This is an optimization exercise on Yosys and OpenROAD, whose aim is small area, not a production implementation. In this exercise RTL edits were held to simulation tests only and were not proved equivalent to the original. The series may have gaps, and a smaller design here may also do less where the tests do not look. The flow treats the clock pin as an ideal source, which a real chip does not have. Power and IR drop assume default switching activity.

Figure 1. Wiring by layer (run 1).
Two of the layers only.
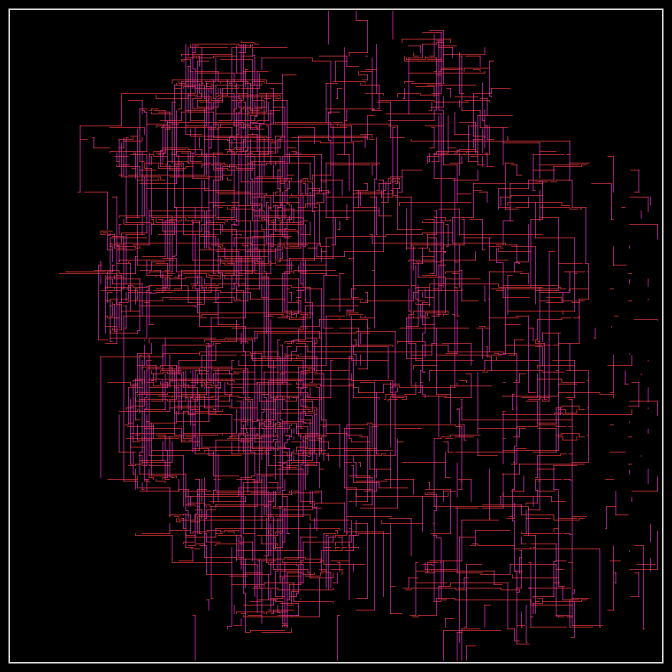
Figure 2. A small window of the routed layout (run 1).
Window x 8 to 58, y 73 to 123 microns. Cells in gray, sequential cells in the stronger gray; small squares are vias.
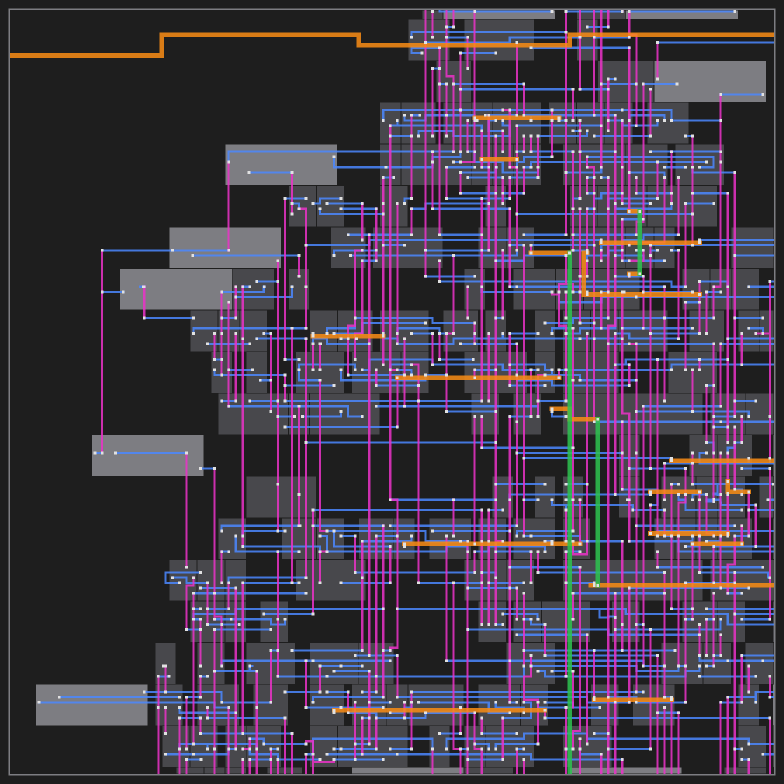
Figure 3. Selected gate families (run 1).
Scale bar: 50 microns.
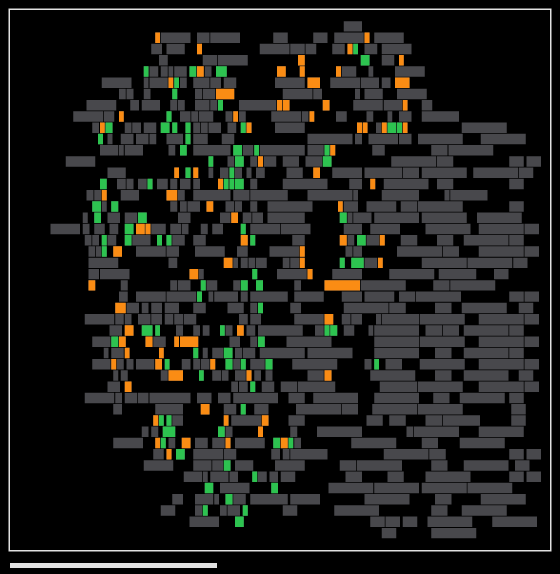
--- flow/design.v ---
`timescale 1ns / 1ps
module Decoder(input Clk,
					 input rst,
					 input High,
					 input Low,
					 output reg [31:0] Out,
					 output reg valid,
					input speed
    );
reg [1:0] High_reg;
reg [1:0] Low_reg;
reg decode_h;
reg decode_l;
reg [8:0] high_cnt;
reg [8:0] low_cnt;
reg [4:0] tmp_high;
reg [4:0] tmp_low;
reg [3:0] flg_h;
reg [3:0] flg_l;
reg [31:0] out_r;
reg dis_reg;
reg [5:0] cnt_v;
reg busy_l;
reg busy_h;
 reg flg;
reg [3:0] cnt_v_h;
reg [3:0] cnt_v_l;
	always@(posedge Clk) 
	begin
	 High_reg[0] <= High;
	 High_reg[1] <= High_reg[0];
	end
	always@(posedge Clk)  
	begin
	 Low_reg[0] <= Low;
	 Low_reg[1] <= Low_reg[0];
	end
	always@(posedge Clk )
	if(rst)
	begin
		valid <= 0;
		decode_h <= 0;
		decode_l <= 0;
		high_cnt <= 0;
		low_cnt <= 0;
		flg_h <= 0;
		flg_l <= 0;
		dis_reg <= 0;
		cnt_v <= 0;
		busy_l <= 0;
		busy_h <= 0;
		flg <= 0;
		cnt_v_h <= 0;
		cnt_v_l <= 0;
	end
	else
	begin
			valid <= 0 ;
		 if(dis_reg == 0)
		 begin
		 if(High_reg == 2'b01) 
		 decode_h <= 1;
		if( Low_reg == 2'b01) 
		 decode_l <= 1;
		 end
			if(speed == 1) 
			begin
				 if(decode_h == 1) 
			begin
			busy_h <= 1;
			dis_reg <= 1;
			high_cnt <= high_cnt + 1;
			if(flg_h == 0)
			begin
				if(high_cnt == 37)
				begin
				tmp_high <= {tmp_high[3:0],High};
				high_cnt <= 0;
				flg_h <= flg_h + 1;
				end
			end
			else
			begin
				if(high_cnt == 38)
				begin
					if(flg_h == 2)
					begin
					flg_h <= flg_h + 1;
					high_cnt <= 0;
					end
					else
					begin
					tmp_high <= {tmp_high[3:0],High};
					high_cnt <= 0;
					flg_h <= flg_h + 1;
					end
				end
			end
			if(flg_h == 6)
				begin
				flg_h <= 0;	
				dis_reg <= 0;
				decode_h <= 0;
				if(tmp_high == 5'b11000)
					begin
					out_r <= {1'b1,out_r[31:1]};
					cnt_v <= cnt_v + 1;
					end
				end
			end
		else busy_h <= 0;
				if(cnt_v == 32)
					begin
					busy_h <=1;
					high_cnt <= high_cnt + 1;
					if(high_cnt == 37)
					begin
					if(flg_h == 2)
						begin
						flg_h <= flg_h + 1;
						end
					else
						begin
						tmp_high <= {tmp_high[3:0],High};
						high_cnt <= 0;
						flg_h <= flg_h + 1;
						end
					end
					if(flg_h == 6)
						begin
						flg_h <= 0;
						decode_h <= 0;
						if(tmp_high == 5'b00000)
						cnt_v_h <= cnt_v_h + 1;
					end
			end	
			end
			if(speed == 1) 
		 begin
			 if(decode_l == 1) 
			begin
			busy_l <= 1;
			dis_reg <= 1;
			low_cnt <= low_cnt + 1;
			if(flg_l == 0)
			begin
				if(low_cnt == 37)
				begin
				tmp_low <= {tmp_low[3:0],Low};
				low_cnt <= 0;
				flg_l <= flg_l + 1;
				end
			end
			else
			begin
				if(low_cnt == 38)
				begin
					if(flg_l == 2)
					begin
					flg_l <= flg_l + 1;
					low_cnt <= 0;
					end
					else
					begin
					tmp_low <= {tmp_low[3:0],Low};
					low_cnt <= 0;
					flg_l <= flg_l + 1;
					end
				end
			end
			if(flg_l == 6)
				begin
				flg_l <= 0;	
				dis_reg <= 0;
				decode_l <= 0;
				if(tmp_low == 5'b11000)
					begin
					out_r <= {1'b0,out_r[31:1]};
					cnt_v <= cnt_v + 1;
					end
				end
			end
		 busy_l <= 0;
				if(cnt_v == 32)
					begin
					busy_l <= 1;
					low_cnt <= low_cnt + 1;
					if(low_cnt == 37)
					begin
					if(flg_l == 2)
						begin
						flg_l <= flg_l + 1;
						end
					else
						begin
						tmp_low <= {tmp_low[3:0],Low};
						low_cnt <= 0;
						flg_l <= flg_l + 1;
						end
					end
					if(flg_l == 6)
						begin
						flg_l <= 0;
						decode_l <= 0;
						if(tmp_low == 5'b00000)
						cnt_v_l <= cnt_v_l + 1;
					end
			end	
	end	
		if(speed == 0) 
			begin
			if(decode_h == 1) 
			begin
			busy_h <= 1;
			dis_reg <= 1;
			high_cnt <= high_cnt + 1;
			if(flg_h == 0)
			begin
				if(high_cnt == 317)
				begin
				tmp_high <= {tmp_high[3:0],High};
				high_cnt <= 0;
				flg_h <= flg_h + 1;
				end
			end
			else
			begin
				if(high_cnt == 317)
				begin
					if(flg_h == 2)
					begin
					flg_h <= flg_h + 1;
					high_cnt <= 0;
					end
					else
					begin
					tmp_high <= {tmp_high[3:0],High};
					high_cnt <= 0;
					flg_h <= flg_h + 1;
					end
				end
			end
			if(flg_h == 6)
				begin
				flg_h <= 0;	
				dis_reg <= 0;
				decode_h <= 0;
				if(tmp_high == 5'b11000)
					begin
					out_r <= {1'b1,out_r[31:1]};
					cnt_v <= cnt_v + 1;
					end
				end
			end
		else busy_h <= 0;
				if(cnt_v == 32)
					begin
					busy_h <=1;
					high_cnt <= high_cnt + 1;
					if(high_cnt == 317)
					begin
					if(flg_h == 2)
						begin
						flg_h <= flg_h + 1;
						end
					else
						begin
						tmp_high <= {tmp_high[3:0],High};
						high_cnt <= 0;
						flg_h <= flg_h + 1;
						end
					end
					if(flg_h == 6)
						begin
						flg_h <= 0;
						decode_h <= 0;
						if(tmp_high == 5'b00000)
						cnt_v_h <= cnt_v_h + 1;
					end
			end	
			end
			if(speed == 0) 
		 begin
			 if(decode_l == 1) 
			begin
			busy_l <= 1;
			dis_reg <= 1;
			low_cnt <= low_cnt + 1;
			if(flg_l == 0)
			begin
				if(low_cnt == 317)
				begin
				tmp_low <= {tmp_low[3:0],Low};
				low_cnt <= 0;
				flg_l <= flg_l + 1;
				end
			end
			else
			begin
				if(low_cnt == 317)
				begin
					if(flg_l == 2)
					begin
					flg_l <= flg_l + 1;
					low_cnt <= 0;
					end
					else
					begin
					tmp_low <= {tmp_low[3:0],Low};
					low_cnt <= 0;
					flg_l <= flg_l + 1;
					end
				end
			end
			if(flg_l == 6)
				begin
				flg_l <= 0;	
				dis_reg <= 0;
				decode_l <= 0;
				if(tmp_low == 5'b11000)
					begin
					out_r <= {1'b0,out_r[31:1]};
					cnt_v <= cnt_v + 1;
					end
				end
			end
		 busy_l <= 0;
				if(cnt_v == 32)
					begin
					busy_l <= 1;
					low_cnt <= low_cnt + 1;
					if(low_cnt == 317)
					begin
					if(flg_l == 2)
						begin
						flg_l <= flg_l + 1;
						end
					else
						begin
						tmp_low <= {tmp_low[3:0],Low};
						low_cnt <= 0;
						flg_l <= flg_l + 1;
						end
					end
					if(flg_l == 6)
						begin
						flg_l <= 0;
						decode_l <= 0;
						if(tmp_low == 5'b00000)
						cnt_v_l <= cnt_v_l + 1;
					end
			end	
	end	
	if(cnt_v_h == 4  && cnt_v_l == 4)
		begin
		flg <= 1;
		cnt_v_l <= 0;
		cnt_v_h <= 0;
		cnt_v <= 0;
		end
		if(flg)
		valid <= 1;
		if(valid)
			begin
			Out <= out_r;
			busy_l <= 0;
			busy_l <= 0;
			flg <= 0;
			end
end
endmodule
--- flow/run.sh ---
#!/bin/bash
# synth_recipe.tcl (not shown) runs the flow's synth.tcl, then flattens the netlist and writes it again
# the make line also repeats each setting of config.mk as NAME=value (left out here)
make -C /OpenROAD-flow-scripts/flow DESIGN_CONFIG=/design/flow/config.mk WORK_HOME=/design/flow/orfs CLKGATE_MAP_FILE= SYNTH_SCRIPT=/design/flow/synth_recipe.tcl finish
--- flow/config.mk ---
export PLATFORM = sky130hd
export DESIGN_NAME = Decoder
export DESIGN_NICKNAME = Decoder
export VERILOG_FILES = /design/flow/design.v
export SDC_FILE = /design/flow/constraint.sdc
export NUM_CORES = 4
export LEC_CHECK = 0
export CAP_MARGIN = 20
export CORE_MARGIN = 2
export CORE_UTILIZATION = 40
export SLEW_MARGIN = 20
--- flow/constraint.sdc ---
create_clock -name core_clock -period 10.0 [get_ports {Clk}]
set_input_delay 2.0000 -clock core_clock [delete_from_list [all_inputs] [get_ports {Clk}]]
set_output_delay 2.0000 -clock core_clock [all_outputs]
set_load 0.01 [all_outputs]
==> out/qor.csv, run 1 <==
metric,value,unit
die_y,130,microns
fin_setup_tns,0,ps
place_area,6920,sq um
critPathTopFamily,buffers and inverters,
ys.flop_type,edfxtp_1,
cp.arrival,3710,ps
drive_gt1_frac,0.149,
cts_max_level,4,
ys_ff_latch,123,
maxCapViolations,0,
clock_skew,10.1,ps
hold_viol,0,
root_buffer,clkbuf_16,
rr_worst_depth,8,
p_int,0.960,mW
antenna_found_initial,0,
start_util,0.406,
clk-power,0.606,mW
post_cts_buffers,0,
rsz0062_at_grt,no,
vias,4783,
first_iter_violations,443,
max_slew_margin,0.305,
start_kind,input pin,
final_core_util,0.476,
drv_slew,0,
finalNetCount,661,
synth_area,6390,sq um
clkPwrFrac,0.495,
ys_top_cells_by_area,"edfxtp_1 (35%), dfxtp_1 (15%), mux2_2 (6.9%)",
finalCriticalPeriod,3550,ps
hold_path.class,flop to flop,
synth.avg_cell_area,10.5,sq um
yosysTopAreaCell,edfxtp_1,
die_width,130,microns
clk_pin_slew,50,ps
fmax,282,MHz
pwr-share-comb,0.042,
setup_viol,0,
fin_crit_sh,0.355,
syn_inst,608,
async_flop_share,0,
grt_max_degree,49,
clock-sinks,123,
p_leak,2.61,nW
post-place-ws,6050,ps
viasPerCell,5.52,
ys_warn_count,1,
synth_top_area_frac,0.347,
grtUsageMet2,0.270,
ys_seq_area_frac,0.501,
required,10160,ps
place_congestion,0.857,
cts_hold_buf,0,
core,15800,sq um
power_leader,the clock network,
timing.critical_path.buf_inv,2,
synth_fp_nets,631,
clockBufferDepth,2,
min_path_cells,0,
use_met3,0.0375,
insertion_delay,420,ps
power_sequential,0.566,mW
switchingPower,0.264,mW
die_area,17000,sq um
top_regs,"Out x32, out_r x32",
cts_resized,0,
status,"complete, no violations",
drc_errors,0,
crit_path_end_kind,flop,
drt_pass1_iterations,6,
grt_pass1_vias,4389,
postRouteAntennaNets,0,
use_met1,0.204,
slowest_stage,clkdlybuf4s50_1,
tritoncts,built,
fillers,1456,
worstPathMaxFanout,31,
diodes,0,
About Figure 1:
[M2] magenta | wire length: 6260 microns
[M1] red | wire length: 6270 microns
final wirelength: 13400 microns
Tot GR Track Use: 0.162
routed length per instance: 15.4 microns

About Figure 2:
[M3] orange
[M2] magenta
[M4] green
[M1] blue
most frequent: nand2_1 (20), a21oi_1 (20), o21ai_0 (14)
netlist names of flops here include: high_cnt (4), flg_h (2)
cells with their middle in the window: 157
sequential cells in the window: 6

About Figure 3:
[nor cells] orange | cells: 80 | most used: nor2_1
[nand cells] green | cells: 87 | most used: nand2_1

run 1: final timing paths:
kind / from / end / slack (ps)
max: speed / tmp_low[2]$_DFFE_PN_ / 6450
min: High_reg[0]$_DFF_P_ / High_reg[1]$_DFF_P_ / 360
min reg2reg: High_reg[0]$_DFF_P_ / High_reg[1]$_DFF_P_ / 360
max reg2reg: cnt_v[0]$_SDFF_PP0_ / cnt_v_l[3]$_SDFF_PP0_ / 7170
run 1: through the flow:
stage	std cells	hold WS, ps	total power [mW]
2_1_floorplan	608	331	0.612
3_3_place_gp	835	335	0.627
3_5_place_dp	835	346	0.628
4_1_cts	866	356	1.23
5_1_grt	866	368	1.26
6_report	866	356	1.22
run 1: layout make-up:
cell class,instances,area [sq um],area share
clock buffers,18,429,0.0572
clock inverters,13,153,0.0204
inverters,24,90.1,0.0120
multi-input cells,429,2940,0.392
flip-flops and latches,123,3200,0.427
well taps,216,270,0.0360
repair buffers,43,415,0.0554
run 1: per-layer routing:
metal  vias to the layer above  wire length, microns  share of wire
li1                       2335                     -              -
met1                      2293                  6270           0.47
met2                       125                  6260           0.47
met3                        30                   557          0.042
met4                         0                   274          0.021
met5                         -                     0              0
run 1: Yosys cell counts (all sizes together) (3+ instances only):
cell     number
edfxtp       74
dfxtp        49
nand2        49
nor2         46
a21oi        45
mux2         39
o21ai        35
inv          23
clkbuf       20
nand3        20
nor3         19
ha           18
buf          12
nand4        12
and2          9
xor2          9
a211oi        8
a31oi         8
mux2i         8
and3          7
o31ai         6
nor4          5
o32ai         5
or3           5
a22o          4
nor2b         4
nor3b         4
o22ai         4
or2           4
xnor2         4
a311oi        3
and3b         3
and4          3
o221ai        3
o2bb2ai       3
or4           3
run 1: layout by cell type, fill, tap and decap left out, types with 18 or more instances in the layout:
cell and instances:
nor2_1 45, clkdlybuf4s50_1 37, a21oi_1 45, edfxtp_1 74, nand3_1 20, dfxtp_1 49, ha_1 18, inv_1 23
nand2_1 48, nor3_1 18, o21ai_0 33, mux2_2 39
run 1: cell families (layout without fill, tap and decap cells):
family / Yosys count / after routing / share of synthesized area
simple gates: 207 / 207 / 0.175
compound gates: 144 / 144 / 0.150
flops: 123 / 123 / 0.501
buf+inv: 56 / 98 / 0.0397
mux: 47 / 47 / 0.0812
fa+ha+maj: 18 / 18 / 0.0352
xor+xnor: 13 / 13 / 0.0178
Figure 4. Metal 3 (run 1).
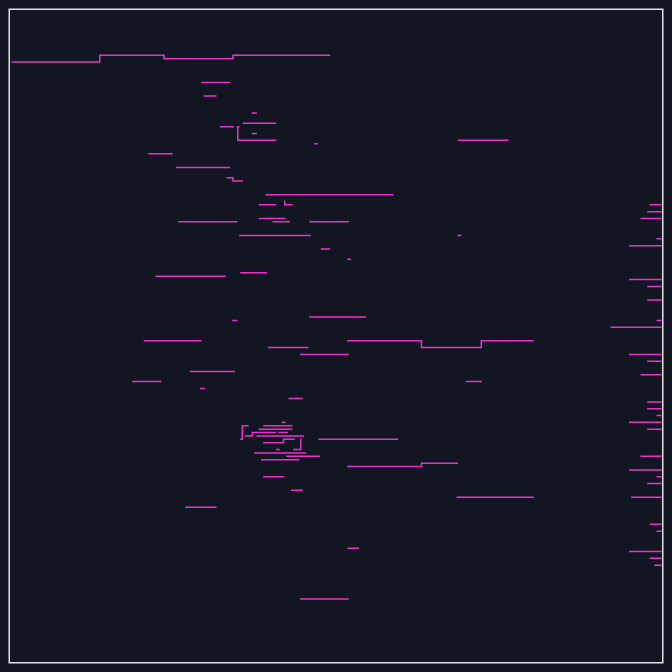

==> run 2, diff against run 1 <==
==> flow/design.v (replaced) <==
`timescale 1ns / 1ps
module Decoder(input Clk,
               input rst,
               input High,
               input Low,
               output reg [31:0] Out,
               output reg valid,
               input speed
    );
reg [1:0] High_reg;
reg [1:0] Low_reg;
reg decode_h, decode_l;
reg [8:0] high_cnt, low_cnt;
reg [2:0] flg_h, flg_l;
reg m1_h, m0_h, m1_l, m0_l;
reg [31:0] out_r;
reg dis_reg;
reg [5:0] cnt_v;
reg flg;
reg [3:0] cnt_v_h, cnt_v_l;
always @(posedge Clk) begin
  High_reg <= {High_reg[0], High};
  Low_reg  <= {Low_reg[0], Low};
end
wire cv32 = (cnt_v == 6'd32);
wire h_e37 = (high_cnt == 9'd37), h_e38 = (high_cnt == 9'd38), h_e317 = (high_cnt == 9'd317);
wire l_e37 = (low_cnt == 9'd37),  l_e38 = (low_cnt == 9'd38),  l_e317 = (low_cnt == 9'd317);
wire h_f0 = (flg_h == 3'd0), h_f2 = (flg_h == 3'd2), h_f6 = (flg_h == 3'd6);
wire l_f0 = (flg_l == 3'd0), l_f2 = (flg_l == 3'd2), l_f6 = (flg_l == 3'd6);
wire h_hitG = speed ? h_e37 : h_e317;
wire l_hitG = speed ? l_e37 : l_e317;
wire h_hitD = speed ? (h_f0 ? h_e37 : h_e38) : h_e317;
wire l_hitD = speed ? (l_f0 ? l_e37 : l_e38) : l_e317;
wire h_act = decode_h | cv32;
wire l_act = decode_l | cv32;
wire h_inc = (decode_h & h_hitD) | (cv32 & h_hitG);
wire l_inc = (decode_l & l_hitD) | (cv32 & l_hitG);
wire h_clr = cv32 ? (h_hitG & ~h_f2) : (decode_h & h_hitD);
wire l_clr = cv32 ? (l_hitG & ~l_f2) : (decode_l & l_hitD);
wire h_shift = h_inc & ~h_f2;
wire l_shift = l_inc & ~l_f2;
wire h_end = h_act & h_f6;
wire l_end = l_act & l_f6;
wire acc_h = decode_h & h_f6 & m1_h;
wire acc_l = decode_l & l_f6 & m1_l;
wire gap_h = cv32 & h_f6 & m0_h;
wire gap_l = cv32 & l_f6 & m0_l;
wire acc = acc_h | acc_l;
wire both4 = (cnt_v_h == 4'd4) & (cnt_v_l == 4'd4);
always @(posedge Clk) begin
  if (h_shift) begin
    m1_h <= (flg_h[2] | flg_h[1]) ? (m1_h & ~High) : (h_f0 ? High : (m1_h & High));
    m0_h <= ~High & (h_f0 | m0_h);
  end
  if (l_shift) begin
    m1_l <= (flg_l[2] | flg_l[1]) ? (m1_l & ~Low) : (l_f0 ? Low : (m1_l & Low));
    m0_l <= ~Low & (l_f0 | m0_l);
  end
  if (acc & ~rst)
    out_r <= {~acc_l, out_r[31:1]};
  if (valid & ~rst)
    Out <= out_r;
end
always @(posedge Clk) begin
  if (rst) begin
    valid <= 1'b0;
    decode_h <= 1'b0;
    decode_l <= 1'b0;
    high_cnt <= 9'd0;
    low_cnt <= 9'd0;
    flg_h <= 3'd0;
    flg_l <= 3'd0;
    dis_reg <= 1'b0;
    cnt_v <= 6'd0;
    flg <= 1'b0;
    cnt_v_h <= 4'd0;
    cnt_v_l <= 4'd0;
  end else begin
    valid <= flg;
    flg <= ~valid & (flg | both4);
    if (h_end) decode_h <= 1'b0;
    else if (~dis_reg & ~High_reg[1] & High_reg[0]) decode_h <= 1'b1;
    if (l_end) decode_l <= 1'b0;
    else if (~dis_reg & ~Low_reg[1] & Low_reg[0]) decode_l <= 1'b1;
    if (decode_l) dis_reg <= ~l_f6;
    else if (decode_h) dis_reg <= ~h_f6;
    if (h_clr) high_cnt <= 9'd0;
    else if (h_act) high_cnt <= high_cnt + 9'd1;
    if (l_clr) low_cnt <= 9'd0;
    else if (l_act) low_cnt <= low_cnt + 9'd1;
    if (h_end) flg_h <= 3'd0;
    else if (h_inc) flg_h <= flg_h + 3'd1;
    if (l_end) flg_l <= 3'd0;
    else if (l_inc) flg_l <= flg_l + 3'd1;
    if (both4) begin
      cnt_v <= 6'd0;
      cnt_v_h <= 4'd0;
      cnt_v_l <= 4'd0;
    end else begin
      if (acc) cnt_v <= cnt_v + 6'd1;
      if (gap_h) cnt_v_h <= cnt_v_h + 4'd1;
      if (gap_l) cnt_v_l <= cnt_v_l + 4'd1;
    end
  end
end
endmodule
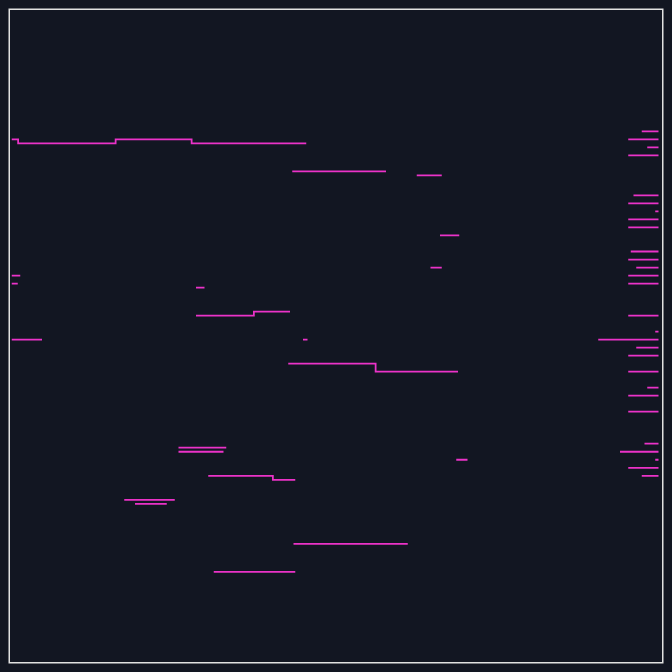
Figure 5: run 2, metal 3.
main direction: horizontal
longest straight run: 19.3 microns
nets with wire on the layer: 37
wire length on this layer: 318 microns
routed via count: 2700
final wirelength: 7490 microns
met3 Use GR: 0.0426

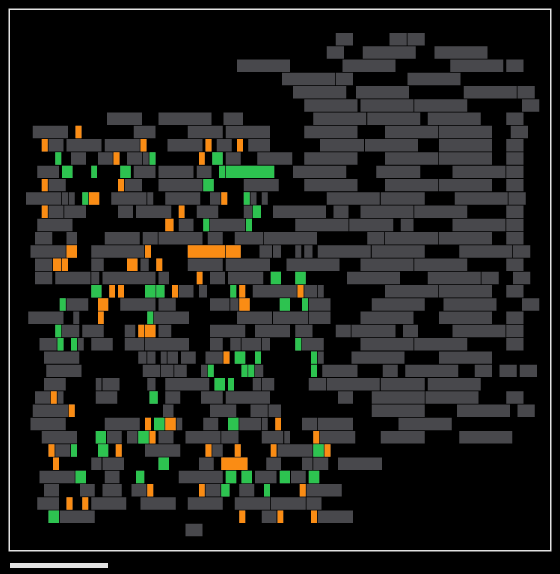
Figure 6: run 2, selected gate families.
Scale bar: 20 microns.
[nand cells] green | cells: 55 | most used: nand2_1
[nor cells] orange | cells: 57 | most used: nor2_1

==> run 2 against run 1 <==
  * Highest routed layer unchanged
  * Cell area is 24% lower
  * Clock skew is 3.4 ps lower
  * Critical endpoint is now out_r[24]$_DFFE_PP_
  * Hold slack better by 4.0 ps
==> out/qor.csv, run 2 <==
metric,value,unit,change
status,"complete, no violations",,unchanged
grt_use_total,0.130,,was 0.162
required,10030,ps,was 10160 ps
setup_viol,0,,unchanged
grt-ovfl-total,0,,unchanged
worstPathMaxFanout,32,,was 31
ys_top_cells_by_area,"edfxtp_1 (45%), dfxtp_1 (21%), ha_1 (4.9%)",,"was edfxtp_1 (35%), dfxtp_1 (15%), mux2_2 (6.9%)"
drive_gt1_frac,0.109,,was 0.149
crit_path_end_kind,flop,,unchanged
drc_errors,0,,unchanged
clk_pin_slew,60,ps,was 50 ps
first_iter_violations,99,,was 443
drv_slew,0,,unchanged
viasPerCell,4.87,,was 5.52
hold_path.class,flop to flop,,unchanged
place_congestion,0.762,,was 0.857
fin_crit_sh,0.355,,about the same
post_cts_buffers,0,,unchanged
synth_fp_nets,376,,was 631
yosysMostFrequentCell,edfxtp_1,,unchanged
die_y,111,microns,was 130 microns
maxCapViolations,0,,unchanged
clock_skew,6.71,ps,was 10.1 ps
finalCriticalPeriod,3550,ps,about the same
grt_pass1_vias,2701,,was 4389
fin_setup_tns,0,ps,unchanged
slowest_stage,a21oi_4,,was clkdlybuf4s50_1
cts_resized,0,,unchanged
fmax,282,MHz,about the same
critPathTopFamily,compound AO/OA/AOI/OAI gates,,was buffers and inverters
postRouteAntennaNets,0,,unchanged
final_cell_mix,"edfxtp_1 (68), dfxtp_1 (47), nor2_1 (45), clkdlybuf4s50_1 (37), nand2_1 (25)",,"was edfxtp_1 (74), dfxtp_1 (49), nand2_1 (48), nor2_1 (45), a21oi_1 (45)"
grt_max_degree,33,,was 49
p_leak,2.02,nW,was 2.61 nW
rr_worst_depth,7,,was 8
ys_seq_area_frac,0.655,,was 0.501
top_regs,"Out x32, out_r x32",,unchanged
wire_per_inst,13.5,microns,was 15.4 microns
insertion_delay,410,ps,was 420 ps
cts_hold_buf,0,,unchanged
die_area,12300,sq um,was 17000 sq um
async_flop_share,0,,unchanged
max_slew_margin,0.323,,was 0.305
cp.arrival,3580,ps,was 3710 ps
clockBufferDepth,2,,unchanged
diodes,0,,unchanged
synth_top_area_frac,0.448,,was 0.347
hold_viol,0,,unchanged
ys_ff_latch,115,,was 123
tritoncts,built,,unchanged
fillers,989,,was 1456
whs,360,ps,was 356 ps
layout.cells.most_common,edfxtp_1,,unchanged
drt_pass1_iterations,4,,was 6
die_width,111,microns,was 130 microns
clock-sinks,115,,was 123
ys.flop_type,edfxtp_1,,unchanged
start_util,0.415,,was 0.406
start_kind,input pin,,unchanged
root_buffer,clkbuf_16,,unchanged
antenna_found_initial,0,,unchanged
yosysTopAreaCell,edfxtp_1,,unchanged
synth.avg_cell_area,12.9,sq um,was 10.5 sq um
[run 2: logic make-up after synthesis]
logic type / synth area share
adders and majority gates: 0.0495
DFF: 0.655
xor gates and xnor gates: 0.0519
and+or+nand+nor: 0.143
muxes: 0.0198
AOI/OAI and AO/OA: 0.0541
buffers and inverters: 0.0264
[run 2: cell type report]
cell class,instances,share of cell area
Tap cell,140,0.0309
Clock buffer,17,0.0750
Clock inverter,15,0.0318
Timing Repair Buffer,38,0.0666
Inverter,18,0.0119
Sequential cell,115,0.526
Multi-Input combinational cell,211,0.258
[run 2: path summary, 6_finish.rpt]
check / start / end / slack (ps)
worst min-delay path: Low_reg[0]$_DFF_P_ / Low_reg[1]$_DFF_P_ / 360
worst min register to register: Low_reg[0]$_DFF_P_ / Low_reg[1]$_DFF_P_ / 360
worst max register to register: cnt_v[0]$_SDFFE_PP0P_ / flg_h[0]$_SDFFE_PP0P_ / 7670
worst max-delay path: rst / out_r[24]$_DFFE_PP_ / 6450
[run 2: stage by stage]
stage                     instances   util  worst slack (ps)  cell area (sq um)  power, mW
after floorplan                 353      -              5780               4550      0.534
after CTS                       554  0.517              6430               5670       1.15
final                           554  0.517              6450               5670       1.14
after global placement          522  0.461              6020               5070      0.539
after global routing            554  0.517              6330               5670       1.18
after detailed placement        522  0.461              5980               5070      0.540
[run 2: power breakdown]
part	switching (mW)	internal, mW
Combinational	0.0142	0.0100
Clock	0.234	0.378
Sequential	0.00555	0.500
[run 2: metal layers]
metal | global-route usage | up-vias | wire length, microns
met1 | 0.172 | 1268 | 3710
li1 | - | 1363 | -
met5 | 0 | - | 0
met4 | 0.0608 | 0 | 131
met2 | 0.196 | 54 | 3330
met3 | 0.0426 | 15 | 318
Figure 7. Supply voltage drop heat map (run 2).
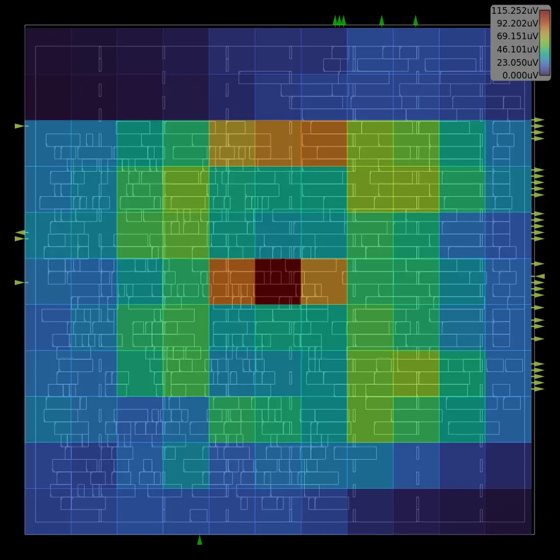

==> run 3, diff against run 2 <==
==> flow/flow/run.sh (new file) <==
#!/bin/bash
# Layout flow: standard.sh (standard synthesis, standard ORFS steps) with these changes:
#  - after the standard synthesis, the combinational logic is re-mapped for area with ABC
#    (flip-flop instances, their names and cell types are kept exactly as synthesised);
#  - port buffers use the smallest buffer cell;
#  - CTS inserts no dummy loads and uses clkbuf_4 buffers.
# Each tool's output goes to a log file in the work folder.
set -euo pipefail
W=$(pwd)
CTS="-sink_clustering_enable -repair_clock_nets -dont_use_dummy_load -buf_list sky130_fd_sc_hd__clkbuf_4 -sink_clustering_size 20 -sink_clustering_max_diameter 60"
ARGS=("BUFFER_PORTS_ARGS=-buffer_cell sky130_fd_sc_hd__buf_1" "CTS_ARGS=$CTS")
bash standard.sh "${ARGS[@]}" synth > synth.log 2>&1
R=$W/orfs/results/${FLOW_PLATFORM}/Decoder/base
cp $R/1_2_yosys.v $W/standard_netlist.v
REMAP_LIB=$FLOW_HOME/platforms/sky130hd/lib/sky130_fd_sc_hd__tt_025C_1v80.lib \
REMAP_IN=$W/standard_netlist.v REMAP_OUT=$W/remapped.v REMAP_SCRIPTS="$W/flow/a1.abc $W/flow/a2.abc $W/flow/a3.abc" \
REMAP_TOP=$FLOW_TOP REMAP_DONT_USE="sky130_fd_sc_hd__lpflow_* sky130_fd_sc_hd__probe*" \
REMAP_STAT=$W/remap_stat.txt yosys -c $W/flow/remap.tcl > remap.log 2>&1
cp $W/remapped.v $R/1_2_yosys.v
rm -f $R/1_synth.odb
bash standard.sh "${ARGS[@]}" finish > flow.log 2>&1
==> flow/flow/a1.abc (new file) <==
strash
dch -f
amap
topo
==> flow/flow/a2.abc (new file) <==
strash
&get -n
&deepsyn -T 90
&put
dch -f
amap
topo
==> flow/flow/a3.abc (new file) <==
strash
resub -K 8
rewrite -l
refactor -l
resub -K 10 -N 2
dch -f
amap
topo
==> flow/flow/remap.tcl (new file) <==
# Re-map the combinational logic of the standard synthesis netlist for area.
# Registers (flip-flop cell instances) are kept as they are, with their names and cell types.
# Several ABC scripts are tried; the smallest result is written.
yosys -import
set lib $::env(REMAP_LIB)
set in $::env(REMAP_IN)
set out $::env(REMAP_OUT)
read_liberty -ignore_miss_func $lib
read_verilog $in
hierarchy -top $::env(REMAP_TOP)
set ffs {}
foreach m [split [string trim [exec grep -o {sky130_fd_sc_hd__[a-z0-9_]*} $in | sort -u]] "\n"] {
  if {[regexp {__(e?df|sdf|dl|sedf|dfb|dfr|dfs)} $m]} { lappend ffs $m }
}
puts "keeping: $ffs"
foreach m $ffs { setattr -mod -set keep_hierarchy 1 $m }
flatten
opt_clean -purge
design -save base
set du {}
foreach c $::env(REMAP_DONT_USE) { lappend du -dont_use $c }
set best ""
set bestarea 1e30
foreach script $::env(REMAP_SCRIPTS) {
  design -load base
  if {[catch {abc -liberty $lib -script $script {*}$du} err]} { puts "script $script failed: $err"; continue }
  opt_clean -purge
  tee -q -o $out.stat.tmp stat -liberty $lib
  set fh [open $out.stat.tmp r]; set txt [read $fh]; close $fh
  if {[regexp {Chip area for module '\\\S+': ([0-9.]+)} $txt -> area]} {
    puts "script $script: area $area"
    if {$area < $bestarea} { set bestarea $area; set best $script; design -save bestdes }
  }
}
puts "best script: $best area $bestarea"
design -load bestdes
setundef -zero
splitnets
opt_clean -purge
hilomap -singleton -hicell sky130_fd_sc_hd__conb_1 HI -locell sky130_fd_sc_hd__conb_1 LO
insbuf -buf sky130_fd_sc_hd__buf_4 A X
foreach m $ffs { blackbox $m }
tee -o $::env(REMAP_STAT) stat -liberty $lib
write_verilog -noattr -nohex -nodec -selected $out
==> flow/standard.sh (new file) <==
#!/bin/bash
# synth_recipe.tcl (not shown) runs the flow's synth.tcl, then flattens the netlist and writes it again
# the make line also repeats each setting of config.mk as NAME=value (left out here)
make -C /OpenROAD-flow-scripts/flow DESIGN_CONFIG=/design/flow/config.mk WORK_HOME=/design/flow/orfs CLKGATE_MAP_FILE= SYNTH_SCRIPT=/design/flow/synth_recipe.tcl "${@:-finish}"
--- a/flow/config.mk
+++ b/flow/config.mk
@@ -7,5 +7,5 @@
 export LEC_CHECK = 0
 export CAP_MARGIN = 20
 export CORE_MARGIN = 2
-export CORE_UTILIZATION = 40
+export CORE_UTILIZATION = 65
 export SLEW_MARGIN = 20
removed: flow/run.sh
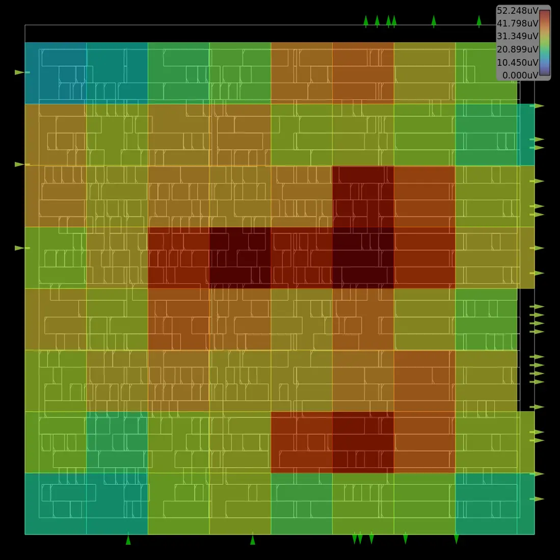
Figure 8: run 3, supply voltage drop heat map.
Int Pwr: 0.581 mW
P per Cell Area: 163 nW/um^2
Final Power: 0.724 mW

==> run 3 against run 2 <==
  * Utilization up 23 points
  * First-iteration DRC count up 53%
  * Sequential power down 1%
  * Clock-buffer cell count unchanged
  * Total power down 37%
  * Sequential share of layout area up 15 points
  * Cell count down 16%
  * Cell area down 22%
  * Setup slack better by 230 ps
==> out/qor.csv, run 3 <==
metric,value,unit,change
synth_area,4040,sq um,was 4550 sq um
synth_fp_nets,338,,was 376
drt_pass1_iterations,4,,unchanged
wire_per_inst,13.2,microns,was 13.5 microns
fin_setup_tns,0,ps,unchanged
diodes,0,,unchanged
maxCapViolations,0,,unchanged
antenna_found_initial,0,,unchanged
rr_worst_depth,14,,was 7
rr_startpoint,cnt_v[3]$_SDFFE_PP0P_,,was cnt_v[0]$_SDFFE_PP0P_
post_cts_buffers,0,,unchanged
hp-start,High_reg[0]$_DFF_P_,,was Low_reg[0]$_DFF_P_
min_path_cells,0,,unchanged
reg2reg_to,high_cnt[8]$_SDFFE_PP0P_,,was flg_h[0]$_SDFFE_PP0P_
clock_skew,36.7,ps,was 6.71 ps
cts_max_level,4,,unchanged
finalCriticalPeriod,3320,ps,was 3550 ps
grt_max_degree,33,,unchanged
tritoncts,built,,unchanged
postRouteAntennaNets,0,,unchanged
viasPerCell,5.47,,was 4.87
vias,2544,,was 2700
p_leak,1.40,nW,was 2.02 nW
hold_viol,0,,unchanged
max_slew_margin,0.498,,was 0.323
cts_resized,0,,unchanged
grt_pass1_vias,2478,,was 2701
fin_crit_sh,0.332,,was 0.355
hold_path.class,flop to flop,,unchanged
clk_pin_slew,80,ps,was 60 ps
die_y,82.9,microns,was 111 microns
core,5960,sq um,was 11000 sq um
worstPathMaxFanout,9,,was 32
start_util,0.679,,was 0.415
die_area,6860,sq um,was 12300 sq um
clockBufferDepth,2,,unchanged
drive_gt1_frac,0.0564,,was 0.109
ys_warn_count,1,,unchanged
required,10330,ps,was 10030 ps
first_iter_violations,151,,was 99
slowest_stage,o21ai_1,,was a21oi_4
top_regs,"Out x32, out_r x32",,unchanged
crit_path_end_kind,flop,,unchanged
grt-ovfl-total,0,,unchanged
root_buffer,clkbuf_4,,was clkbuf_16
hold_end,High_reg[1]$_DFF_P_,,was Low_reg[1]$_DFF_P_
grt_use_total,0.195,,was 0.130
final_cell_mix,"nor2_1 (69), edfxtp_1 (68), dfxtp_1 (47), buf_1 (37), clkinv_1 (27)",,"was edfxtp_1 (68), dfxtp_1 (47), nor2_1 (45), clkdlybuf4s50_1 (37), nand2_1 (25)"
critPathTopFamily,simple AND/OR/NAND/NOR gates,,was compound AO/OA/AOI/OAI gates
critical_path.startpoint,speed,,was rst
drc_errors,0,,unchanged
fmax,301,MHz,was 282 MHz
routed_wl,6150,microns,was 7490 microns
insertion_delay,500,ps,was 410 ps
clock-sinks,115,,unchanged
place_congestion,0.791,,was 0.762
timing.critical_path.buf_inv,2,,was 1
final_core_util,0.744,,was 0.517
rrSetupSlack,7490,ps,was 7670 ps
status,"complete, no violations",,unchanged
synth.avg_cell_area,12.1,sq um,was 12.9 sq um
cts_hold_buf,0,,unchanged
die_width,82.9,microns,was 111 microns
setup_viol,0,,unchanged
rsz0062_at_grt,no,,unchanged
start_kind,input pin,,unchanged
finalNetCount,397,,was 424
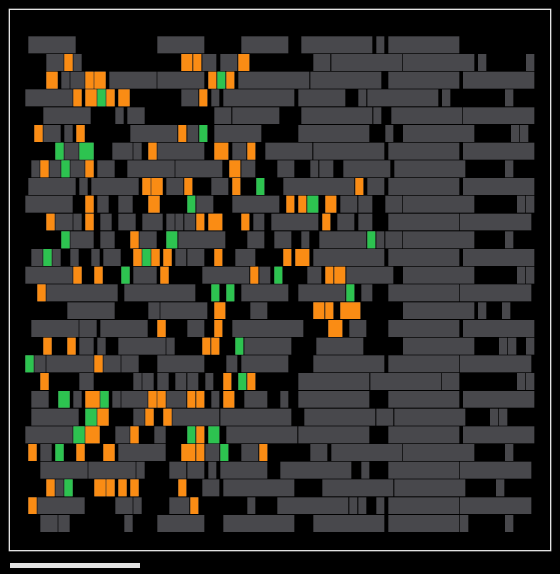
Figure 9: run 3, selected gate families.
Scale bar: 20 microns.
[nor cells] orange | cells: 94 | most used: nor2_1
[nand cells] green | cells: 31 | most used: nand2_1
Layout Cells excl Fill: 465
multi-input combinational area share: 0.217
commonest non-fill, non-tap cell in the layout: nor2_1

[run 3: final cells by class]
cell class / instances / area (sq um)
Clock buffer: 17 / 128
Fill cell: 442 / 1530
Inverter: 27 / 101
Multi-Input combinational cell: 191 / 963
Sequential cell: 115 / 2980
Tap cell: 75 / 93.8
Timing Repair Buffer: 40 / 161
[run 3: how the worst max path moves through the flow]
stage / endpoint / slack (ps) / cells past startpoint
4_1_cts: high_cnt[1]$_SDFFE_PP0P_ / 6410 / 7
5_1_grt: high_cnt[3]$_SDFFE_PP0P_ / 6480 / 7
6_report: high_cnt[1]$_SDFFE_PP0P_ / 6680 / 7
2_1_floorplan: out_r[0]$_DFFE_PP_ / 5980 / 1
3_3_place_gp: high_cnt[1]$_SDFFE_PP0P_ / 6020 / 7
3_5_place_dp: high_cnt[1]$_SDFFE_PP0P_ / 5890 / 7
[run 3: per-stage QoR]
stage / power, mW / setup WS, ps / hold slack [ps] / std cells / instance area [sq um]
2_1_floorplan: 0.521 / 5980 / 331 / 333 / 4040
3_3_place_gp: 0.526 / 6020 / 335 / 448 / 4300
3_5_place_dp: 0.526 / 5890 / 344 / 448 / 4300
4_1_cts: 0.731 / 6410 / 338 / 465 / 4430
5_1_grt: 0.751 / 6480 / 347 / 465 / 4430
6_report: 0.724 / 6680 / 341 / 465 / 4430
[run 3: where the power goes]
group | total (mW) | internal, mW | switching (mW)
combinational | 0.0142 | 0.00459 | 0.00961
clock | 0.208 | 0.0775 | 0.131
sequential | 0.501 | 0.499 | 0.00231
total | 0.724 | 0.581 | 0.143
[run 3: metal layers]
layer  up-vias  global-route usage  routed length [microns]
met3        12              0.0666                      320
met4         0              0.0969                      100
met2        67               0.329                     3010
met5         -                   0                        0
li1       1299                   -                        -
met1      1166               0.222                     2710
[run 3: worst reg2reg max path, delay by kind of cell, from the launching register on]
kind / cells / cell delay, ps
buf+inv: 1 / 200
flops: 1 / 320
compound gates: 1 / 190
simple gates: 12 / 1700
Figure 10. Wiring by layer (run 3).
Two of the layers only.
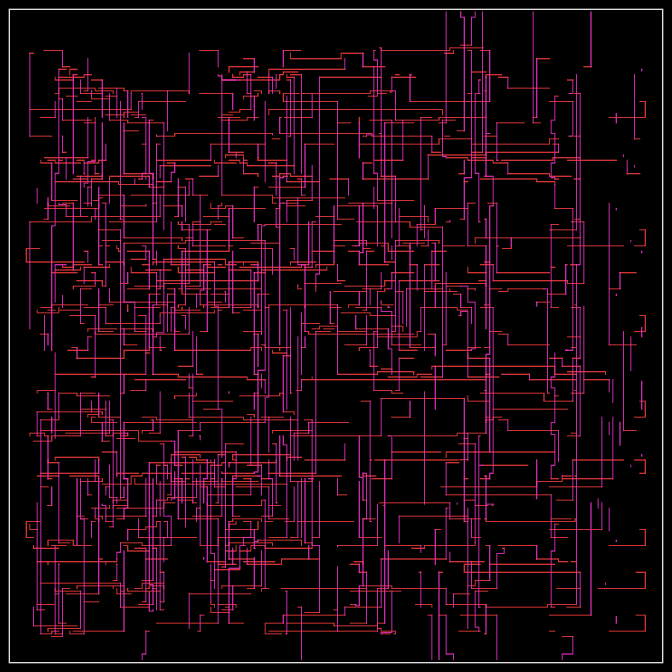

==> run 4, diff against run 3 <==
--- a/flow/flow/run.sh
+++ b/flow/flow/run.sh
@@ -13,7 +13,7 @@
 R=$W/orfs/results/${FLOW_PLATFORM}/Decoder/base
 cp $R/1_2_yosys.v $W/standard_netlist.v
 REMAP_LIB=$FLOW_HOME/platforms/sky130hd/lib/sky130_fd_sc_hd__tt_025C_1v80.lib \
-REMAP_IN=$W/standard_netlist.v REMAP_OUT=$W/remapped.v REMAP_SCRIPTS="$W/flow/a1.abc $W/flow/a2.abc $W/flow/a3.abc" \
+REMAP_IN=$W/standard_netlist.v REMAP_OUT=$W/remapped.v REMAP_SCRIPTS="$W/flow/a1.abc $W/flow/a2.abc $W/flow/a3.abc $W/flow/a4.abc" \
 REMAP_TOP=$FLOW_TOP REMAP_DONT_USE="sky130_fd_sc_hd__lpflow_* sky130_fd_sc_hd__probe*" \
 REMAP_STAT=$W/remap_stat.txt yosys -c $W/flow/remap.tcl > remap.log 2>&1
 cp $W/remapped.v $R/1_2_yosys.v
==> flow/flow/a4.abc (new file) <==
strash
&get -n
&deepsyn -T 90
&put
dc2
dch -f
amap
topo
--- a/flow/flow/remap.tcl
+++ b/flow/flow/remap.tcl
@@ -27,7 +27,8 @@
   opt_clean -purge
   tee -q -o $out.stat.tmp stat -liberty $lib
   set fh [open $out.stat.tmp r]; set txt [read $fh]; close $fh
-  if {[regexp {Chip area for module '\\\S+': ([0-9.]+)} $txt -> area]} {
+  set top $::env(REMAP_TOP)
+  if {[regexp "Chip area for module '\\\\$top': (\[0-9.\]+)" $txt -> area]} {
     puts "script $script: area $area"
     if {$area < $bestarea} { set bestarea $area; set best $script; design -save bestdes }
   }
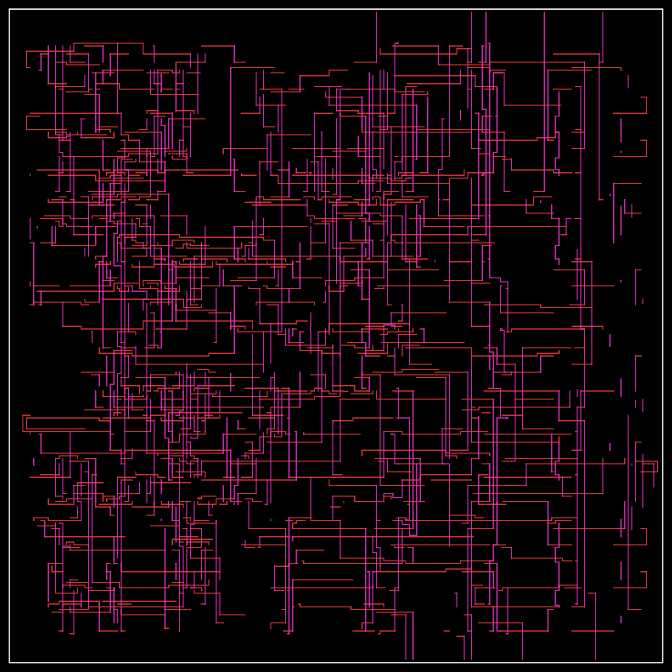
Figure 11: run 4, wiring by layer.
Two of the layers only.
routed via count: 2446
routed length per instance: 13.5 microns
Tot GR Track Use: 0.203
final wirelength: 6020 microns

==> run 4 against run 3 <==
  * Synthesized area is 1.6% lower
  * Hold slack better by 14 ps
  * Combinational power is 9% lower
  * Non-clock buffer count stayed put
  * Cell count is 3.9% lower
  * Cell area is 1.5% lower
  * Die area is 1.5% lower
  * Wire length is 2.0% lower
==> out/qor.csv, run 4 <==
metric,value,unit,change
drt_pass1_iterations,4,,unchanged
postRouteAntennaNets,0,,unchanged
finalNetCount,379,,was 397
post_cts_buffers,0,,unchanged
place_congestion,0.828,,was 0.791
clkPwrFrac,0.287,,was 0.288
syn_inst,315,,was 333
synth_fp_nets,320,,was 338
synth_area,3980,sq um,was 4040 sq um
clk_pin_slew,80,ps,about the same
p_sw_frac,0.194,,was 0.197
cts_resized,0,,unchanged
synth.avg_cell_area,12.6,sq um,was 12.1 sq um
p_leak,1.37,nW,was 1.40 nW
rsz0062_at_grt,no,,unchanged
pwr-share-seq,0.695,,was 0.692
fin_crit_sh,0.335,,was 0.332
hold_path.class,flop to flop,,unchanged
worstPathMaxFanout,9,,unchanged
pwr-share-comb,0.018,,was 0.020
clock-sinks,115,,unchanged
clock_skew,44.2,ps,was 36.7 ps
grt_max_degree,33,,unchanged
ys_warn_count,1,,unchanged
first_iter_violations,170,,was 151
peakVddDrop,0.0927,mV,was 0.0804 mV
drc_errors,0,,unchanged
max_slew_margin,0.333,,was 0.498
antenna_found_initial,0,,unchanged
layout.cells.most_common,edfxtp_1,,was nor2_1
status,"complete, no violations",,unchanged
drv_slew,0,,unchanged
num_io_pins,38,,unchanged
required,10320,ps,was 10330 ps
diodes,0,,unchanged
grt_pass1_wl,9960,microns,was 10500 microns
tritoncts,built,,unchanged
root_buffer,clkbuf_4,,unchanged
setup_viol,0,,unchanged
grt-ovfl-total,0,,unchanged
die_width,82.2,microns,was 82.9 microns
cts_hold_buf,0,,unchanged
whs,355,ps,was 341 ps
crit_path_end_kind,flop,,unchanged
start_kind,input pin,,unchanged
dp_hpwl,4150,microns,was 4310 microns
die_y,82.2,microns,was 82.9 microns
die_area,6760,sq um,was 6860 sq um
fin_setup_tns,0,ps,unchanged
core,5920,sq um,was 5960 sq um
maxCapViolations,0,,unchanged
top_regs,"Out x32, out_r x32",,unchanged
insertion_delay,490,ps,was 500 ps
port_buffers,37,,unchanged
finalCriticalPeriod,3350,ps,was 3320 ps
fillers,386,,was 442
cts_made_buffers,17,,unchanged
crit_type,input pin to flop,,unchanged
cp.arrival,3670,ps,was 3660 ps
row_count,28,,unchanged
cts_max_level,4,,unchanged
hold_viol,0,,unchanged
start_util,0.672,,was 0.679
drive_gt1_frac,0.0591,,was 0.0564
final_cell_mix,"edfxtp_1 (68), nor2_1 (63), dfxtp_1 (47), buf_1 (37), nor3_1 (24)",,"was nor2_1 (69), edfxtp_1 (68), dfxtp_1 (47), buf_1 (37), clkinv_1 (27)"
viasPerCell,5.47,,about the same
area_growth,9.69,%,was 9.63%
fmax,298,MHz,was 301 MHz
grt_pass1_vias,2249,,was 2478
clockBufferDepth,2,,unchanged
tightest_slew,990,ps,was 754 ps
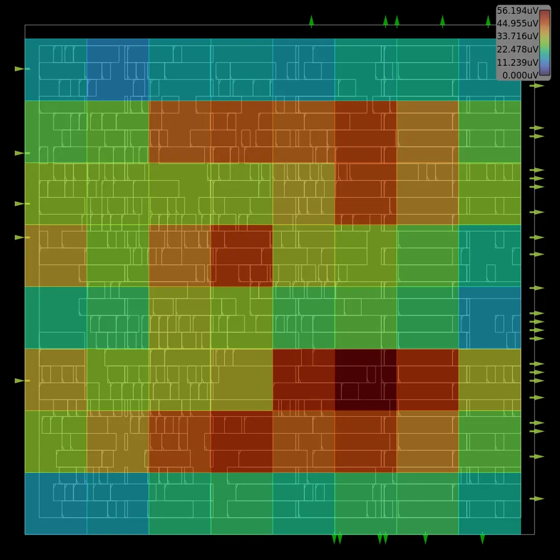
Figure 12: run 4, supply voltage drop heat map.
Int Pwr: 0.581 mW
Final Power: 0.721 mW
P per Cell Area: 165 nW/um^2
Psw: 0.140 mW

[run 4: power by group through the flow]
stage	clock network, mW	logic, mW	registers (mW)
2_1_floorplan	0	0.00906	0.511
3_3_place_gp	0	0.0123	0.512
3_5_place_dp	0	0.0126	0.512
4_1_cts	0.214	0.0127	0.501
5_1_grt	0.232	0.0150	0.501
6_report	0.207	0.0129	0.501
[run 4: final timing paths]
check | start | to | slack [ps] | cells past startpoint
min | Low_reg[0]$_DFF_P_ | Low_reg[1]$_DFF_P_ | 350 | 0
max reg2reg | cnt_v[3]$_SDFFE_PP0P_ | low_cnt[8]$_SDFFE_PP0P_ | 7600 | 13
max | speed | high_cnt[0]$_SDFFE_PP0P_ | 6650 | 8
min reg2reg | Low_reg[0]$_DFF_P_ | Low_reg[1]$_DFF_P_ | 350 | 0
[run 4: worst max-delay path: stages]
cell      delay (ps)
buf_1            110
clkinv_1         140
nor3_1           190
nand2_1           90
nor2_1            90
o21ai_0          100
o21ai_0          790
nor3_1           150
[run 4: per-stage QoR]
stage	cell area, sq um	instances	util	power, mW	setup slack (ps)
final	4360	447	0.737	0.721	6650
after global routing	4360	447	0.737	0.748	6330
after CTS	4360	446	0.736	0.727	6660
after detailed placement	4230	429	0.714	0.525	6140
after global placement	4230	429	0.714	0.524	6270
after floorplan	3980	315	-	0.520	6120
[run 4: layout make-up]
cell class              instances  area (sq um)  share of cell area
repair buffers                 40           159              0.0364
flip-flops and latches        115          2980               0.684
multi-input cells             177           913               0.209
well taps                      75          93.8              0.0215
inverters                      23          86.3              0.0198
clock buffers                  17           128              0.0293
[run 4: routing by layer]
metal	routed length [microns]	track usage
met1	2800	0.264
met2	2720	0.302
met3	356	0.0717
met4	144	0.0983
met5	0	0
Figure 13. Selected gate families (run 4).
Scale bar: 20 microns.
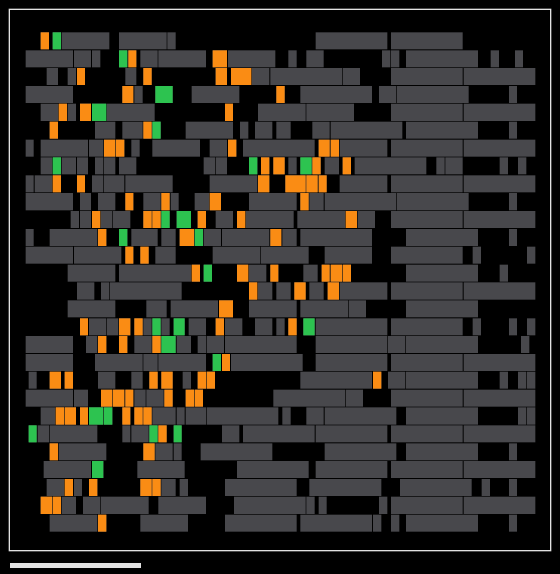

==> run 5, diff against run 4 <==
--- a/flow/design.v
+++ b/flow/design.v
@@ -25,8 +25,8 @@
 wire cv32 = (cnt_v == 6'd32);
 wire h_e37 = (high_cnt == 9'd37), h_e38 = (high_cnt == 9'd38), h_e317 = (high_cnt == 9'd317);
 wire l_e37 = (low_cnt == 9'd37),  l_e38 = (low_cnt == 9'd38),  l_e317 = (low_cnt == 9'd317);
-wire h_f0 = (flg_h == 3'd0), h_f2 = (flg_h == 3'd2), h_f6 = (flg_h == 3'd6);
-wire l_f0 = (flg_l == 3'd0), l_f2 = (flg_l == 3'd2), l_f6 = (flg_l == 3'd6);
+wire h_f0 = (flg_h == 3'd0), h_f2 = (flg_h == 3'd2), h_f6 = flg_h[2] & flg_h[1];
+wire l_f0 = (flg_l == 3'd0), l_f2 = (flg_l == 3'd2), l_f6 = flg_l[2] & flg_l[1];
 wire h_hitG = speed ? h_e37 : h_e317;
 wire l_hitG = speed ? l_e37 : l_e317;
 wire h_hitD = speed ? (h_f0 ? h_e37 : h_e38) : h_e317;
==> flow/flow/run.sh (replaced) <==
#!/bin/bash
# Layout flow: standard.sh (standard synthesis, standard ORFS steps) with these changes:
#  - after the standard synthesis, the combinational logic is re-mapped for area with ABC
#    (flip-flop instances, their names and cell types are kept exactly as synthesised);
#  - port buffers use the smallest buffer cell;
#  - CTS inserts no dummy loads and uses clkbuf_4 buffers; afterwards, leaf clock buffers
#    whose flip-flop clock pins keep a low slew are swapped to clkbuf_2 (flow/post_cts.tcl).
# Each tool's output goes to a log file in the work folder.
set -euo pipefail
W=$(pwd)
CTS="-sink_clustering_enable -repair_clock_nets -dont_use_dummy_load -buf_list sky130_fd_sc_hd__clkbuf_4 -sink_clustering_size 20 -sink_clustering_max_diameter 60"
ARGS=("BUFFER_PORTS_ARGS=-buffer_cell sky130_fd_sc_hd__buf_1" "CTS_ARGS=$CTS" "POST_CTS_TCL=$W/flow/post_cts.tcl")
bash standard.sh "${ARGS[@]}" synth > synth.log 2>&1
R=$W/orfs/results/${FLOW_PLATFORM}/Decoder/base
cp $R/1_2_yosys.v $W/standard_netlist.v
REMAP_LIB=$FLOW_HOME/platforms/sky130hd/lib/sky130_fd_sc_hd__tt_025C_1v80.lib \
REMAP_IN=$W/standard_netlist.v REMAP_OUT=$W/remapped.v REMAP_SCRIPTS="$W/flow/a1.abc $W/flow/a2.abc $W/flow/a3.abc $W/flow/a4.abc $W/flow/a5.abc" \
REMAP_TOP=$FLOW_TOP REMAP_DONT_USE="sky130_fd_sc_hd__lpflow_* sky130_fd_sc_hd__probe*" \
REMAP_STAT=$W/remap_stat.txt yosys -c $W/flow/remap.tcl > remap.log 2>&1
cp $W/remapped.v $R/1_2_yosys.v
rm -f $R/1_synth.odb
bash standard.sh "${ARGS[@]}" finish > flow.log 2>&1
==> flow/flow/a5.abc (new file) <==
strash
&get -n
&deepsyn -T 60 -S 2
&put
dch -f
amap
topo
==> flow/flow/downsize.tcl (new file) <==
# Downsize clock-tree leaf buffers to a smaller clock buffer where the flip-flop
# clock pins they drive keep a slew below a threshold (estimated parasitics).
proc clk_sink_slew {inst} {
  set w 0
  set net [[$inst findITerm X] getNet]
  foreach it [$net getITerms] {
    if {[$it isInputSignal]} {
      set p [get_pins [[$it getInst] getName]/[[$it getMTerm] getName]]
      set s [get_property $p slew_max]
      if {$s > $w} { set w $s }
    }
  }
  return $w
}
proc downsize_clock_leaves {small thr} {
  set db [ord::get_db]
  set sm [$db findMaster $small]
  set n 0
  foreach inst [[ord::get_db_block] getInsts] {
    set m [$inst getMaster]
    if {![string match "sky130_fd_sc_hd__clkbuf_*" [$m getName]]} continue
    if {[$m getName] eq $small} continue
    set net [[$inst findITerm X] getNet]
    if {$net eq "NULL"} continue
    set leaf 1
    foreach it [$net getITerms] {
      if {[$it isInputSignal] && [string match "*clkbuf*" [[[$it getInst] getMaster] getName]]} { set leaf 0 }
    }
    if {!$leaf} continue
    $inst swapMaster $sm
    estimate_parasitics -placement
    set s [clk_sink_slew $inst]
    if {$s > $thr} {
      $inst swapMaster $m
      estimate_parasitics -placement
    } else { incr n }
  }
  puts "downsized $n clock leaf buffers to $small"
}
==> flow/flow/post_cts.tcl (new file) <==
# ORFS POST_CTS_TCL hook: use clkbuf_2 for clock-tree leaf buffers whose
# flip-flop clock pins stay below 105 ps slew (placement parasitics).
source [file join [file dirname [info script]] downsize.tcl]
estimate_parasitics -placement
downsize_clock_leaves sky130_fd_sc_hd__clkbuf_2 0.105
detailed_placement
check_placement -verbose
--- a/flow/config.mk
+++ b/flow/config.mk
@@ -7,5 +7,5 @@
 export LEC_CHECK = 0
 export CAP_MARGIN = 20
 export CORE_MARGIN = 2
-export CORE_UTILIZATION = 65
+export CORE_UTILIZATION = 75
 export SLEW_MARGIN = 20
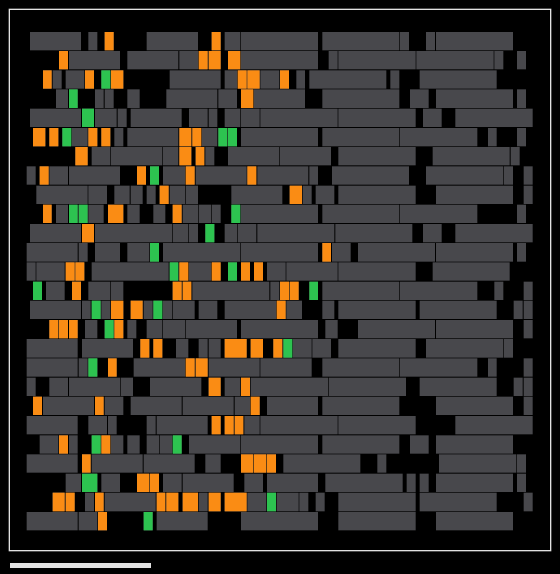
Figure 14: run 5, selected gate families.
Scale bar: 20 microns.
[nor cells] orange | cells: 84 | most used: nor2_1
[nand cells] green | cells: 26 | most used: nand2_1

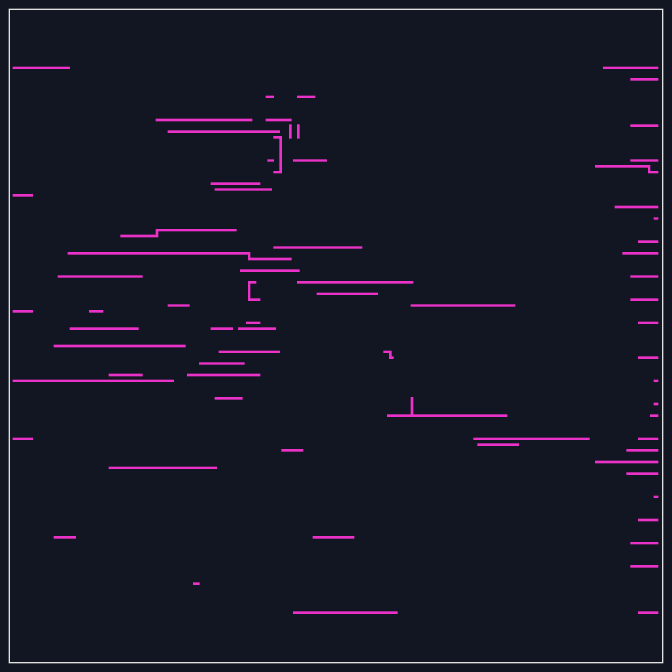
Figure 15: run 5, metal 3.
wire length on this layer: 390 microns
main direction: horizontal
longest straight run: 21.2 microns
share of all routed wire: 6.1%
nets with wire on the layer: 61
met3 Use GR: 0.0723
final wirelength: 6430 microns
routed via count: 2504

==> run 5 against run 4 <==
  * Clock power is 4% lower
  * Cell count is 2.0% lower
  * Still clean
  * Highest routed layer unchanged
  * Largest cell class unchanged
  * Critical path depth is 4 higher
  * Utilization is 11 points higher
  * Sequential share of layout area is 0.97 points higher
  * Sequential power hardly changed
  * Via count is 2.4% higher
  * Clock skew is 0.77 ps higher
  * Total power is 1.3% lower
  * Cell area is 1.4% lower
==> out/qor.csv, run 5 <==
metric,value,unit,change
row_count,26,,was 28
stdcell_count,438,,was 447
synth.avg_cell_area,12.6,sq um,about the same
drv_slew,0,,unchanged
first_iter_violations,217,,was 170
cp.arrival,4040,ps,was 3670 ps
p_leak,1.15,nW,was 1.37 nW
port_buffers,37,,unchanged
worstPathMaxFanout,9,,unchanged
whs,347,ps,was 355 ps
final_core_util,0.848,,was 0.737
postRouteAntennaNets,0,,unchanged
pwr-share-comb,0.019,,was 0.018
layout.cells.most_common,edfxtp_1,,unchanged
fillers,274,,was 386
synth_area,3940,sq um,was 3980 sq um
dp_hpwl,4460,microns,was 4150 microns
place_congestion,0.841,,was 0.828
status,"complete, no violations",,unchanged
fin_setup_tns,0,ps,unchanged
start_kind,flop,,was input pin
multi_input_area,857,sq um,was 913 sq um
setup_viol,0,,unchanged
hold_path.class,flop to flop,,unchanged
dp.cells,421,,was 429
wire_per_inst,14.7,microns,was 13.5 microns
peakVddDrop,0.101,mV,was 0.0927 mV
diodes,0,,unchanged
timing.critical_path.buf_inv,2,,unchanged
grt_max_degree,33,,unchanged
maxCapViolations,0,,unchanged
grt_pass1_wl,10600,microns,was 9960 microns
die_area,5850,sq um,was 6760 sq um
synth_fp_nets,317,,was 320
num_io_pins,38,,unchanged
insertion_delay,480,ps,was 490 ps
max_slew_margin,0.508,,was 0.333
ys_warn_count,1,,unchanged
crit_path_end_kind,flop,,unchanged
core,5070,sq um,was 5920 sq um
run 5: path summary, 6_finish.rpt:
| path | from | end | slack [ps] | depth (start not counted) |
|---|---|---|---|---|
| min | High_reg[0]$_DFF_P_ | High_reg[1]$_DFF_P_ | 350 | 0 |
| max reg2reg | cnt_v[5]$_SDFFE_PP0N_ | low_cnt[2]$_SDFFE_PP0P_ | 6280 | 12 |
| min reg2reg | High_reg[0]$_DFF_P_ | High_reg[1]$_DFF_P_ | 350 | 0 |
| max | cnt_v[5]$_SDFFE_PP0N_ | low_cnt[2]$_SDFFE_PP0P_ | 6280 | 12 |
run 5: cell type report:
cell class	instances	share of cell area
flip-flops and latches	115	0.693
multi-input cells	169	0.199
repair buffers	39	0.0358
clock buffers	17	0.0268
inverters	28	0.0244
well taps	70	0.0204
run 5: metrics by stage:
stage	area, sq um	setup slack [ps]
floorplan	3940	6120
global placement	4190	6330
detailed placement	4190	6240
global route	4300	5980
finish	4300	6280
run 5: worst register-to-register path, cell delays in order (launching register included):
cell      delay [ps]
dfxtp_1          350
clkinv_1          80
or4_1            520
nor3_1           460
clkinv_1         310
nand2_1          150
nand2_1          110
a311oi_1         260
a31oi_1           70
nor4_1           510
o31a_1           300
a221o_1          350
nor3_1           100
run 5: routing by layer:
| metal | routed length [microns] | GRT usage | part of all wire | up-vias |
|---|---|---|---|---|
| li1 | - | - | - | 1224 |
| met1 | 2900 | 0.321 | 0.45 | 1156 |
| met2 | 3060 | 0.365 | 0.48 | 113 |
| met3 | 390 | 0.0723 | 0.061 | 11 |
| met4 | 76 | 0.122 | 0.012 | 0 |
| met5 | 0 | 0 | 0 | - |
run 5: power by group through the flow:
stage / Clock (mW) / Combinational, mW / Sequential [mW]
final: 0.198 / 0.0135 / 0.501
after floorplan: 0 / 0.00915 / 0.511
after global placement: 0 / 0.0124 / 0.511
after detailed placement: 0 / 0.0132 / 0.511
after global routing: 0.219 / 0.0151 / 0.501
Figure 16. A small window of the routed layout (run 5).
Window x 0 to 50, y 26 to 76 microns. Cells in gray, sequential cells in the stronger gray; small squares are vias.
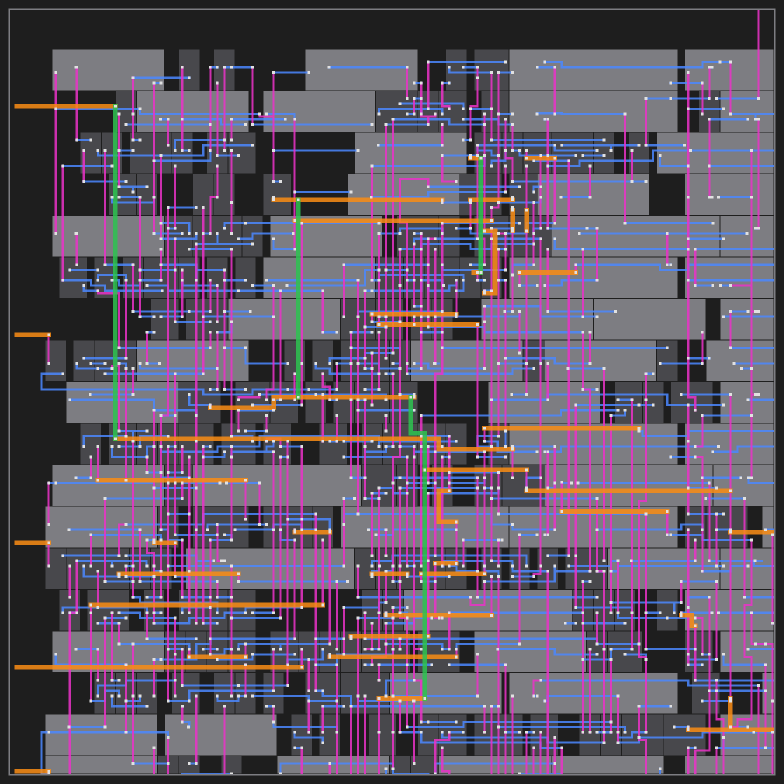

==> run 6, diff against run 5 <==
--- a/flow/config.mk
+++ b/flow/config.mk
@@ -7,5 +7,5 @@
 export LEC_CHECK = 0
 export CAP_MARGIN = 20
 export CORE_MARGIN = 2
-export CORE_UTILIZATION = 75
+export CORE_UTILIZATION = 65
 export SLEW_MARGIN = 20
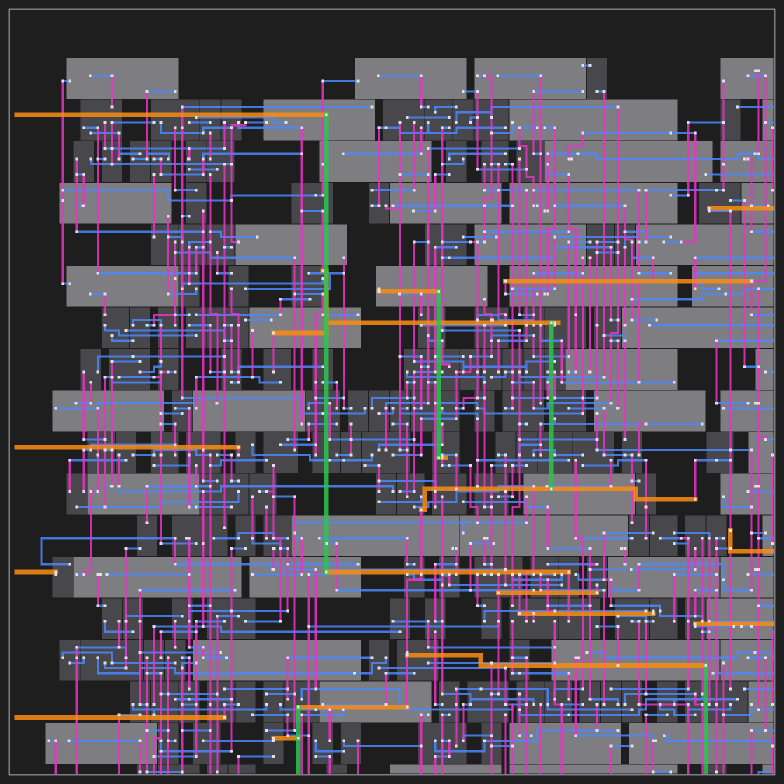
Figure 17: run 6, a small window of the routed layout.
Window x 0 to 50, y 32 to 82 microns. Cells in gray, sequential cells in the stronger gray; small squares are vias.
[M4] green
[M3] orange
[M2] magenta
[M1] blue
cells with their middle in the window: 182
netlist names of flops here include: high_cnt (9), low_cnt (9), out_r (5)
most frequent: nor2_1 (40), dfxtp_1 (23)
sequential cells in the window: 35

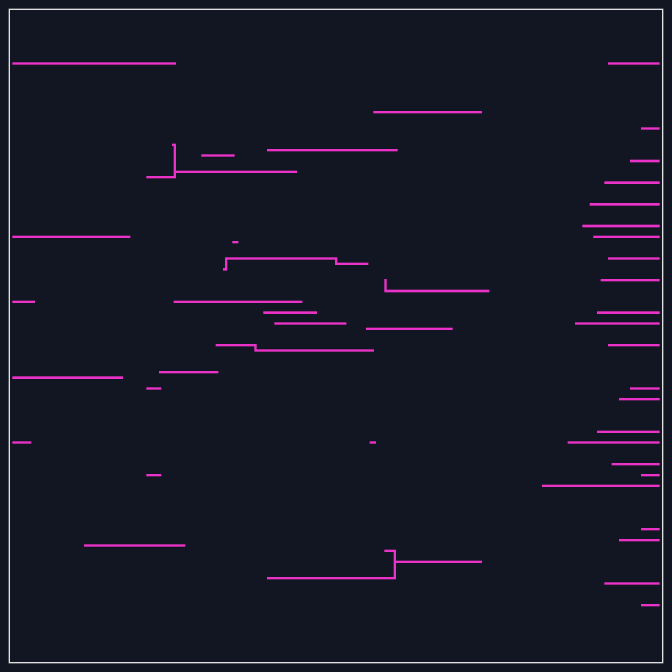
Figure 18: run 6, metal 3.
nets with wire on the layer: 35
share of all routed wire: 6.6%
longest straight run: 20.2 microns
wire length on this layer: 407 microns

==> run 6 against run 5 <==
  * Wire length shrank 3.5%
  * Non-clock buffer count is the same
  * Hold slack improved by 4.5 ps
  * Global-route usage is 3.2 points lower
  * Total power hardly changed
  * Utilization fell by 12 points
  * Clock power is essentially flat
  * Clock skew is 5.4 ps lower
  * Critical path depth did not move
  * Sequential power about the same
  * Largest cell class unchanged
==> out/qor.csv, run 6 <==
metric,value,unit,change
hold_path.class,flop to flop,,unchanged
start_util,0.669,,was 0.776
drv_slew,0,,unchanged
clk_pin_slew,100,ps,about the same
hold_viol,0,,unchanged
status,"complete, no violations",,unchanged
synth_area,3940,sq um,unchanged
p_leak,1.15,nW,unchanged
die_width,81.9,microns,was 76.5 microns
fillers,405,,was 274
fmax,281,MHz,was 269 MHz
grt_pass1_vias,2152,,was 2278
crit_type,flop to flop,,unchanged
clock-sinks,115,,unchanged
required,10320,ps,about the same
grt_pass1_wl,9980,microns,was 10600 microns
die_y,81.9,microns,was 76.5 microns
slowest_stage,or4_1,,unchanged
viasPerCell,5.45,,was 5.72
drc_errors,0,,unchanged
wire_per_inst,14.0,microns,was 14.7 microns
drive_gt1_frac,0.0571,,unchanged
whs,351,ps,was 347 ps
start_kind,flop,,unchanged
max_slew_margin,0.493,,was 0.508
grt_max_degree,33,,unchanged
tightest_slew,760,ps,was 739 ps
cp_num_cells,12,,unchanged
finalCriticalPeriod,3560,ps,was 3720 ps
timing.critical_path.buf_inv,2,,unchanged
crit_path_end_kind,flop,,unchanged
area_growth,9.34,%,was 9.18%
synth.avg_cell_area,12.6,sq um,unchanged
grt_use_total,0.209,,was 0.241
critPathTopFamily,simple AND/OR/NAND/NOR gates,,unchanged
slowest_delay,520,ps,about the same
multi_input_area,857,sq um,unchanged
maxCapViolations,0,,unchanged
antenna_found_initial,0,,unchanged
die_area,6700,sq um,was 5850 sq um
p_per_area,165,nW/um^2,about the same
cp_cell_sequence,"clkinv_1, or4_1, nor3_1, clkinv_1, nand2_1, nand2_1, a311oi_1, a31oi_1, nor4_1, o31a_1, a221o_1, nor3_1",,unchanged
cp.arrival,3890,ps,was 4040 ps
setup_viol,0,,unchanged
syn_inst,312,,unchanged
clock_skew,39.5,ps,was 44.9 ps
fin_crit_sh,0.356,,was 0.372
stdcell_count,443,,was 438
top_regs,"Out x32, out_r x32",,unchanged
vias,2413,,was 2504
core,5890,sq um,was 5070 sq um
routed_wl,6200,microns,was 6430 microns
row_count,28,,was 26
grt-ovfl-total,0,,unchanged
tritoncts,built,,unchanged
diodes,0,,unchanged
drt_pass1_iterations,4,,was 5
finalNetCount,375,,unchanged
synth_fp_nets,317,,unchanged
rsz0062_at_grt,no,,unchanged
num_io_pins,38,,unchanged
place_congestion,0.813,,was 0.841
layout.cells.most_common,edfxtp_1,,unchanged
worstPathMaxFanout,9,,unchanged
insertion_delay,480,ps,about the same
seqCellArea,2980,sq um,unchanged
rr_worst_depth,12,,unchanged
dp_hpwl,4370,microns,was 4460 microns
ys_warn_count,1,,unchanged
peakVddDrop,0.0901,mV,was 0.101 mV
postRouteAntennaNets,0,,unchanged
first_iter_violations,181,,was 217
final_cell_mix,"edfxtp_1 (68), nor2_1 (58), dfxtp_1 (47), buf_1 (37), clkinv_1 (28)",,unchanged
port_buffers,37,,unchanged
min_path_cells,0,,unchanged
dp.cells,426,,was 421
fin_setup_tns,0,ps,unchanged
-- run 6: area by class of cell --
cell class,count,share of cell area
Clock buffer,17,0.0267
Multi-Input combinational cell,169,0.199
Tap cell,75,0.0218
Sequential cell,115,0.692
Inverter,28,0.0244
Timing Repair Buffer,39,0.0357
-- run 6: per-layer routing --
metal  share of wire  global-route usage  up-vias
li1                -                   -     1225
met1            0.45               0.275     1117
met2            0.47               0.310       60
met3           0.065              0.0857       11
met4           0.012              0.0883        0
met5               0                   0        -
-- run 6: where the power goes --
group / switching, mW / internal, mW / leakage, nW
combinational: 0.00857 / 0.00429 / 0.300
clock: 0.130 / 0.0679 / 0.0760
sequential: 0.00178 / 0.499 / 0.773
total: 0.140 / 0.571 / 1.15
-- run 6: stage by stage --
stage | utilization | area, sq um | worst slack (ps) | total power, mW
5_1_grt | 0.732 | 4310 | 5890 | 0.740
6_report | 0.732 | 4310 | 6440 | 0.711
3_3_place_gp | 0.712 | 4190 | 6330 | 0.524
2_1_floorplan | - | 3940 | 6120 | 0.520
3_5_place_dp | 0.712 | 4190 | 6280 | 0.524
-- run 6: worst register-to-register path, cell delays in order (launching register included) --
cell      delay [ps]
dfxtp_1          350
clkinv_1          70
or4_1            520
nor3_1           400
clkinv_1         300
nand2_1          150
nand2_1          110
a311oi_1         220
a31oi_1           60
nor4_1           490
o31a_1           300
a221o_1          350
nor3_1           110
-- run 6: worst paths after layout --
path                                   to  slack (ps)             startpoint
setup reg to reg  low_cnt[7]$_SDFFE_PP0P_        6440  cnt_v[5]$_SDFFE_PP0N_
hold / removal         Low_reg[1]$_DFF_P_         350     Low_reg[0]$_DFF_P_
setup / recovery  low_cnt[7]$_SDFFE_PP0P_        6440  cnt_v[5]$_SDFFE_PP0N_
hold reg to reg        Low_reg[1]$_DFF_P_         350     Low_reg[0]$_DFF_P_
Figure 19. Selected gate families (run 6).
Scale bar: 20 microns.
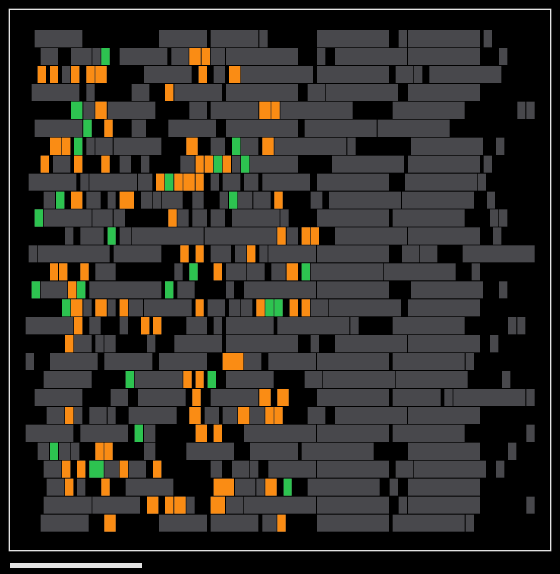

==> run 7, diff against run 6 <==
--- a/flow/flow/run.sh
+++ b/flow/flow/run.sh
@@ -14,7 +14,7 @@
 R=$W/orfs/results/${FLOW_PLATFORM}/Decoder/base
 cp $R/1_2_yosys.v $W/standard_netlist.v
 REMAP_LIB=$FLOW_HOME/platforms/sky130hd/lib/sky130_fd_sc_hd__tt_025C_1v80.lib \
-REMAP_IN=$W/standard_netlist.v REMAP_OUT=$W/remapped.v REMAP_SCRIPTS="$W/flow/a1.abc $W/flow/a2.abc $W/flow/a3.abc $W/flow/a4.abc $W/flow/a5.abc" \
+REMAP_IN=$W/standard_netlist.v REMAP_OUT=$W/remapped.v REMAP_SCRIPTS="$W/flow/a1.abc $W/flow/a2.abc $W/flow/a3.abc $W/flow/a4.abc $W/flow/a5.abc $W/flow/a6.abc $W/flow/a7.abc $W/flow/a8.abc" \
 REMAP_TOP=$FLOW_TOP REMAP_DONT_USE="sky130_fd_sc_hd__lpflow_* sky130_fd_sc_hd__probe*" \
 REMAP_STAT=$W/remap_stat.txt yosys -c $W/flow/remap.tcl > remap.log 2>&1
 cp $W/remapped.v $R/1_2_yosys.v
==> flow/flow/a6.abc (new file) <==
strash
&get -n
&deepsyn -T 60 -S 3
&put
dch -f
amap
topo
==> flow/flow/a7.abc (new file) <==
strash
&get -n
&deepsyn -T 60 -S 4
&put
dch -f
amap
topo
==> flow/flow/a8.abc (new file) <==
strash
&get -n
&deepsyn -T 60 -S 5
&put
dch -f
amap
topo
--- a/flow/config.mk
+++ b/flow/config.mk
@@ -7,5 +7,5 @@
 export LEC_CHECK = 0
 export CAP_MARGIN = 20
 export CORE_MARGIN = 2
-export CORE_UTILIZATION = 65
+export CORE_UTILIZATION = 75
 export SLEW_MARGIN = 20
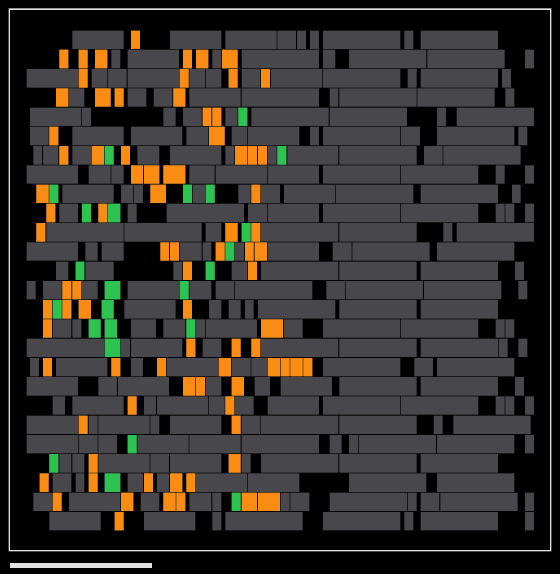
Figure 20: run 7, selected gate families.
Scale bar: 20 microns.
commonest non-fill, non-tap cell in the layout: edfxtp_1
multi-input combinational area share: 0.200
Layout Cells excl Fill: 427

==> run 7 against run 6 <==
  * Hold slack worse by 22 ps
  * Still clean
  * Synthesized area down 0.54%
  * Global-route usage up 3.0 points
  * Wire length up 0.77%
  * Die area down 13%
  * Critical endpoint is now high_cnt[3]$_SDFFE_PP0P_
  * Synthesized cell count down 3.8%
  * Total power down 0.12%
  * Setup slack worse by 470 ps
==> out/qor.csv, run 7 <==
metric,value,unit,change
tritoncts,built,,unchanged
required,10320,ps,about the same
grt_pass1_wl,10600,microns,was 9980 microns
fin_setup_tns,0,ps,unchanged
final_cell_mix,"edfxtp_1 (68), nor2_1 (54), dfxtp_1 (47), buf_1 (37), clkinv_1 (22)",,"was edfxtp_1 (68), nor2_1 (58), dfxtp_1 (47), buf_1 (37), clkinv_1 (28)"
start_kind,input pin,,was flop
first_iter_violations,158,,was 181
die_area,5820,sq um,was 6700 sq um
clk_pin_slew,100,ps,about the same
dp.cells,410,,was 426
viasPerCell,5.73,,was 5.45
routed_wl,6250,microns,was 6200 microns
die_width,76.3,microns,was 81.9 microns
slowest_delay,670,ps,was 520 ps
cp.arrival,4360,ps,was 3890 ps
status,"complete, no violations",,unchanged
num_io_pins,38,,unchanged
syn_inst,300,,was 312
peakVddDrop,0.136,mV,was 0.0901 mV
clock-sinks,115,,unchanged
rsz0062_at_grt,no,,unchanged
slowest_stage,o221ai_1,,was or4_1
maxCapViolations,0,,unchanged
setup_viol,0,,unchanged
fin_crit_sh,0.404,,was 0.356
clock_skew,51.0,ps,was 39.5 ps
ys_warn_count,1,,unchanged
p_per_area,166,nW/um^2,was 165 nW/um^2
worstPathMaxFanout,9,,unchanged
max_slew_margin,0.433,,was 0.493
wire_per_inst,14.6,microns,was 14.0 microns
drv_slew,0,,unchanged
antenna_found_initial,0,,unchanged
crit_type,input pin to flop,,was flop to flop
drive_gt1_frac,0.0616,,was 0.0571
drc_errors,0,,unchanged
fmax,248,MHz,was 281 MHz
tightest_slew,851,ps,was 760 ps
die_y,76.3,microns,was 81.9 microns
crit_path_end_kind,flop,,unchanged
place_congestion,0.793,,was 0.813
area_growth,9.42,%,was 9.34%
hold_viol,0,,unchanged
synth_fp_nets,305,,was 317
insertion_delay,500,ps,was 480 ps
place_area,4170,sq um,was 4190 sq um
grt-ovfl-total,0,,unchanged
grt_pass1_vias,2311,,was 2152
start_util,0.772,,was 0.669
cp_cell_sequence,"buf_1, clkinv_1, nor4_1, a41oi_1, nor4b_1, a31oi_1, a311o_1, o221ai_1, nor3_1",,"was clkinv_1, or4_1, nor3_1, clkinv_1, nand2_1, nand2_1, a311oi_1, a31oi_1, nor4_1, o31a_1, a221o_1, nor3_1"
top_regs,"Out x32, out_r x32",,unchanged
postRouteAntennaNets,0,,unchanged
hold_path.class,flop to flop,,unchanged
dp_hpwl,4300,microns,was 4370 microns
diodes,0,,unchanged
finalNetCount,364,,was 375
finalCriticalPeriod,4040,ps,was 3560 ps
grt_max_degree,33,,unchanged
p_leak,1.15,nW,about the same
port_buffers,37,,unchanged
drt_pass1_iterations,4,,unchanged
grt_use_total,0.240,,was 0.209
row_count,26,,was 28
core,5070,sq um,was 5890 sq um
fin_area,4290,sq um,was 4310 sq um
vias,2447,,was 2413
synth_area,3920,sq um,was 3940 sq um
synth.avg_cell_area,13.1,sq um,was 12.6 sq um
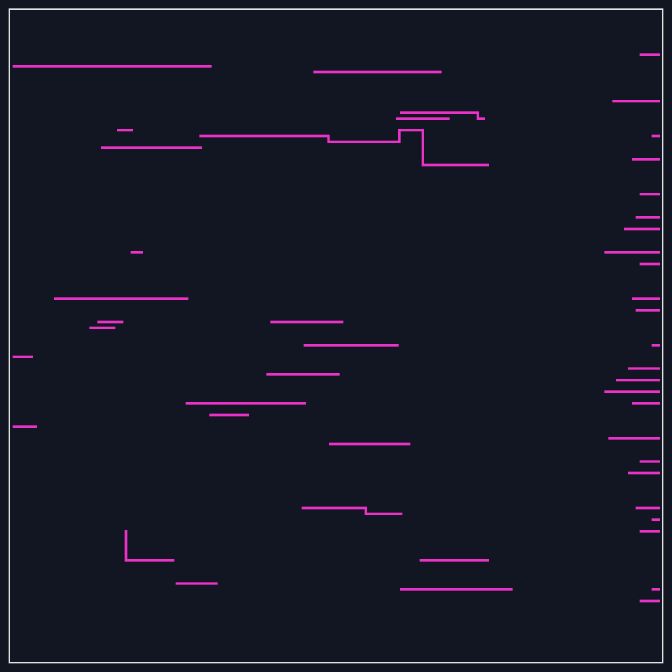
Figure 21: run 7, metal 3.
wire length on this layer: 306 microns
main direction: horizontal
nets with wire on the layer: 39
longest straight run: 23.0 microns
share of all routed wire: 4.9%

[run 7: area by class of cell]
cell class / count / area, sq um
flip-flops and latches: 115 / 2980
multi-input cells: 163 / 858
fillers: 285 / 787
repair buffers: 40 / 161
clock buffers: 17 / 115
well taps: 70 / 87.6
inverters: 22 / 82.6
[run 7: layer usage]
layer	vias to the layer above	share of wire	global-route usage
met5	-	0	0
met4	0	0.017	0.102
met3	10	0.049	0.0877
met2	65	0.49	0.371
met1	1154	0.44	0.310
li1	1218	-	-
[run 7: critical path: cells and delay by family]
kind,cells,cell delay (ps)
AOI/OAI and AO/OA,4,1190
and+or+nand+nor,3,920
buffers and inverters,2,240
[run 7: worst paths after layout]
| path | slack, ps | start | endpoint | depth (start not counted) |
|---|---|---|---|---|
| setup reg to reg | 7210 | cnt_v[5]$_SDFFE_PP0N_ | low_cnt[8]$_SDFFE_PP0P_ | 14 |
| setup / recovery | 5960 | speed | high_cnt[3]$_SDFFE_PP0P_ | 9 |
| hold / removal | 330 | High_reg[0]$_DFF_P_ | High_reg[1]$_DFF_P_ | 0 |
| hold reg to reg | 330 | High_reg[0]$_DFF_P_ | High_reg[1]$_DFF_P_ | 0 |
[run 7: per-stage QoR]
step	hold WS [ps]	util	worst slack (ps)	power (mW)
floorplan	331	-	6120	0.519
global placement	334	0.822	5900	0.522
detailed placement	348	0.822	5550	0.523
global route	330	0.845	5780	0.736
finish	329	0.845	5960	0.710
[run 7: power breakdown]
group	internal, mW	switching, mW	total [mW]
registers	0.498	0.00193	0.500
logic	0.00380	0.00783	0.0116
clock network	0.0679	0.131	0.198
total	0.570	0.140	0.710
Figure 22. Supply voltage drop heat map (run 7).
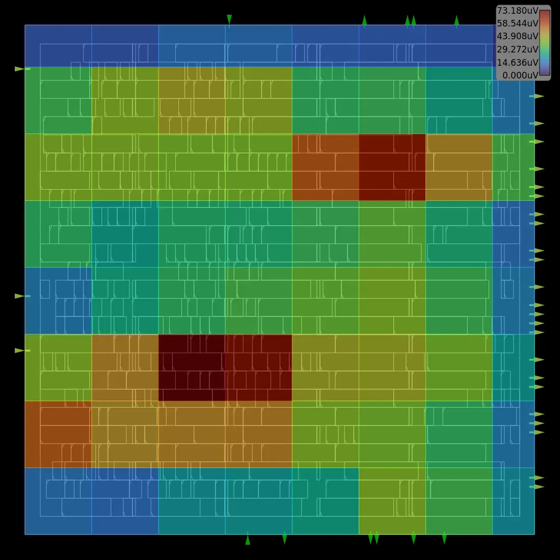

==> run 8, diff against run 7 <==
==> flow/config.mk (replaced) <==
export PLATFORM = sky130hd
export DESIGN_NAME = Decoder
export DESIGN_NICKNAME = Decoder
export VERILOG_FILES = /design/flow/design.v
export SDC_FILE = /design/flow/constraint.sdc
export NUM_CORES = 4
export LEC_CHECK = 0
export CAP_MARGIN = 0
export CORE_MARGIN = 2
export CORE_UTILIZATION = 65
export SLEW_MARGIN = 0
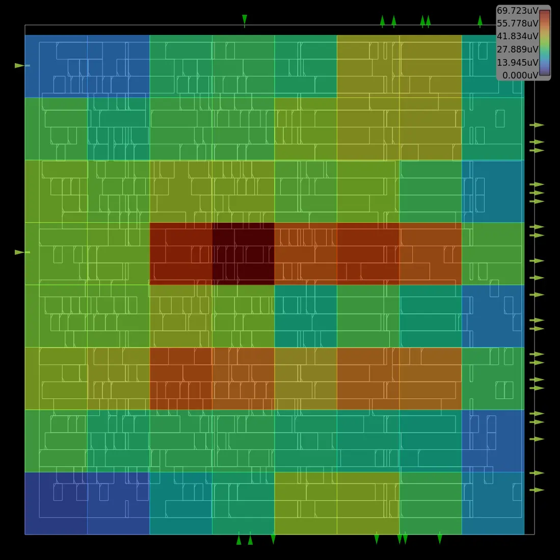
Figure 23: run 8, supply voltage drop heat map.
P per Cell Area: 166 nW/um^2
Psw: 0.143 mW

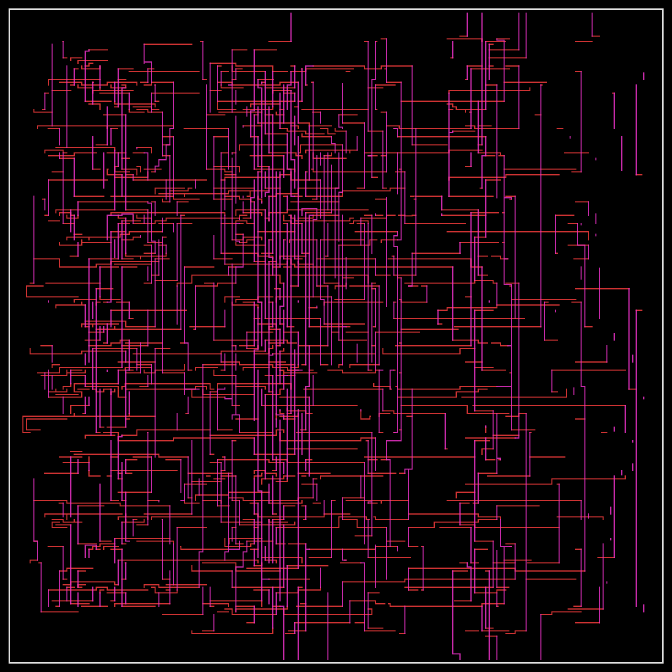
Figure 24: run 8, wiring by layer.
Two of the layers only.
[M2] magenta | wire length: 2890 microns
[M1] red | wire length: 2880 microns
routed via count: 2413
Tot GR Track Use: 0.217
final wirelength: 6310 microns
routed length per instance: 14.6 microns

==> run 8 against run 7 <==
  * Synthesized area unchanged
  * Wire length up 0.99%
  * Critical path depth unchanged
  * Largest power group unchanged
  * Highest routed layer unchanged
==> out/qor.csv, run 8 <==
metric,value,unit,change
status,"complete, no violations",,unchanged
drive_gt1_frac,0.0616,,unchanged
clock-sinks,115,,unchanged
diodes,0,,unchanged
setup_viol,0,,unchanged
cp.arrival,4220,ps,was 4360 ps
insertion_delay,490,ps,was 500 ps
slowest_stage,o221ai_1,,unchanged
drt_pass1_iterations,4,,unchanged
worstPathMaxFanout,9,,unchanged
finalNetCount,364,,unchanged
fin_setup_tns,0,ps,unchanged
synth.avg_cell_area,13.1,sq um,unchanged
tritoncts,built,,unchanged
clk_pin_slew,90,ps,was 100 ps
hold_viol,0,,unchanged
top_regs,"Out x32, out_r x32",,unchanged
drc_errors,0,,unchanged
dp_hpwl,4390,microns,was 4300 microns
start_util,0.666,,was 0.772
grt_pass1_vias,2199,,was 2311
clock_skew,49.6,ps,was 51.0 ps
row_count,28,,was 26
die_y,81.6,microns,was 76.3 microns
slowest_delay,570,ps,was 670 ps
die_area,6670,sq um,was 5820 sq um
first_iter_violations,160,,was 158
port_buffers,37,,unchanged
hold_path.class,flop to flop,,unchanged
num_io_pins,38,,unchanged
p_leak,1.15,nW,unchanged
viasPerCell,5.59,,was 5.73
postRouteAntennaNets,0,,unchanged
antenna_found_initial,0,,unchanged
cp_cell_sequence,"buf_1, clkinv_1, nor4_1, a41oi_1, nor4b_1, a31oi_1, a311o_1, o221ai_1, nor3_1",,unchanged
area_growth,9.58,%,was 9.42%
worst_slack,6080,ps,was 5960 ps
grt-ovfl-total,0,,unchanged
tightest_slew,730,ps,was 851 ps
drv_slew,0,,unchanged
rrSetupSlack,7160,ps,was 7210 ps
finalPower,0.713,mW,was 0.710 mW
stdcell_count,432,,was 427
rsz0062_at_grt,no,,unchanged
post-place-ws,5640,ps,was 5550 ps
ys_warn_count,1,,unchanged
synth_area,3920,sq um,unchanged
crit_path_end_kind,flop,,unchanged
finalCriticalPeriod,3920,ps,was 4040 ps
maxCapViolations,0,,unchanged
crit_type,input pin to flop,,unchanged
synth_fp_nets,305,,unchanged
dp.cells,415,,was 410
peakVddDrop,0.0895,mV,was 0.136 mV
grt_pass1_wl,10300,microns,was 10600 microns
place_congestion,0.818,,was 0.793
grt_max_degree,33,,unchanged
max_slew_margin,0.513,,was 0.433
die_width,81.6,microns,was 76.3 microns
whs,345,ps,was 329 ps
layout.cells.most_common,edfxtp_1,,unchanged
fin_crit_sh,0.392,,was 0.404
syn_inst,300,,unchanged
required,10300,ps,was 10320 ps
core,5890,sq um,was 5070 sq um
final_cell_mix,"edfxtp_1 (68), nor2_1 (54), dfxtp_1 (47), buf_1 (37), clkinv_1 (22)",,unchanged
fmax,255,MHz,was 248 MHz
[run 8: cell counts in the layout (fill, tap and decap cells not counted)]
No cell type changed its count.
[run 8: final cells by class]
class,instances,area [sq um]
sequential,115,2980
fill,398,1590
multi-input combinational,163,858
timing repair buffer,40,161
clock buffer,17,115
tap,75,93.8
inverter,22,82.6
[run 8: critical path, delay by kind of cell]
family / cells / cell delay, ps
simple gates: 3 / 900
buf+inv: 2 / 250
compound gates: 4 / 1070
[run 8: layer usage]
layer,wire length (microns),vias to the layer above,share of wire,track usage
met2,2890,77,0.46,0.323
met4,136,0,0.022,0.113
met1,2880,1104,0.46,0.286
li1,-,1215,-,-
met3,405,17,0.064,0.0703
met5,0,-,0,0
[run 8: metrics by stage]
stage | utilization | area, sq um
2_1_floorplan | - | 3920
3_3_place_gp | 0.710 | 4180
3_5_place_dp | 0.710 | 4180
5_1_grt | 0.730 | 4290
6_report | 0.730 | 4290
[run 8: path summary, 6_finish.rpt]
path	from	cells after the start	end
max reg2reg	cnt_v[5]$_SDFFE_PP0N_	14	high_cnt[8]$_SDFFE_PP0P_
min	Low_reg[0]$_DFF_P_	0	Low_reg[1]$_DFF_P_
max	speed	9	high_cnt[1]$_SDFFE_PP0P_
min reg2reg	Low_reg[0]$_DFF_P_	0	Low_reg[1]$_DFF_P_
[run 8: power breakdown]
| part | leakage, nW | switching [mW] | internal [mW] |
|---|---|---|---|
| Clock | 0.0760 | 0.133 | 0.0680 |
| Combinational | 0.304 | 0.00746 | 0.00380 |
| Sequential | 0.773 | 0.00211 | 0.498 |
| Total | 1.15 | 0.143 | 0.570 |
Figure 25. A small window of the routed layout (run 8).
Window x 0 to 50, y 32 to 82 microns. Cells in gray, sequential cells in the stronger gray; small squares are vias.
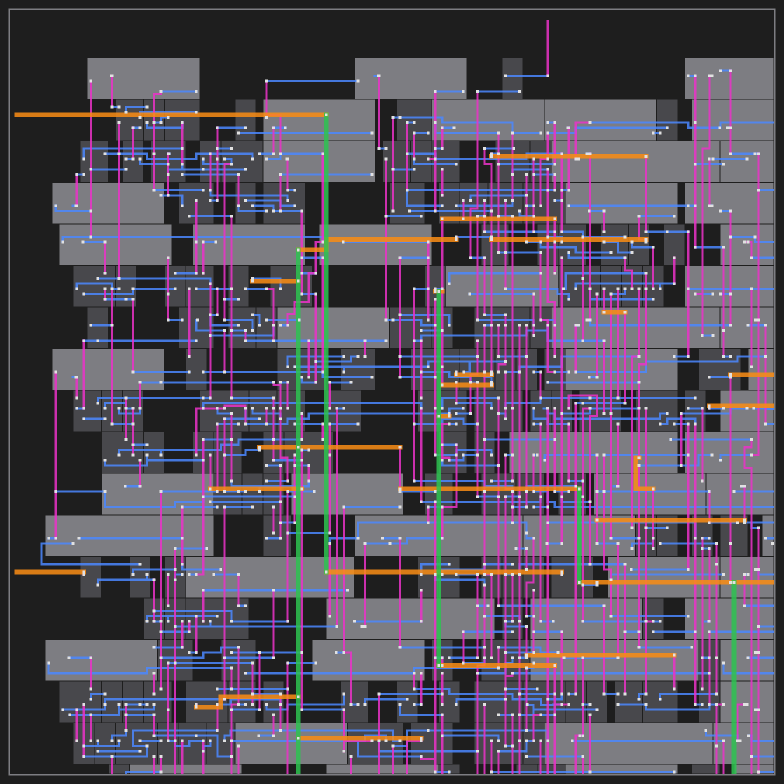

==> run 9, diff against run 8 <==
--- a/flow/config.mk
+++ b/flow/config.mk
@@ -8,4 +8,5 @@
 export CAP_MARGIN = 0
 export CORE_MARGIN = 2
 export CORE_UTILIZATION = 65
+export GPL_TIMING_DRIVEN = 0
 export SLEW_MARGIN = 0
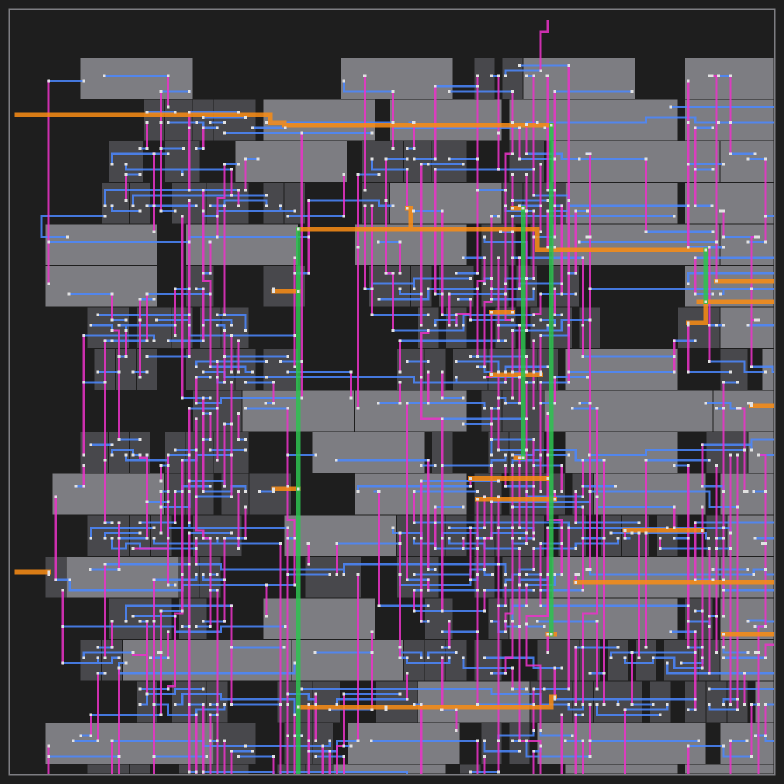
Figure 26: run 9, a small window of the routed layout.
Window x 0 to 50, y 32 to 82 microns. Cells in gray, sequential cells in the stronger gray; small squares are vias.

==> run 9 against run 8 <==
  * Synthesized cell count stayed put
  * Wire length decreased by 5.1%
  * First-iteration DRC count fell by 29%
  * Clock power barely moved
  * Total power hardly changed
  * Largest power group unchanged
==> out/qor.csv, run 9 <==
metric,value,unit,change
status,"complete, no violations",,unchanged
drive_gt1_frac,0.0537,,was 0.0616
top_regs,"Out x32, out_r x32",,unchanged
num_io_pins,38,,unchanged
port_buffers,37,,unchanged
antenna_found_initial,0,,unchanged
dp.cells,412,,was 415
die_area,6670,sq um,unchanged
fin_crit_sh,0.389,,was 0.392
syn_inst,300,,unchanged
drv_slew,0,,unchanged
setup_viol,0,,unchanged
ys_warn_count,1,,unchanged
crit_type,input pin to flop,,unchanged
grt_max_degree,33,,unchanged
slowest_delay,610,ps,was 570 ps
worstPathMaxFanout,9,,unchanged
grt_pass1_wl,10000,microns,was 10300 microns
timing.critical_path.buf_inv,2,,unchanged
drt_pass1_iterations,4,,unchanged
clock_skew,43.9,ps,was 49.6 ps
drc_errors,0,,unchanged
wire_per_inst,14.0,microns,was 14.6 microns
layout.cells.most_common,edfxtp_1,,unchanged
final_core_util,0.728,,was 0.730
hold_path.class,flop to flop,,unchanged
first_iter_violations,113,,was 160
finalNetCount,361,,was 364
slowest_stage,o221ai_1,,unchanged
grt_pass1_vias,2230,,was 2199
tritoncts,built,,unchanged
area_growth,9.39,%,was 9.58%
start_util,0.666,,unchanged
clk_pin_slew,70,ps,was 90 ps
cp_cell_sequence,"buf_1, clkinv_1, nor4_1, a41oi_1, nor4b_1, a31oi_1, a311o_1, o221ai_1, nor3_1",,unchanged
crit_path_end_kind,flop,,unchanged
insertion_delay,480,ps,was 490 ps
synth_area,3920,sq um,unchanged
core,5890,sq um,unchanged
stdcell_count,429,,was 432
postRouteAntennaNets,0,,unchanged
die_width,81.6,microns,unchanged
grt_use_total,0.207,,was 0.217
fin_setup_tns,0,ps,unchanged
place_congestion,0.776,,was 0.818
p_leak,1.14,nW,was 1.15 nW
start_kind,input pin,,unchanged
final_cell_mix,"edfxtp_1 (68), nor2_1 (54), dfxtp_1 (47), buf_1 (37), clkinv_1 (22)",,unchanged
tightest_slew,1090,ps,was 730 ps
grt-ovfl-total,0,,unchanged
die_y,81.6,microns,unchanged
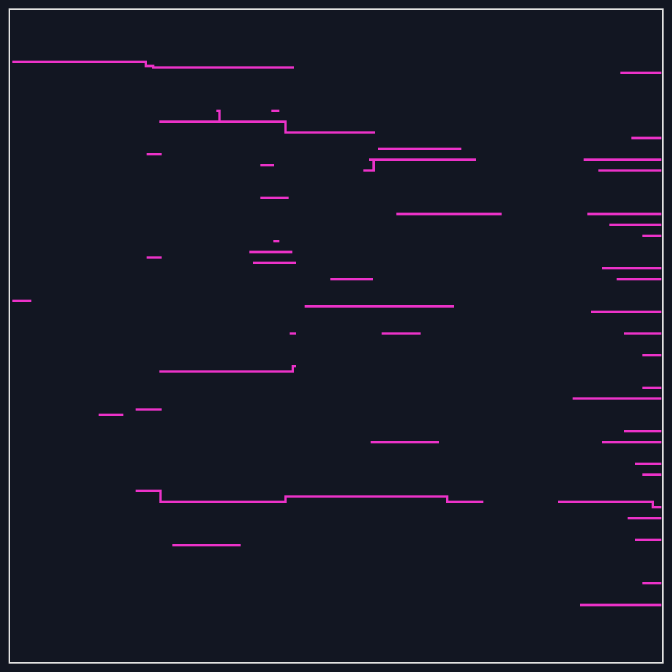
Figure 27: run 9, metal 3.
main direction: horizontal
longest straight run: 20.2 microns
final wirelength: 5990 microns
routed via count: 2381
met3 Use GR: 0.0769

==> run 9: cell type report <==
| cell class | count | area (sq um) |
|---|---|---|
| clock buffer | 17 | 120 |
| fill | 409 | 1600 |
| inverter | 22 | 82.6 |
| multi-input combinational | 163 | 868 |
| sequential | 115 | 2980 |
| tap | 75 | 93.8 |
| timing repair buffer | 37 | 139 |
==> run 9: final timing paths <==
check | startpoint | endpoint | slack (ps) | cells after the start
min reg2reg | Low_reg[0]$_DFF_P_ | Low_reg[1]$_DFF_P_ | 350 | 0
max reg2reg | cnt_v[5]$_SDFFE_PP0N_ | high_cnt[8]$_SDFFE_PP0P_ | 6600 | 13
max | speed | high_cnt[7]$_SDFFE_PP0P_ | 6110 | 9
min | Low_reg[0]$_DFF_P_ | Low_reg[1]$_DFF_P_ | 350 | 0
==> run 9: per-layer routing <==
metal  track usage  part of all wire  up-vias
met5             0                 0        -
met4        0.0967             0.017        0
met3        0.0769             0.062       12
met2         0.305              0.45       63
met1         0.274              0.47     1091
li1              -                 -     1215
==> run 9: metrics by stage <==
stage          cell area (sq um)  worst slack [ps]  power, mW  hold WS, ps
2_1_floorplan               3920              6120      0.519          331
6_report                    4290              6110      0.713          348
3_5_place_dp                4170              5690      0.523          341
3_3_place_gp                4150              5380      0.522          335
5_1_grt                     4290              5910      0.740          364
==> run 9: power breakdown <==
part | switching (mW) | leakage (nW) | internal (mW)
registers | 0.00191 | 0.773 | 0.498
logic | 0.00752 | 0.287 | 0.00380
clock network | 0.130 | 0.0769 | 0.0718
==> run 9: worst reg2reg max path: stages, from the launching register on <==
cell and delay, ps:
dfxtp_1 340, clkinv_1 90, or4_1 510, nor3_1 840, nor2_1 170, nor2_1 250, nand2_1 130, clkinv_1 70
and3_1 180, nand2_1 90, nor2_1 200, and3_1 240, nor2_1 50, a211oi_1 150
Figure 28. Selected gate families (run 9).
Scale bar: 20 microns.
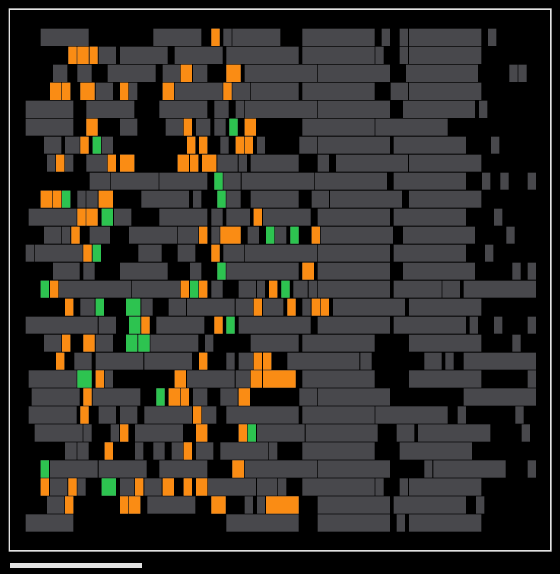

==> run 10, diff against run 9 <==
==> flow/flow/post_cts.tcl (replaced) <==
# ORFS POST_CTS_TCL hook: use clkbuf_2 for clock-tree leaf buffers whose
# flip-flop clock pins stay below 112 ps slew (placement parasitics).
source [file join [file dirname [info script]] downsize.tcl]
estimate_parasitics -placement
downsize_clock_leaves sky130_fd_sc_hd__clkbuf_2 0.112
detailed_placement
check_placement -verbose
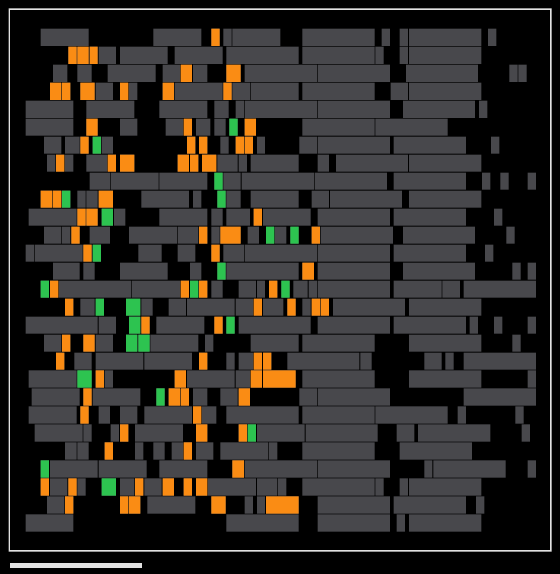
Figure 29: run 10, selected gate families.
Scale bar: 20 microns.
[nor cells] orange | cells: 83 | most used: nor2_1
[nand cells] green | cells: 24 | most used: nand2_1
Layout Cells excl Fill: 429
multi-input combinational area share: 0.203

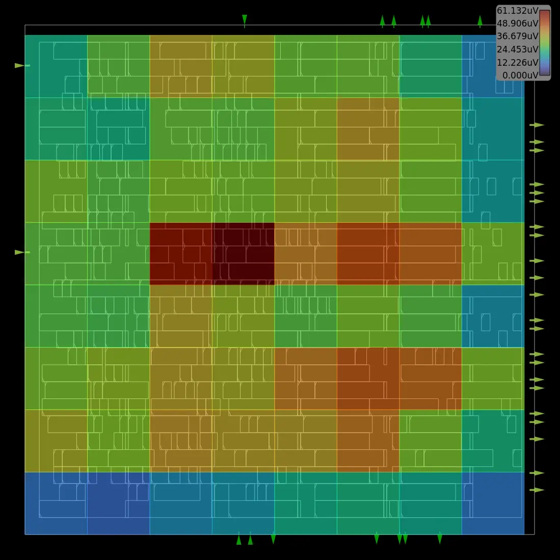
Figure 30: run 10, supply voltage drop heat map.
P per Cell Area: 166 nW/um^2
Final Power: 0.709 mW
Int Pwr: 0.570 mW
Psw: 0.139 mW

==> run 10 against run 9 <==
  * Setup slack worse by 1.9 ps
  * Cell area decreased by 0.12%
  * Clock skew about the same
  * Non-clock buffer count is the same
  * First-iteration DRC count unchanged
  * Synthesized area did not move
  * Hold slack improved by 1.8 ps
  * Combinational power barely moved
  * Clock-buffer cell count unchanged
  * Critical endpoint is now high_cnt[0]$_SDFFE_PP0P_
==> out/qor.csv, run 10 <==
metric,value,unit,change
status,"complete, no violations",,unchanged
timing.critical_path.buf_inv,2,,unchanged
synth.avg_cell_area,13.1,sq um,unchanged
row_count,28,,unchanged
rr_worst_depth,13,,unchanged
grt-ovfl-total,0,,unchanged
die_width,81.6,microns,unchanged
grt_max_degree,33,,unchanged
grt_pass1_vias,2230,,unchanged
first_iter_violations,113,,unchanged
viasPerCell,5.55,,unchanged
port_buffers,37,,unchanged
critical_path.startpoint,speed,,unchanged
ys_warn_count,1,,unchanged
drc_errors,0,,unchanged
fin_setup_tns,0,ps,unchanged
slowest_stage,o221ai_1,,unchanged
top_regs,"Out x32, out_r x32",,unchanged
hold_end,Low_reg[1]$_DFF_P_,,unchanged
num_io_pins,38,,unchanged
fillers,411,,was 409
fmax,257,MHz,about the same
place_area,4170,sq um,unchanged
slowest_delay,610,ps,about the same
drt_pass1_iterations,4,,unchanged
rsz0062_at_grt,no,,unchanged
setup_viol,0,,unchanged
worstPathMaxFanout,9,,unchanged
clock_skew,43.9,ps,about the same
finalNetCount,361,,unchanged
clkPwrFrac,0.279,,was 0.283
hold_path.class,flop to flop,,unchanged
crit_path_end_kind,flop,,unchanged
antenna_found_initial,0,,unchanged
postRouteAntennaNets,0,,unchanged
syn_inst,300,,unchanged
diodes,0,,unchanged
routed_wl,5990,microns,about the same
cp_cell_sequence,"buf_1, clkinv_1, nor4_1, a41oi_1, nor4b_1, a31oi_1, a311o_1, o221ai_1, a211oi_1",,"was buf_1, clkinv_1, nor4_1, a41oi_1, nor4b_1, a31oi_1, a311o_1, o221ai_1, nor3_1"
hold_viol,0,,unchanged
synth_area,3920,sq um,unchanged
pwr-share-comb,0.016,,about the same
area_growth,9.26,%,was 9.39%
critPathTopFamily,compound AO/OA/AOI/OAI gates,,unchanged
p_sw_frac,0.196,,was 0.195
core,5890,sq um,unchanged
clk_pin_slew,100,ps,was 70 ps
tightest_slew,1090,ps,unchanged
hp-start,Low_reg[0]$_DFF_P_,,unchanged
clock-sinks,115,,unchanged
run 10: changes by cell type in the layout (fill, tap and decap cells not counted):
cell      delta
clkbuf_4     -2
clkbuf_2     +2
run 10: per-layer routing:
metal	global-route usage	routed length [microns]	vias to the layer above
met5	0	0	-
li1	-	-	1215
met3	0.0769	369	12
met4	0.0967	99	0
met2	0.305	2710	63
met1	0.274	2820	1091
run 10: worst max path at each step:
| stage | end | cells past startpoint |
|---|---|---|
| 5_1_grt | high_cnt[7]$_SDFFE_PP0P_ | 9 |
| 3_3_place_gp | out_r[0]$_DFFE_PP_ | 2 |
| 6_report | high_cnt[0]$_SDFFE_PP0P_ | 9 |
| 3_5_place_dp | high_cnt[3]$_SDFFE_PP0P_ | 9 |
| 2_1_floorplan | Out[0]$_DFFE_PP_ | 1 |
run 10: area by class of cell:
cell class                 count  area [sq um]  area share
sequential                   115          2980       0.697
multi-input combinational    163           868       0.203
timing repair buffer          37           139      0.0324
clock buffer                  17           115      0.0269
tap                           75          93.8      0.0219
inverter                      22          82.6      0.0193
run 10: metrics by stage:
step | total power [mW] | hold slack, ps | utilization | cells
2_1_floorplan | 0.519 | 331 | - | 300
6_report | 0.709 | 350 | 0.727 | 429
5_1_grt | 0.736 | 369 | 0.727 | 429
3_3_place_gp | 0.522 | 335 | 0.705 | 412
3_5_place_dp | 0.523 | 341 | 0.708 | 412
run 10: power groups by stage:
| stage | clock (mW) | sequential (mW) | combinational, mW |
|---|---|---|---|
| detailed placement | 0 | 0.511 | 0.0114 |
| floorplan | 0 | 0.511 | 0.00786 |
| finish | 0.198 | 0.500 | 0.0113 |
| global placement | 0 | 0.511 | 0.0107 |
| global route | 0.222 | 0.501 | 0.0130 |
Figure 31. A small window of the routed layout (run 10).
Window x 0 to 50, y 32 to 82 microns. Cells in gray, sequential cells in the stronger gray; small squares are vias.
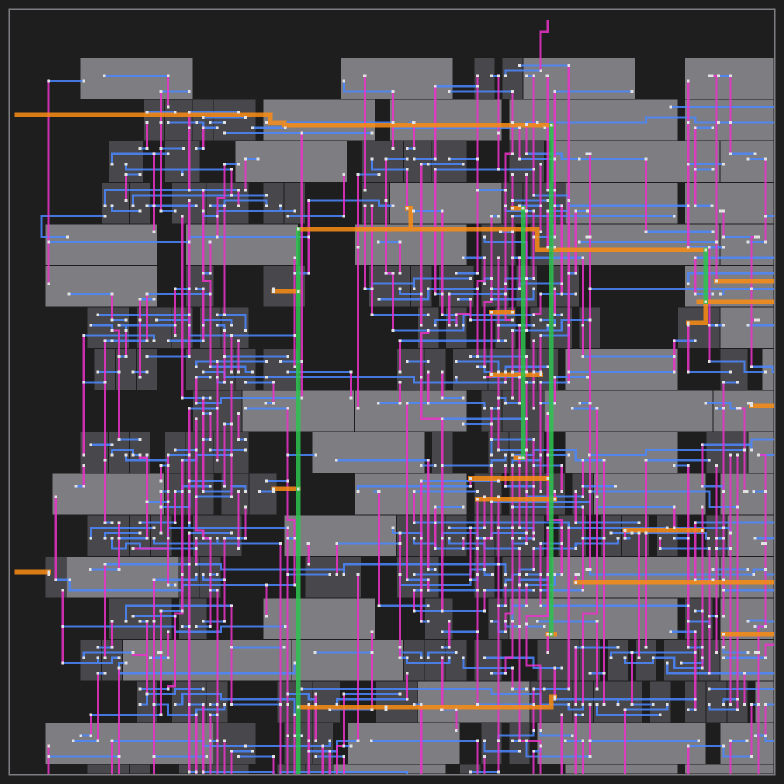

==> run 11, diff against run 10 <==
--- a/flow/design.v
+++ b/flow/design.v
@@ -18,11 +18,14 @@
 reg [5:0] cnt_v;
 reg flg;
 reg [3:0] cnt_v_h, cnt_v_l;
+function [5:0] nx6(input [5:0] s);
+  nx6 = {s[4:0], s[5] ^ s[4] ^ (s[4:0] == 5'd0)};
+endfunction
 always @(posedge Clk) begin
   High_reg <= {High_reg[0], High};
   Low_reg  <= {Low_reg[0], Low};
 end
-wire cv32 = (cnt_v == 6'd32);
+wire cv32 = (cnt_v == 6'b100100);
 wire h_e37 = (high_cnt == 9'd37), h_e38 = (high_cnt == 9'd38), h_e317 = (high_cnt == 9'd317);
 wire l_e37 = (low_cnt == 9'd37),  l_e38 = (low_cnt == 9'd38),  l_e317 = (low_cnt == 9'd317);
 wire h_f0 = (flg_h == 3'd0), h_f2 = (flg_h == 3'd2), h_f6 = flg_h[2] & flg_h[1];
@@ -97,7 +100,7 @@
       cnt_v_h <= 4'd0;
       cnt_v_l <= 4'd0;
     end else begin
-      if (acc) cnt_v <= cnt_v + 6'd1;
+      if (acc) cnt_v <= nx6(cnt_v);
       if (gap_h) cnt_v_h <= cnt_v_h + 4'd1;
       if (gap_l) cnt_v_l <= cnt_v_l + 4'd1;
     end
==> flow/flow/post_cts.tcl (replaced) <==
# ORFS POST_CTS_TCL hook: use clkbuf_2 for clock-tree leaf buffers whose
# flip-flop clock pins stay below 105 ps slew (placement parasitics).
source [file join [file dirname [info script]] downsize.tcl]
estimate_parasitics -placement
downsize_clock_leaves sky130_fd_sc_hd__clkbuf_2 0.105
detailed_placement
check_placement -verbose
==> flow/config.mk (replaced) <==
export PLATFORM = sky130hd
export DESIGN_NAME = Decoder
export DESIGN_NICKNAME = Decoder
export VERILOG_FILES = /design/flow/design.v
export SDC_FILE = /design/flow/constraint.sdc
export NUM_CORES = 4
export LEC_CHECK = 0
export CAP_MARGIN = 20
export CORE_MARGIN = 2
export CORE_UTILIZATION = 65
export SLEW_MARGIN = 20
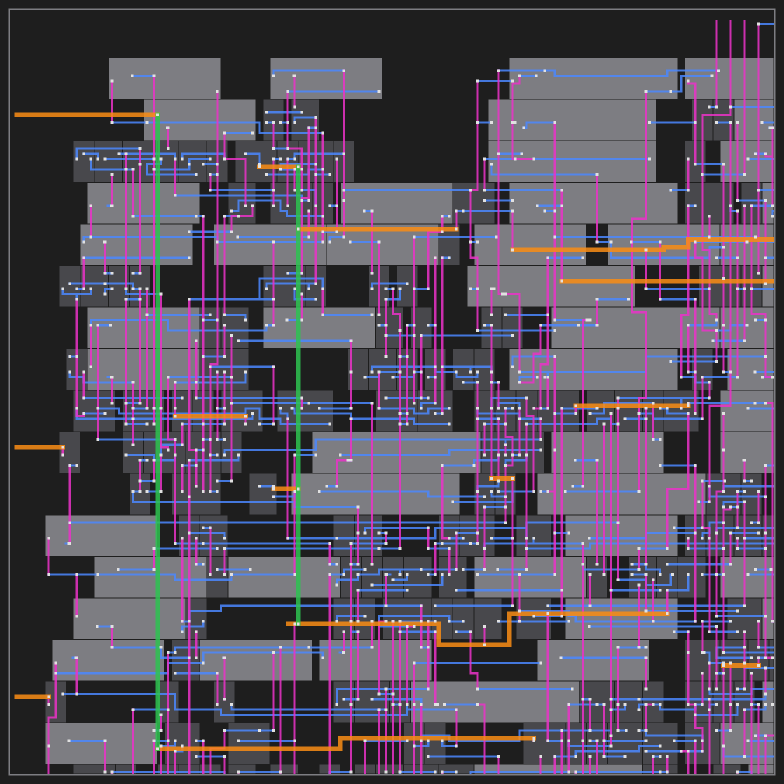
Figure 32: run 11, a small window of the routed layout.
Window x 0 to 50, y 32 to 82 microns. Cells in gray, sequential cells in the stronger gray; small squares are vias.
[M3] orange
[M4] green
[M2] magenta
[M1] blue
cells with their middle in the window: 169
sequential cells in the window: 38
netlist names of flops here include: high_cnt (9), out_r (5), Out (4)
most frequent: nor2_1 (41), dfxtp_1 (26), clkinv_1 (16)

==> run 11 against run 10 <==
  * Clock-buffer cell count unchanged
  * Flip-flop and latch count unchanged
  * Sequential power about the same
  * Still clean
  * Total power increased by 0.55%
  * Largest power group unchanged
  * Global-route usage increased by 0.90 points
  * Combinational power increased by 12%
==> out/qor.csv, run 11 <==
metric,value,unit,change
rsz0062_at_grt,no,,unchanged
clock-sinks,115,,unchanged
wl_met2,2990,microns,was 2710 microns
dp_hpwl,4420,microns,was 4100 microns
fin_area,4300,sq um,was 4280 sq um
drive_gt1_frac,0.0575,,was 0.0537
status,"complete, no violations",,unchanged
diodes,0,,unchanged
die_area,6680,sq um,was 6670 sq um
grt-ovfl-total,0,,unchanged
tritoncts,built,,unchanged
antenna_found_initial,0,,unchanged
required,10360,ps,was 10300 ps
hold_path.class,flop to flop,,unchanged
top_regs,"Out x32, out_r x32",,unchanged
drc_errors,0,,unchanged
die_y,81.7,microns,was 81.6 microns
place_area,4180,sq um,was 4170 sq um
reg2reg_to,high_cnt[3]$_SDFFE_PP0P_,,was high_cnt[8]$_SDFFE_PP0P_
start_util,0.668,,was 0.666
wl_met1,2820,microns,about the same
tightest_slew,772,ps,was 1090 ps
first_iter_violations,149,,was 113
route.met3.wl,325,microns,was 369 microns
crit_type,flop to flop,,was input pin to flop
grt_max_degree,27,,was 33
insertion_delay,490,ps,was 480 ps
place_congestion,0.842,,was 0.776
postRouteAntennaNets,0,,unchanged
peakVddDrop,0.0986,mV,was 0.101 mV
synth_area,3930,sq um,was 3920 sq um
core,5890,sq um,unchanged
cp.arrival,3820,ps,was 4190 ps
die_width,81.7,microns,was 81.6 microns
grt_use_total,0.216,,was 0.207
drv_slew,0,,unchanged
fillers,404,,was 411
start_kind,flop,,was input pin
synth_fp_nets,314,,was 305
fin_setup_tns,0,ps,unchanged
rr_startpoint,cnt_v[0]$_SDFFE_PP0N_,,was cnt_v[5]$_SDFFE_PP0N_
hold_viol,0,,unchanged
crit_path_end_kind,flop,,unchanged
clk_pin_slew,90,ps,was 100 ps
area_growth,9.43,%,was 9.26%
critical_path.startpoint,cnt_v[0]$_SDFFE_PP0N_,,was speed
ys_warn_count,1,,unchanged
finalNetCount,372,,was 361
num_io_pins,38,,unchanged
grt_pass1_vias,2128,,was 2230
clock_skew,50.2,ps,was 43.9 ps
layout.cells.most_common,edfxtp_1,,unchanged
grt_pass1_wl,10200,microns,was 10000 microns
port_buffers,37,,unchanged
fmax,289,MHz,was 257 MHz
fin_crit_sh,0.346,,was 0.389
synth.avg_cell_area,12.7,sq um,was 13.1 sq um
worstPathMaxFanout,9,,unchanged
wire_per_inst,14.2,microns,was 14.0 microns
viasPerCell,5.43,,was 5.55
final_cell_mix,"edfxtp_1 (68), nor2_1 (58), dfxtp_1 (47), buf_1 (37), clkinv_1 (30)",,"was edfxtp_1 (68), nor2_1 (54), dfxtp_1 (47), buf_1 (37), clkinv_1 (22)"
routed_wl,6230,microns,was 5990 microns
crit_end,high_cnt[3]$_SDFFE_PP0P_,,was high_cnt[0]$_SDFFE_PP0P_
finalCriticalPeriod,3460,ps,was 3890 ps
p_leak,1.39,nW,was 1.14 nW
rr_worst_depth,14,,was 13
routed.top_layer,met4,,unchanged
max_slew_margin,0.482,,was 0.270
syn_inst,309,,was 300
drt_pass1_iterations,4,,unchanged
rrSetupSlack,6540,ps,was 6600 ps
row_count,28,,unchanged
maxCapViolations,0,,unchanged
setup_viol,0,,unchanged
vias,2390,,was 2381
p_per_area,166,nW/um^2,about the same
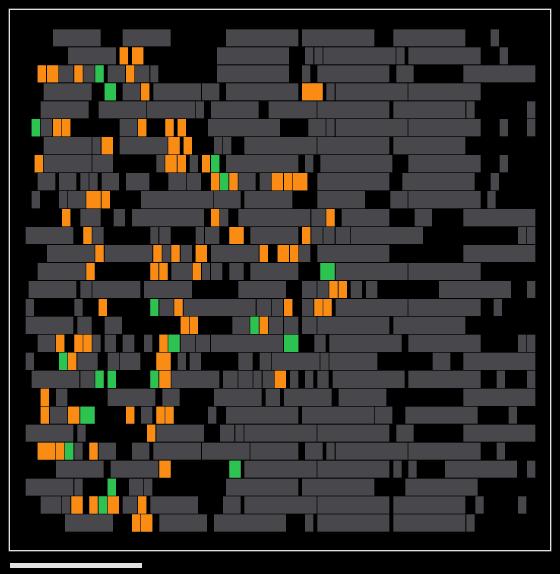
Figure 33: run 11, selected gate families.
Scale bar: 20 microns.
Layout Cells excl Fill: 440
multi-input combinational area share: 0.195

-- run 11: final cells by class --
cell class                      instances  area (sq um)  area share
Inverter                               30           113      0.0262
Sequential cell                       115          2980       0.694
Tap cell                               75          93.8      0.0218
Clock buffer                           17           118      0.0274
Multi-Input combinational cell        164           838       0.195
Timing Repair Buffer                   39           154      0.0358
-- run 11: metal layers --
metal	track usage	vias to the layer above
met3	0.0824	9
li1	-	1224
met4	0.103	0
met1	0.285	1095
met2	0.315	62
met5	0	-
-- run 11: power breakdown --
group / internal, mW / switching, mW
Sequential: 0.499 / 0.00234
Combinational: 0.00425 / 0.00838
Clock: 0.0698 / 0.130
-- run 11: through the flow --
stage	std cells	hold slack [ps]	power, mW	setup WS [ps]	util
detailed placement	423	343	0.524	6050	0.710
global placement	423	342	0.524	6180	0.710
global route	440	365	0.744	6180	0.730
floorplan	309	331	0.520	6120	-
finish	440	361	0.713	6540	0.730
-- run 11: how the worst min path moves through the flow --
stage | slack [ps] | cells past startpoint | from | end
2_1_floorplan | 330 | 0 | High_reg[0]$_DFF_P_ | High_reg[1]$_DFF_P_
3_3_place_gp | 340 | 0 | High_reg[0]$_DFF_P_ | High_reg[1]$_DFF_P_
3_5_place_dp | 340 | 0 | Low_reg[0]$_DFF_P_ | Low_reg[1]$_DFF_P_
5_1_grt | 360 | 0 | High_reg[0]$_DFF_P_ | High_reg[1]$_DFF_P_
6_report | 360 | 0 | High_reg[0]$_DFF_P_ | High_reg[1]$_DFF_P_
-- run 11: critical path: stages, from the launching register on --
cell and delay (ps):
dfxtp_1 330, clkinv_1 110, nand3_1 120, o21ai_0 130
nor3_1 660, nor2_1 170, nor2_1 180, clkinv_1 130
a211oi_1 200, a41oi_1 70, nor3_1 250, clkinv_1 180
a31oi_1 300, a221o_1 400, a211oi_1 100
Figure 34. Supply voltage drop heat map (run 11).
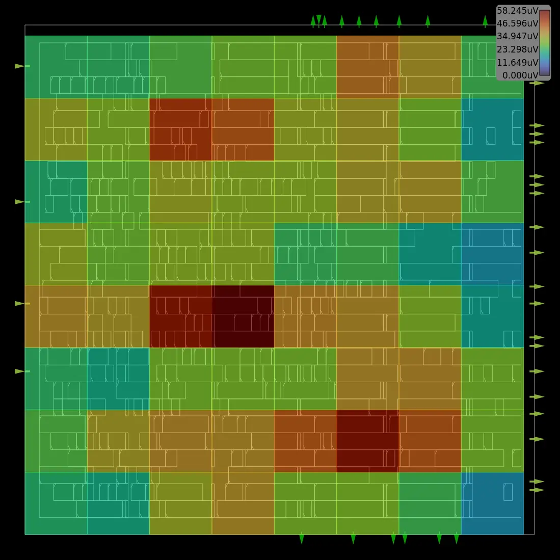

## Run 12: large edit since run 11, in outline
flow/design.v: 109 -> 121 lines; modules unchanged: 0
  Decoder: edited, 108 -> 120 lines
==> flow/flow/run.sh (replaced) <==
#!/bin/bash
# Standard ORFS layout (standard.sh, standard synthesis) with two changes:
# port buffers use the smallest buffer cell, and CTS inserts no dummy loads.
set -euo pipefail
CTS="-sink_clustering_enable -repair_clock_nets -dont_use_dummy_load -buf_list sky130_fd_sc_hd__clkbuf_8 -sink_clustering_size 30 -sink_clustering_max_diameter 80"
bash standard.sh "BUFFER_PORTS_ARGS=-buffer_cell sky130_fd_sc_hd__buf_1" "CTS_ARGS=$CTS" finish > flow.log 2>&1
removed: flow/flow/a1.abc
removed: flow/flow/a2.abc
removed: flow/flow/a3.abc
removed: flow/flow/a4.abc
removed: flow/flow/a5.abc
removed: flow/flow/a6.abc
removed: flow/flow/a7.abc
removed: flow/flow/a8.abc
removed: flow/flow/downsize.tcl
removed: flow/flow/post_cts.tcl
removed: flow/flow/remap.tcl
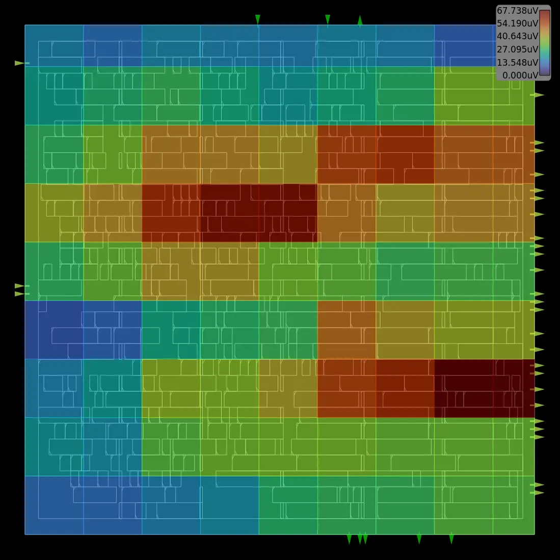
Figure 35: run 12, supply voltage drop heat map.
P per Cell Area: 165 nW/um^2
Int Pwr: 0.655 mW
Final Power: 0.813 mW
Psw: 0.158 mW

==> run 12 against run 11 <==
  * Wire length is 12% higher
  * Via count is 15% higher
  * Sequential power hardly changed
  * First-iteration DRC count is 7.4% higher
  * Utilization is 0.14 points lower
  * Critical path type is now input pin to flop
  * Critical endpoint is now m1_h$_DFFE_PP_
  * Highest routed layer unchanged
==> out/qor.csv, run 12 <==
metric,value,unit,change
max_slew_margin,0.628,,was 0.482
core,6760,sq um,was 5890 sq um
insertion_delay,410,ps,was 490 ps
num_io_pins,38,,unchanged
maxCapViolations,0,,unchanged
rsz0062_at_grt,no,,unchanged
dp_hpwl,4670,microns,was 4420 microns
pwr-share-seq,0.620,,was 0.702
viasPerCell,5.88,,was 5.43
p_sw_frac,0.194,,was 0.197
fmax,303,MHz,was 289 MHz
syn_inst,342,,was 309
layout.cells.most_common,edfxtp_1,,unchanged
ys_warn_count,1,,unchanged
place_congestion,0.852,,was 0.842
first_iter_violations,160,,was 149
drive_gt1_frac,0.118,,was 0.0575
rrSetupSlack,8060,ps,was 6540 ps
final_cell_mix,"edfxtp_1 (68), dfxtp_1 (47), nor2_1 (42), buf_1 (37), mux2i_1 (21)",,"was edfxtp_1 (68), nor2_1 (58), dfxtp_1 (47), buf_1 (37), clkinv_1 (30)"
p_leak,1.61,nW,was 1.39 nW
tritoncts,built,,unchanged
start_kind,input pin,,was flop
slowest_stage,nor4b_1,,was nor3_1
crit_type,input pin to flop,,was flop to flop
clk_pin_slew,50,ps,was 90 ps
worst_slack,6700,ps,was 6540 ps
postRouteAntennaNets,0,,unchanged
die_area,7590,sq um,was 6680 sq um
setup_viol,0,,unchanged
crit_top_cell,nor2_1,,was clkinv_1
ys_top_cells_by_area,"edfxtp_1 (45%), dfxtp_1 (21%), mux2i_1 (4.7%)",,
port_buffers,37,,unchanged
top_regs,"Out x32, out_r x32",,unchanged
fin_crit_sh,0.330,,was 0.346
clockBufferDepth,2,,
die_width,87.1,microns,was 81.7 microns
async_flop_share,0,,
clkPwrFrac,0.359,,was 0.280
status,"complete, no violations",,unchanged
synth_area,4490,sq um,was 3930 sq um
crit_path_end_kind,flop,,unchanged
cts_resized,0,,
start_util,0.664,,was 0.668
grt_pass1_wl,11600,microns,was 10200 microns
grt_pass1_vias,2538,,was 2128
drc_errors,0,,unchanged
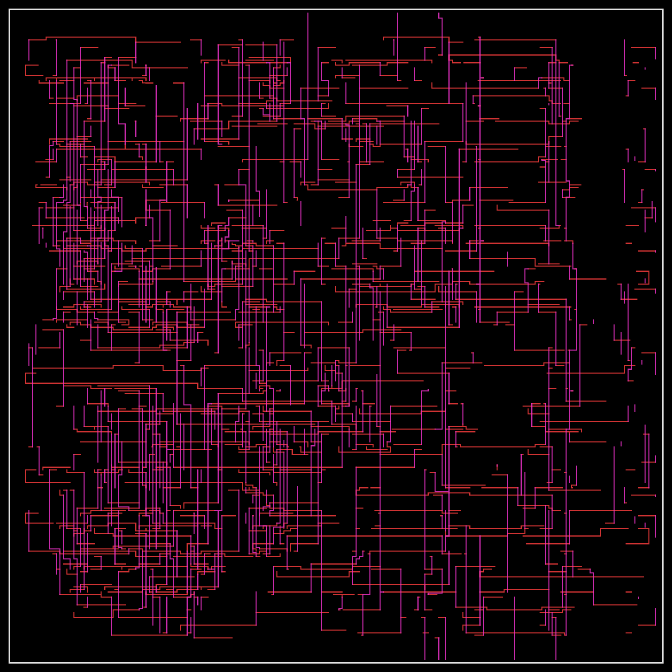
Figure 36: run 12, wiring by layer.
Two of the layers only.
final wirelength: 7000 microns
Tot GR Track Use: 0.197
routed length per instance: 14.9 microns
routed via count: 2758

-- run 12: final cells by class --
type,instances,share of cell area
multi-input combinational,207,0.287
clock buffer,17,0.0475
timing repair buffer,39,0.0312
tap,80,0.0203
sequential,115,0.606
inverter,11,0.00838
-- run 12: path summary, 6_finish.rpt --
path,startpoint,to,cells past startpoint
worst max-delay path,speed,m1_h$_DFFE_PP_,6
worst min-delay path,Low_reg[0]$_DFF_P_,Low_reg[1]$_DFF_P_,0
worst max register to register,cnt_v[4]$_SDFFE_PP0P_,high_cnt[2]$_SDFFE_PP0P_,7
worst min register to register,Low_reg[0]$_DFF_P_,Low_reg[1]$_DFF_P_,0
-- run 12: power groups by stage --
stage	registers (mW)	clock network, mW	logic, mW
after global routing	0.504	0.317	0.0195
after global placement	0.513	0	0.0171
after detailed placement	0.513	0	0.0174
final	0.504	0.292	0.0174
after floorplan	0.511	0	0.0147
after CTS	0.503	0.300	0.0174
-- run 12: through the flow --
stage	cell area, sq um	power, mW	hold WS (ps)	util
final	4930	0.813	334	0.729
after global routing	4930	0.840	348	0.729
after CTS	4930	0.820	338	0.729
after detailed placement	4690	0.531	341	0.694
after global placement	4690	0.530	336	0.694
after floorplan	4490	0.526	331	-
-- run 12: logic make-up (layout without fill, tap and decap cells) --
kind of cell / Yosys count / count (layout) / share of synthesized area
AND/OR/NAND/NOR: 120 / 120 / 0.153
flip-flops: 115 / 115 / 0.664
AO/OA/AOI/OAI: 58 / 58 / 0.0942
multiplexers: 21 / 21 / 0.0468
buffers and inverters: 20 / 67 / 0.0220
adder cells (fa/ha/maj): 5 / 5 / 0.0139
XOR/XNOR: 3 / 3 / 0.00585
-- run 12: layer usage --
metal,global-route usage,share of wire,vias up
met1,0.271,0.48,1329
li1,-,-,1350
met4,0.0601,0.0066,0
met5,0,0,-
met3,0.0673,0.042,5
met2,0.301,0.47,74

-- separate check: timing with driven ports --
The flow's constraints put no driver on any port. The routed layouts listed below were extracted and timed again, unchanged, in two steps.
Step 1 sets driving cells, clkbuf_16 on the clock port and buf_2 on the other inputs (assumed; they add their load-dependent delay and slew).
Step 2 also shifts input and output timing later by t, the mid clock arrival at the registers, as if the neighbouring blocks saw the same clock.
Slacks: ideal ports / drivers / drivers and shift; pairs: ideal ports / drivers.
run | t, ns | slack for setup (ns)
run 1 | 0.451 | 6.453 / 6.467 / 6.016
run 2 | 0.443 | 6.448 / 6.459 / 6.016
run 3 | 0.504 | 6.677 / 6.681 / 6.177
run 4 | 0.493 | 6.648 / 6.655 / 6.162
run 5 | 0.479 | 6.276 / 6.276 / 6.226
run 6 | 0.492 | 6.435 / 6.435 / 6.235
run 7 | 0.498 | 5.964 / 5.964 / 5.465
run 8 | 0.496 | 6.080 / 6.083 / 5.587
run 9 | 0.490 | 6.114 / 6.120 / 5.630
run 10 | 0.491 | 6.112 / 6.118 / 5.627
run 11 | 0.495 | 6.544 / 6.544 / 6.060
run 12 | 0.422 | 6.698 / 6.702 / 6.279
After both steps every run listed still meets setup and hold.
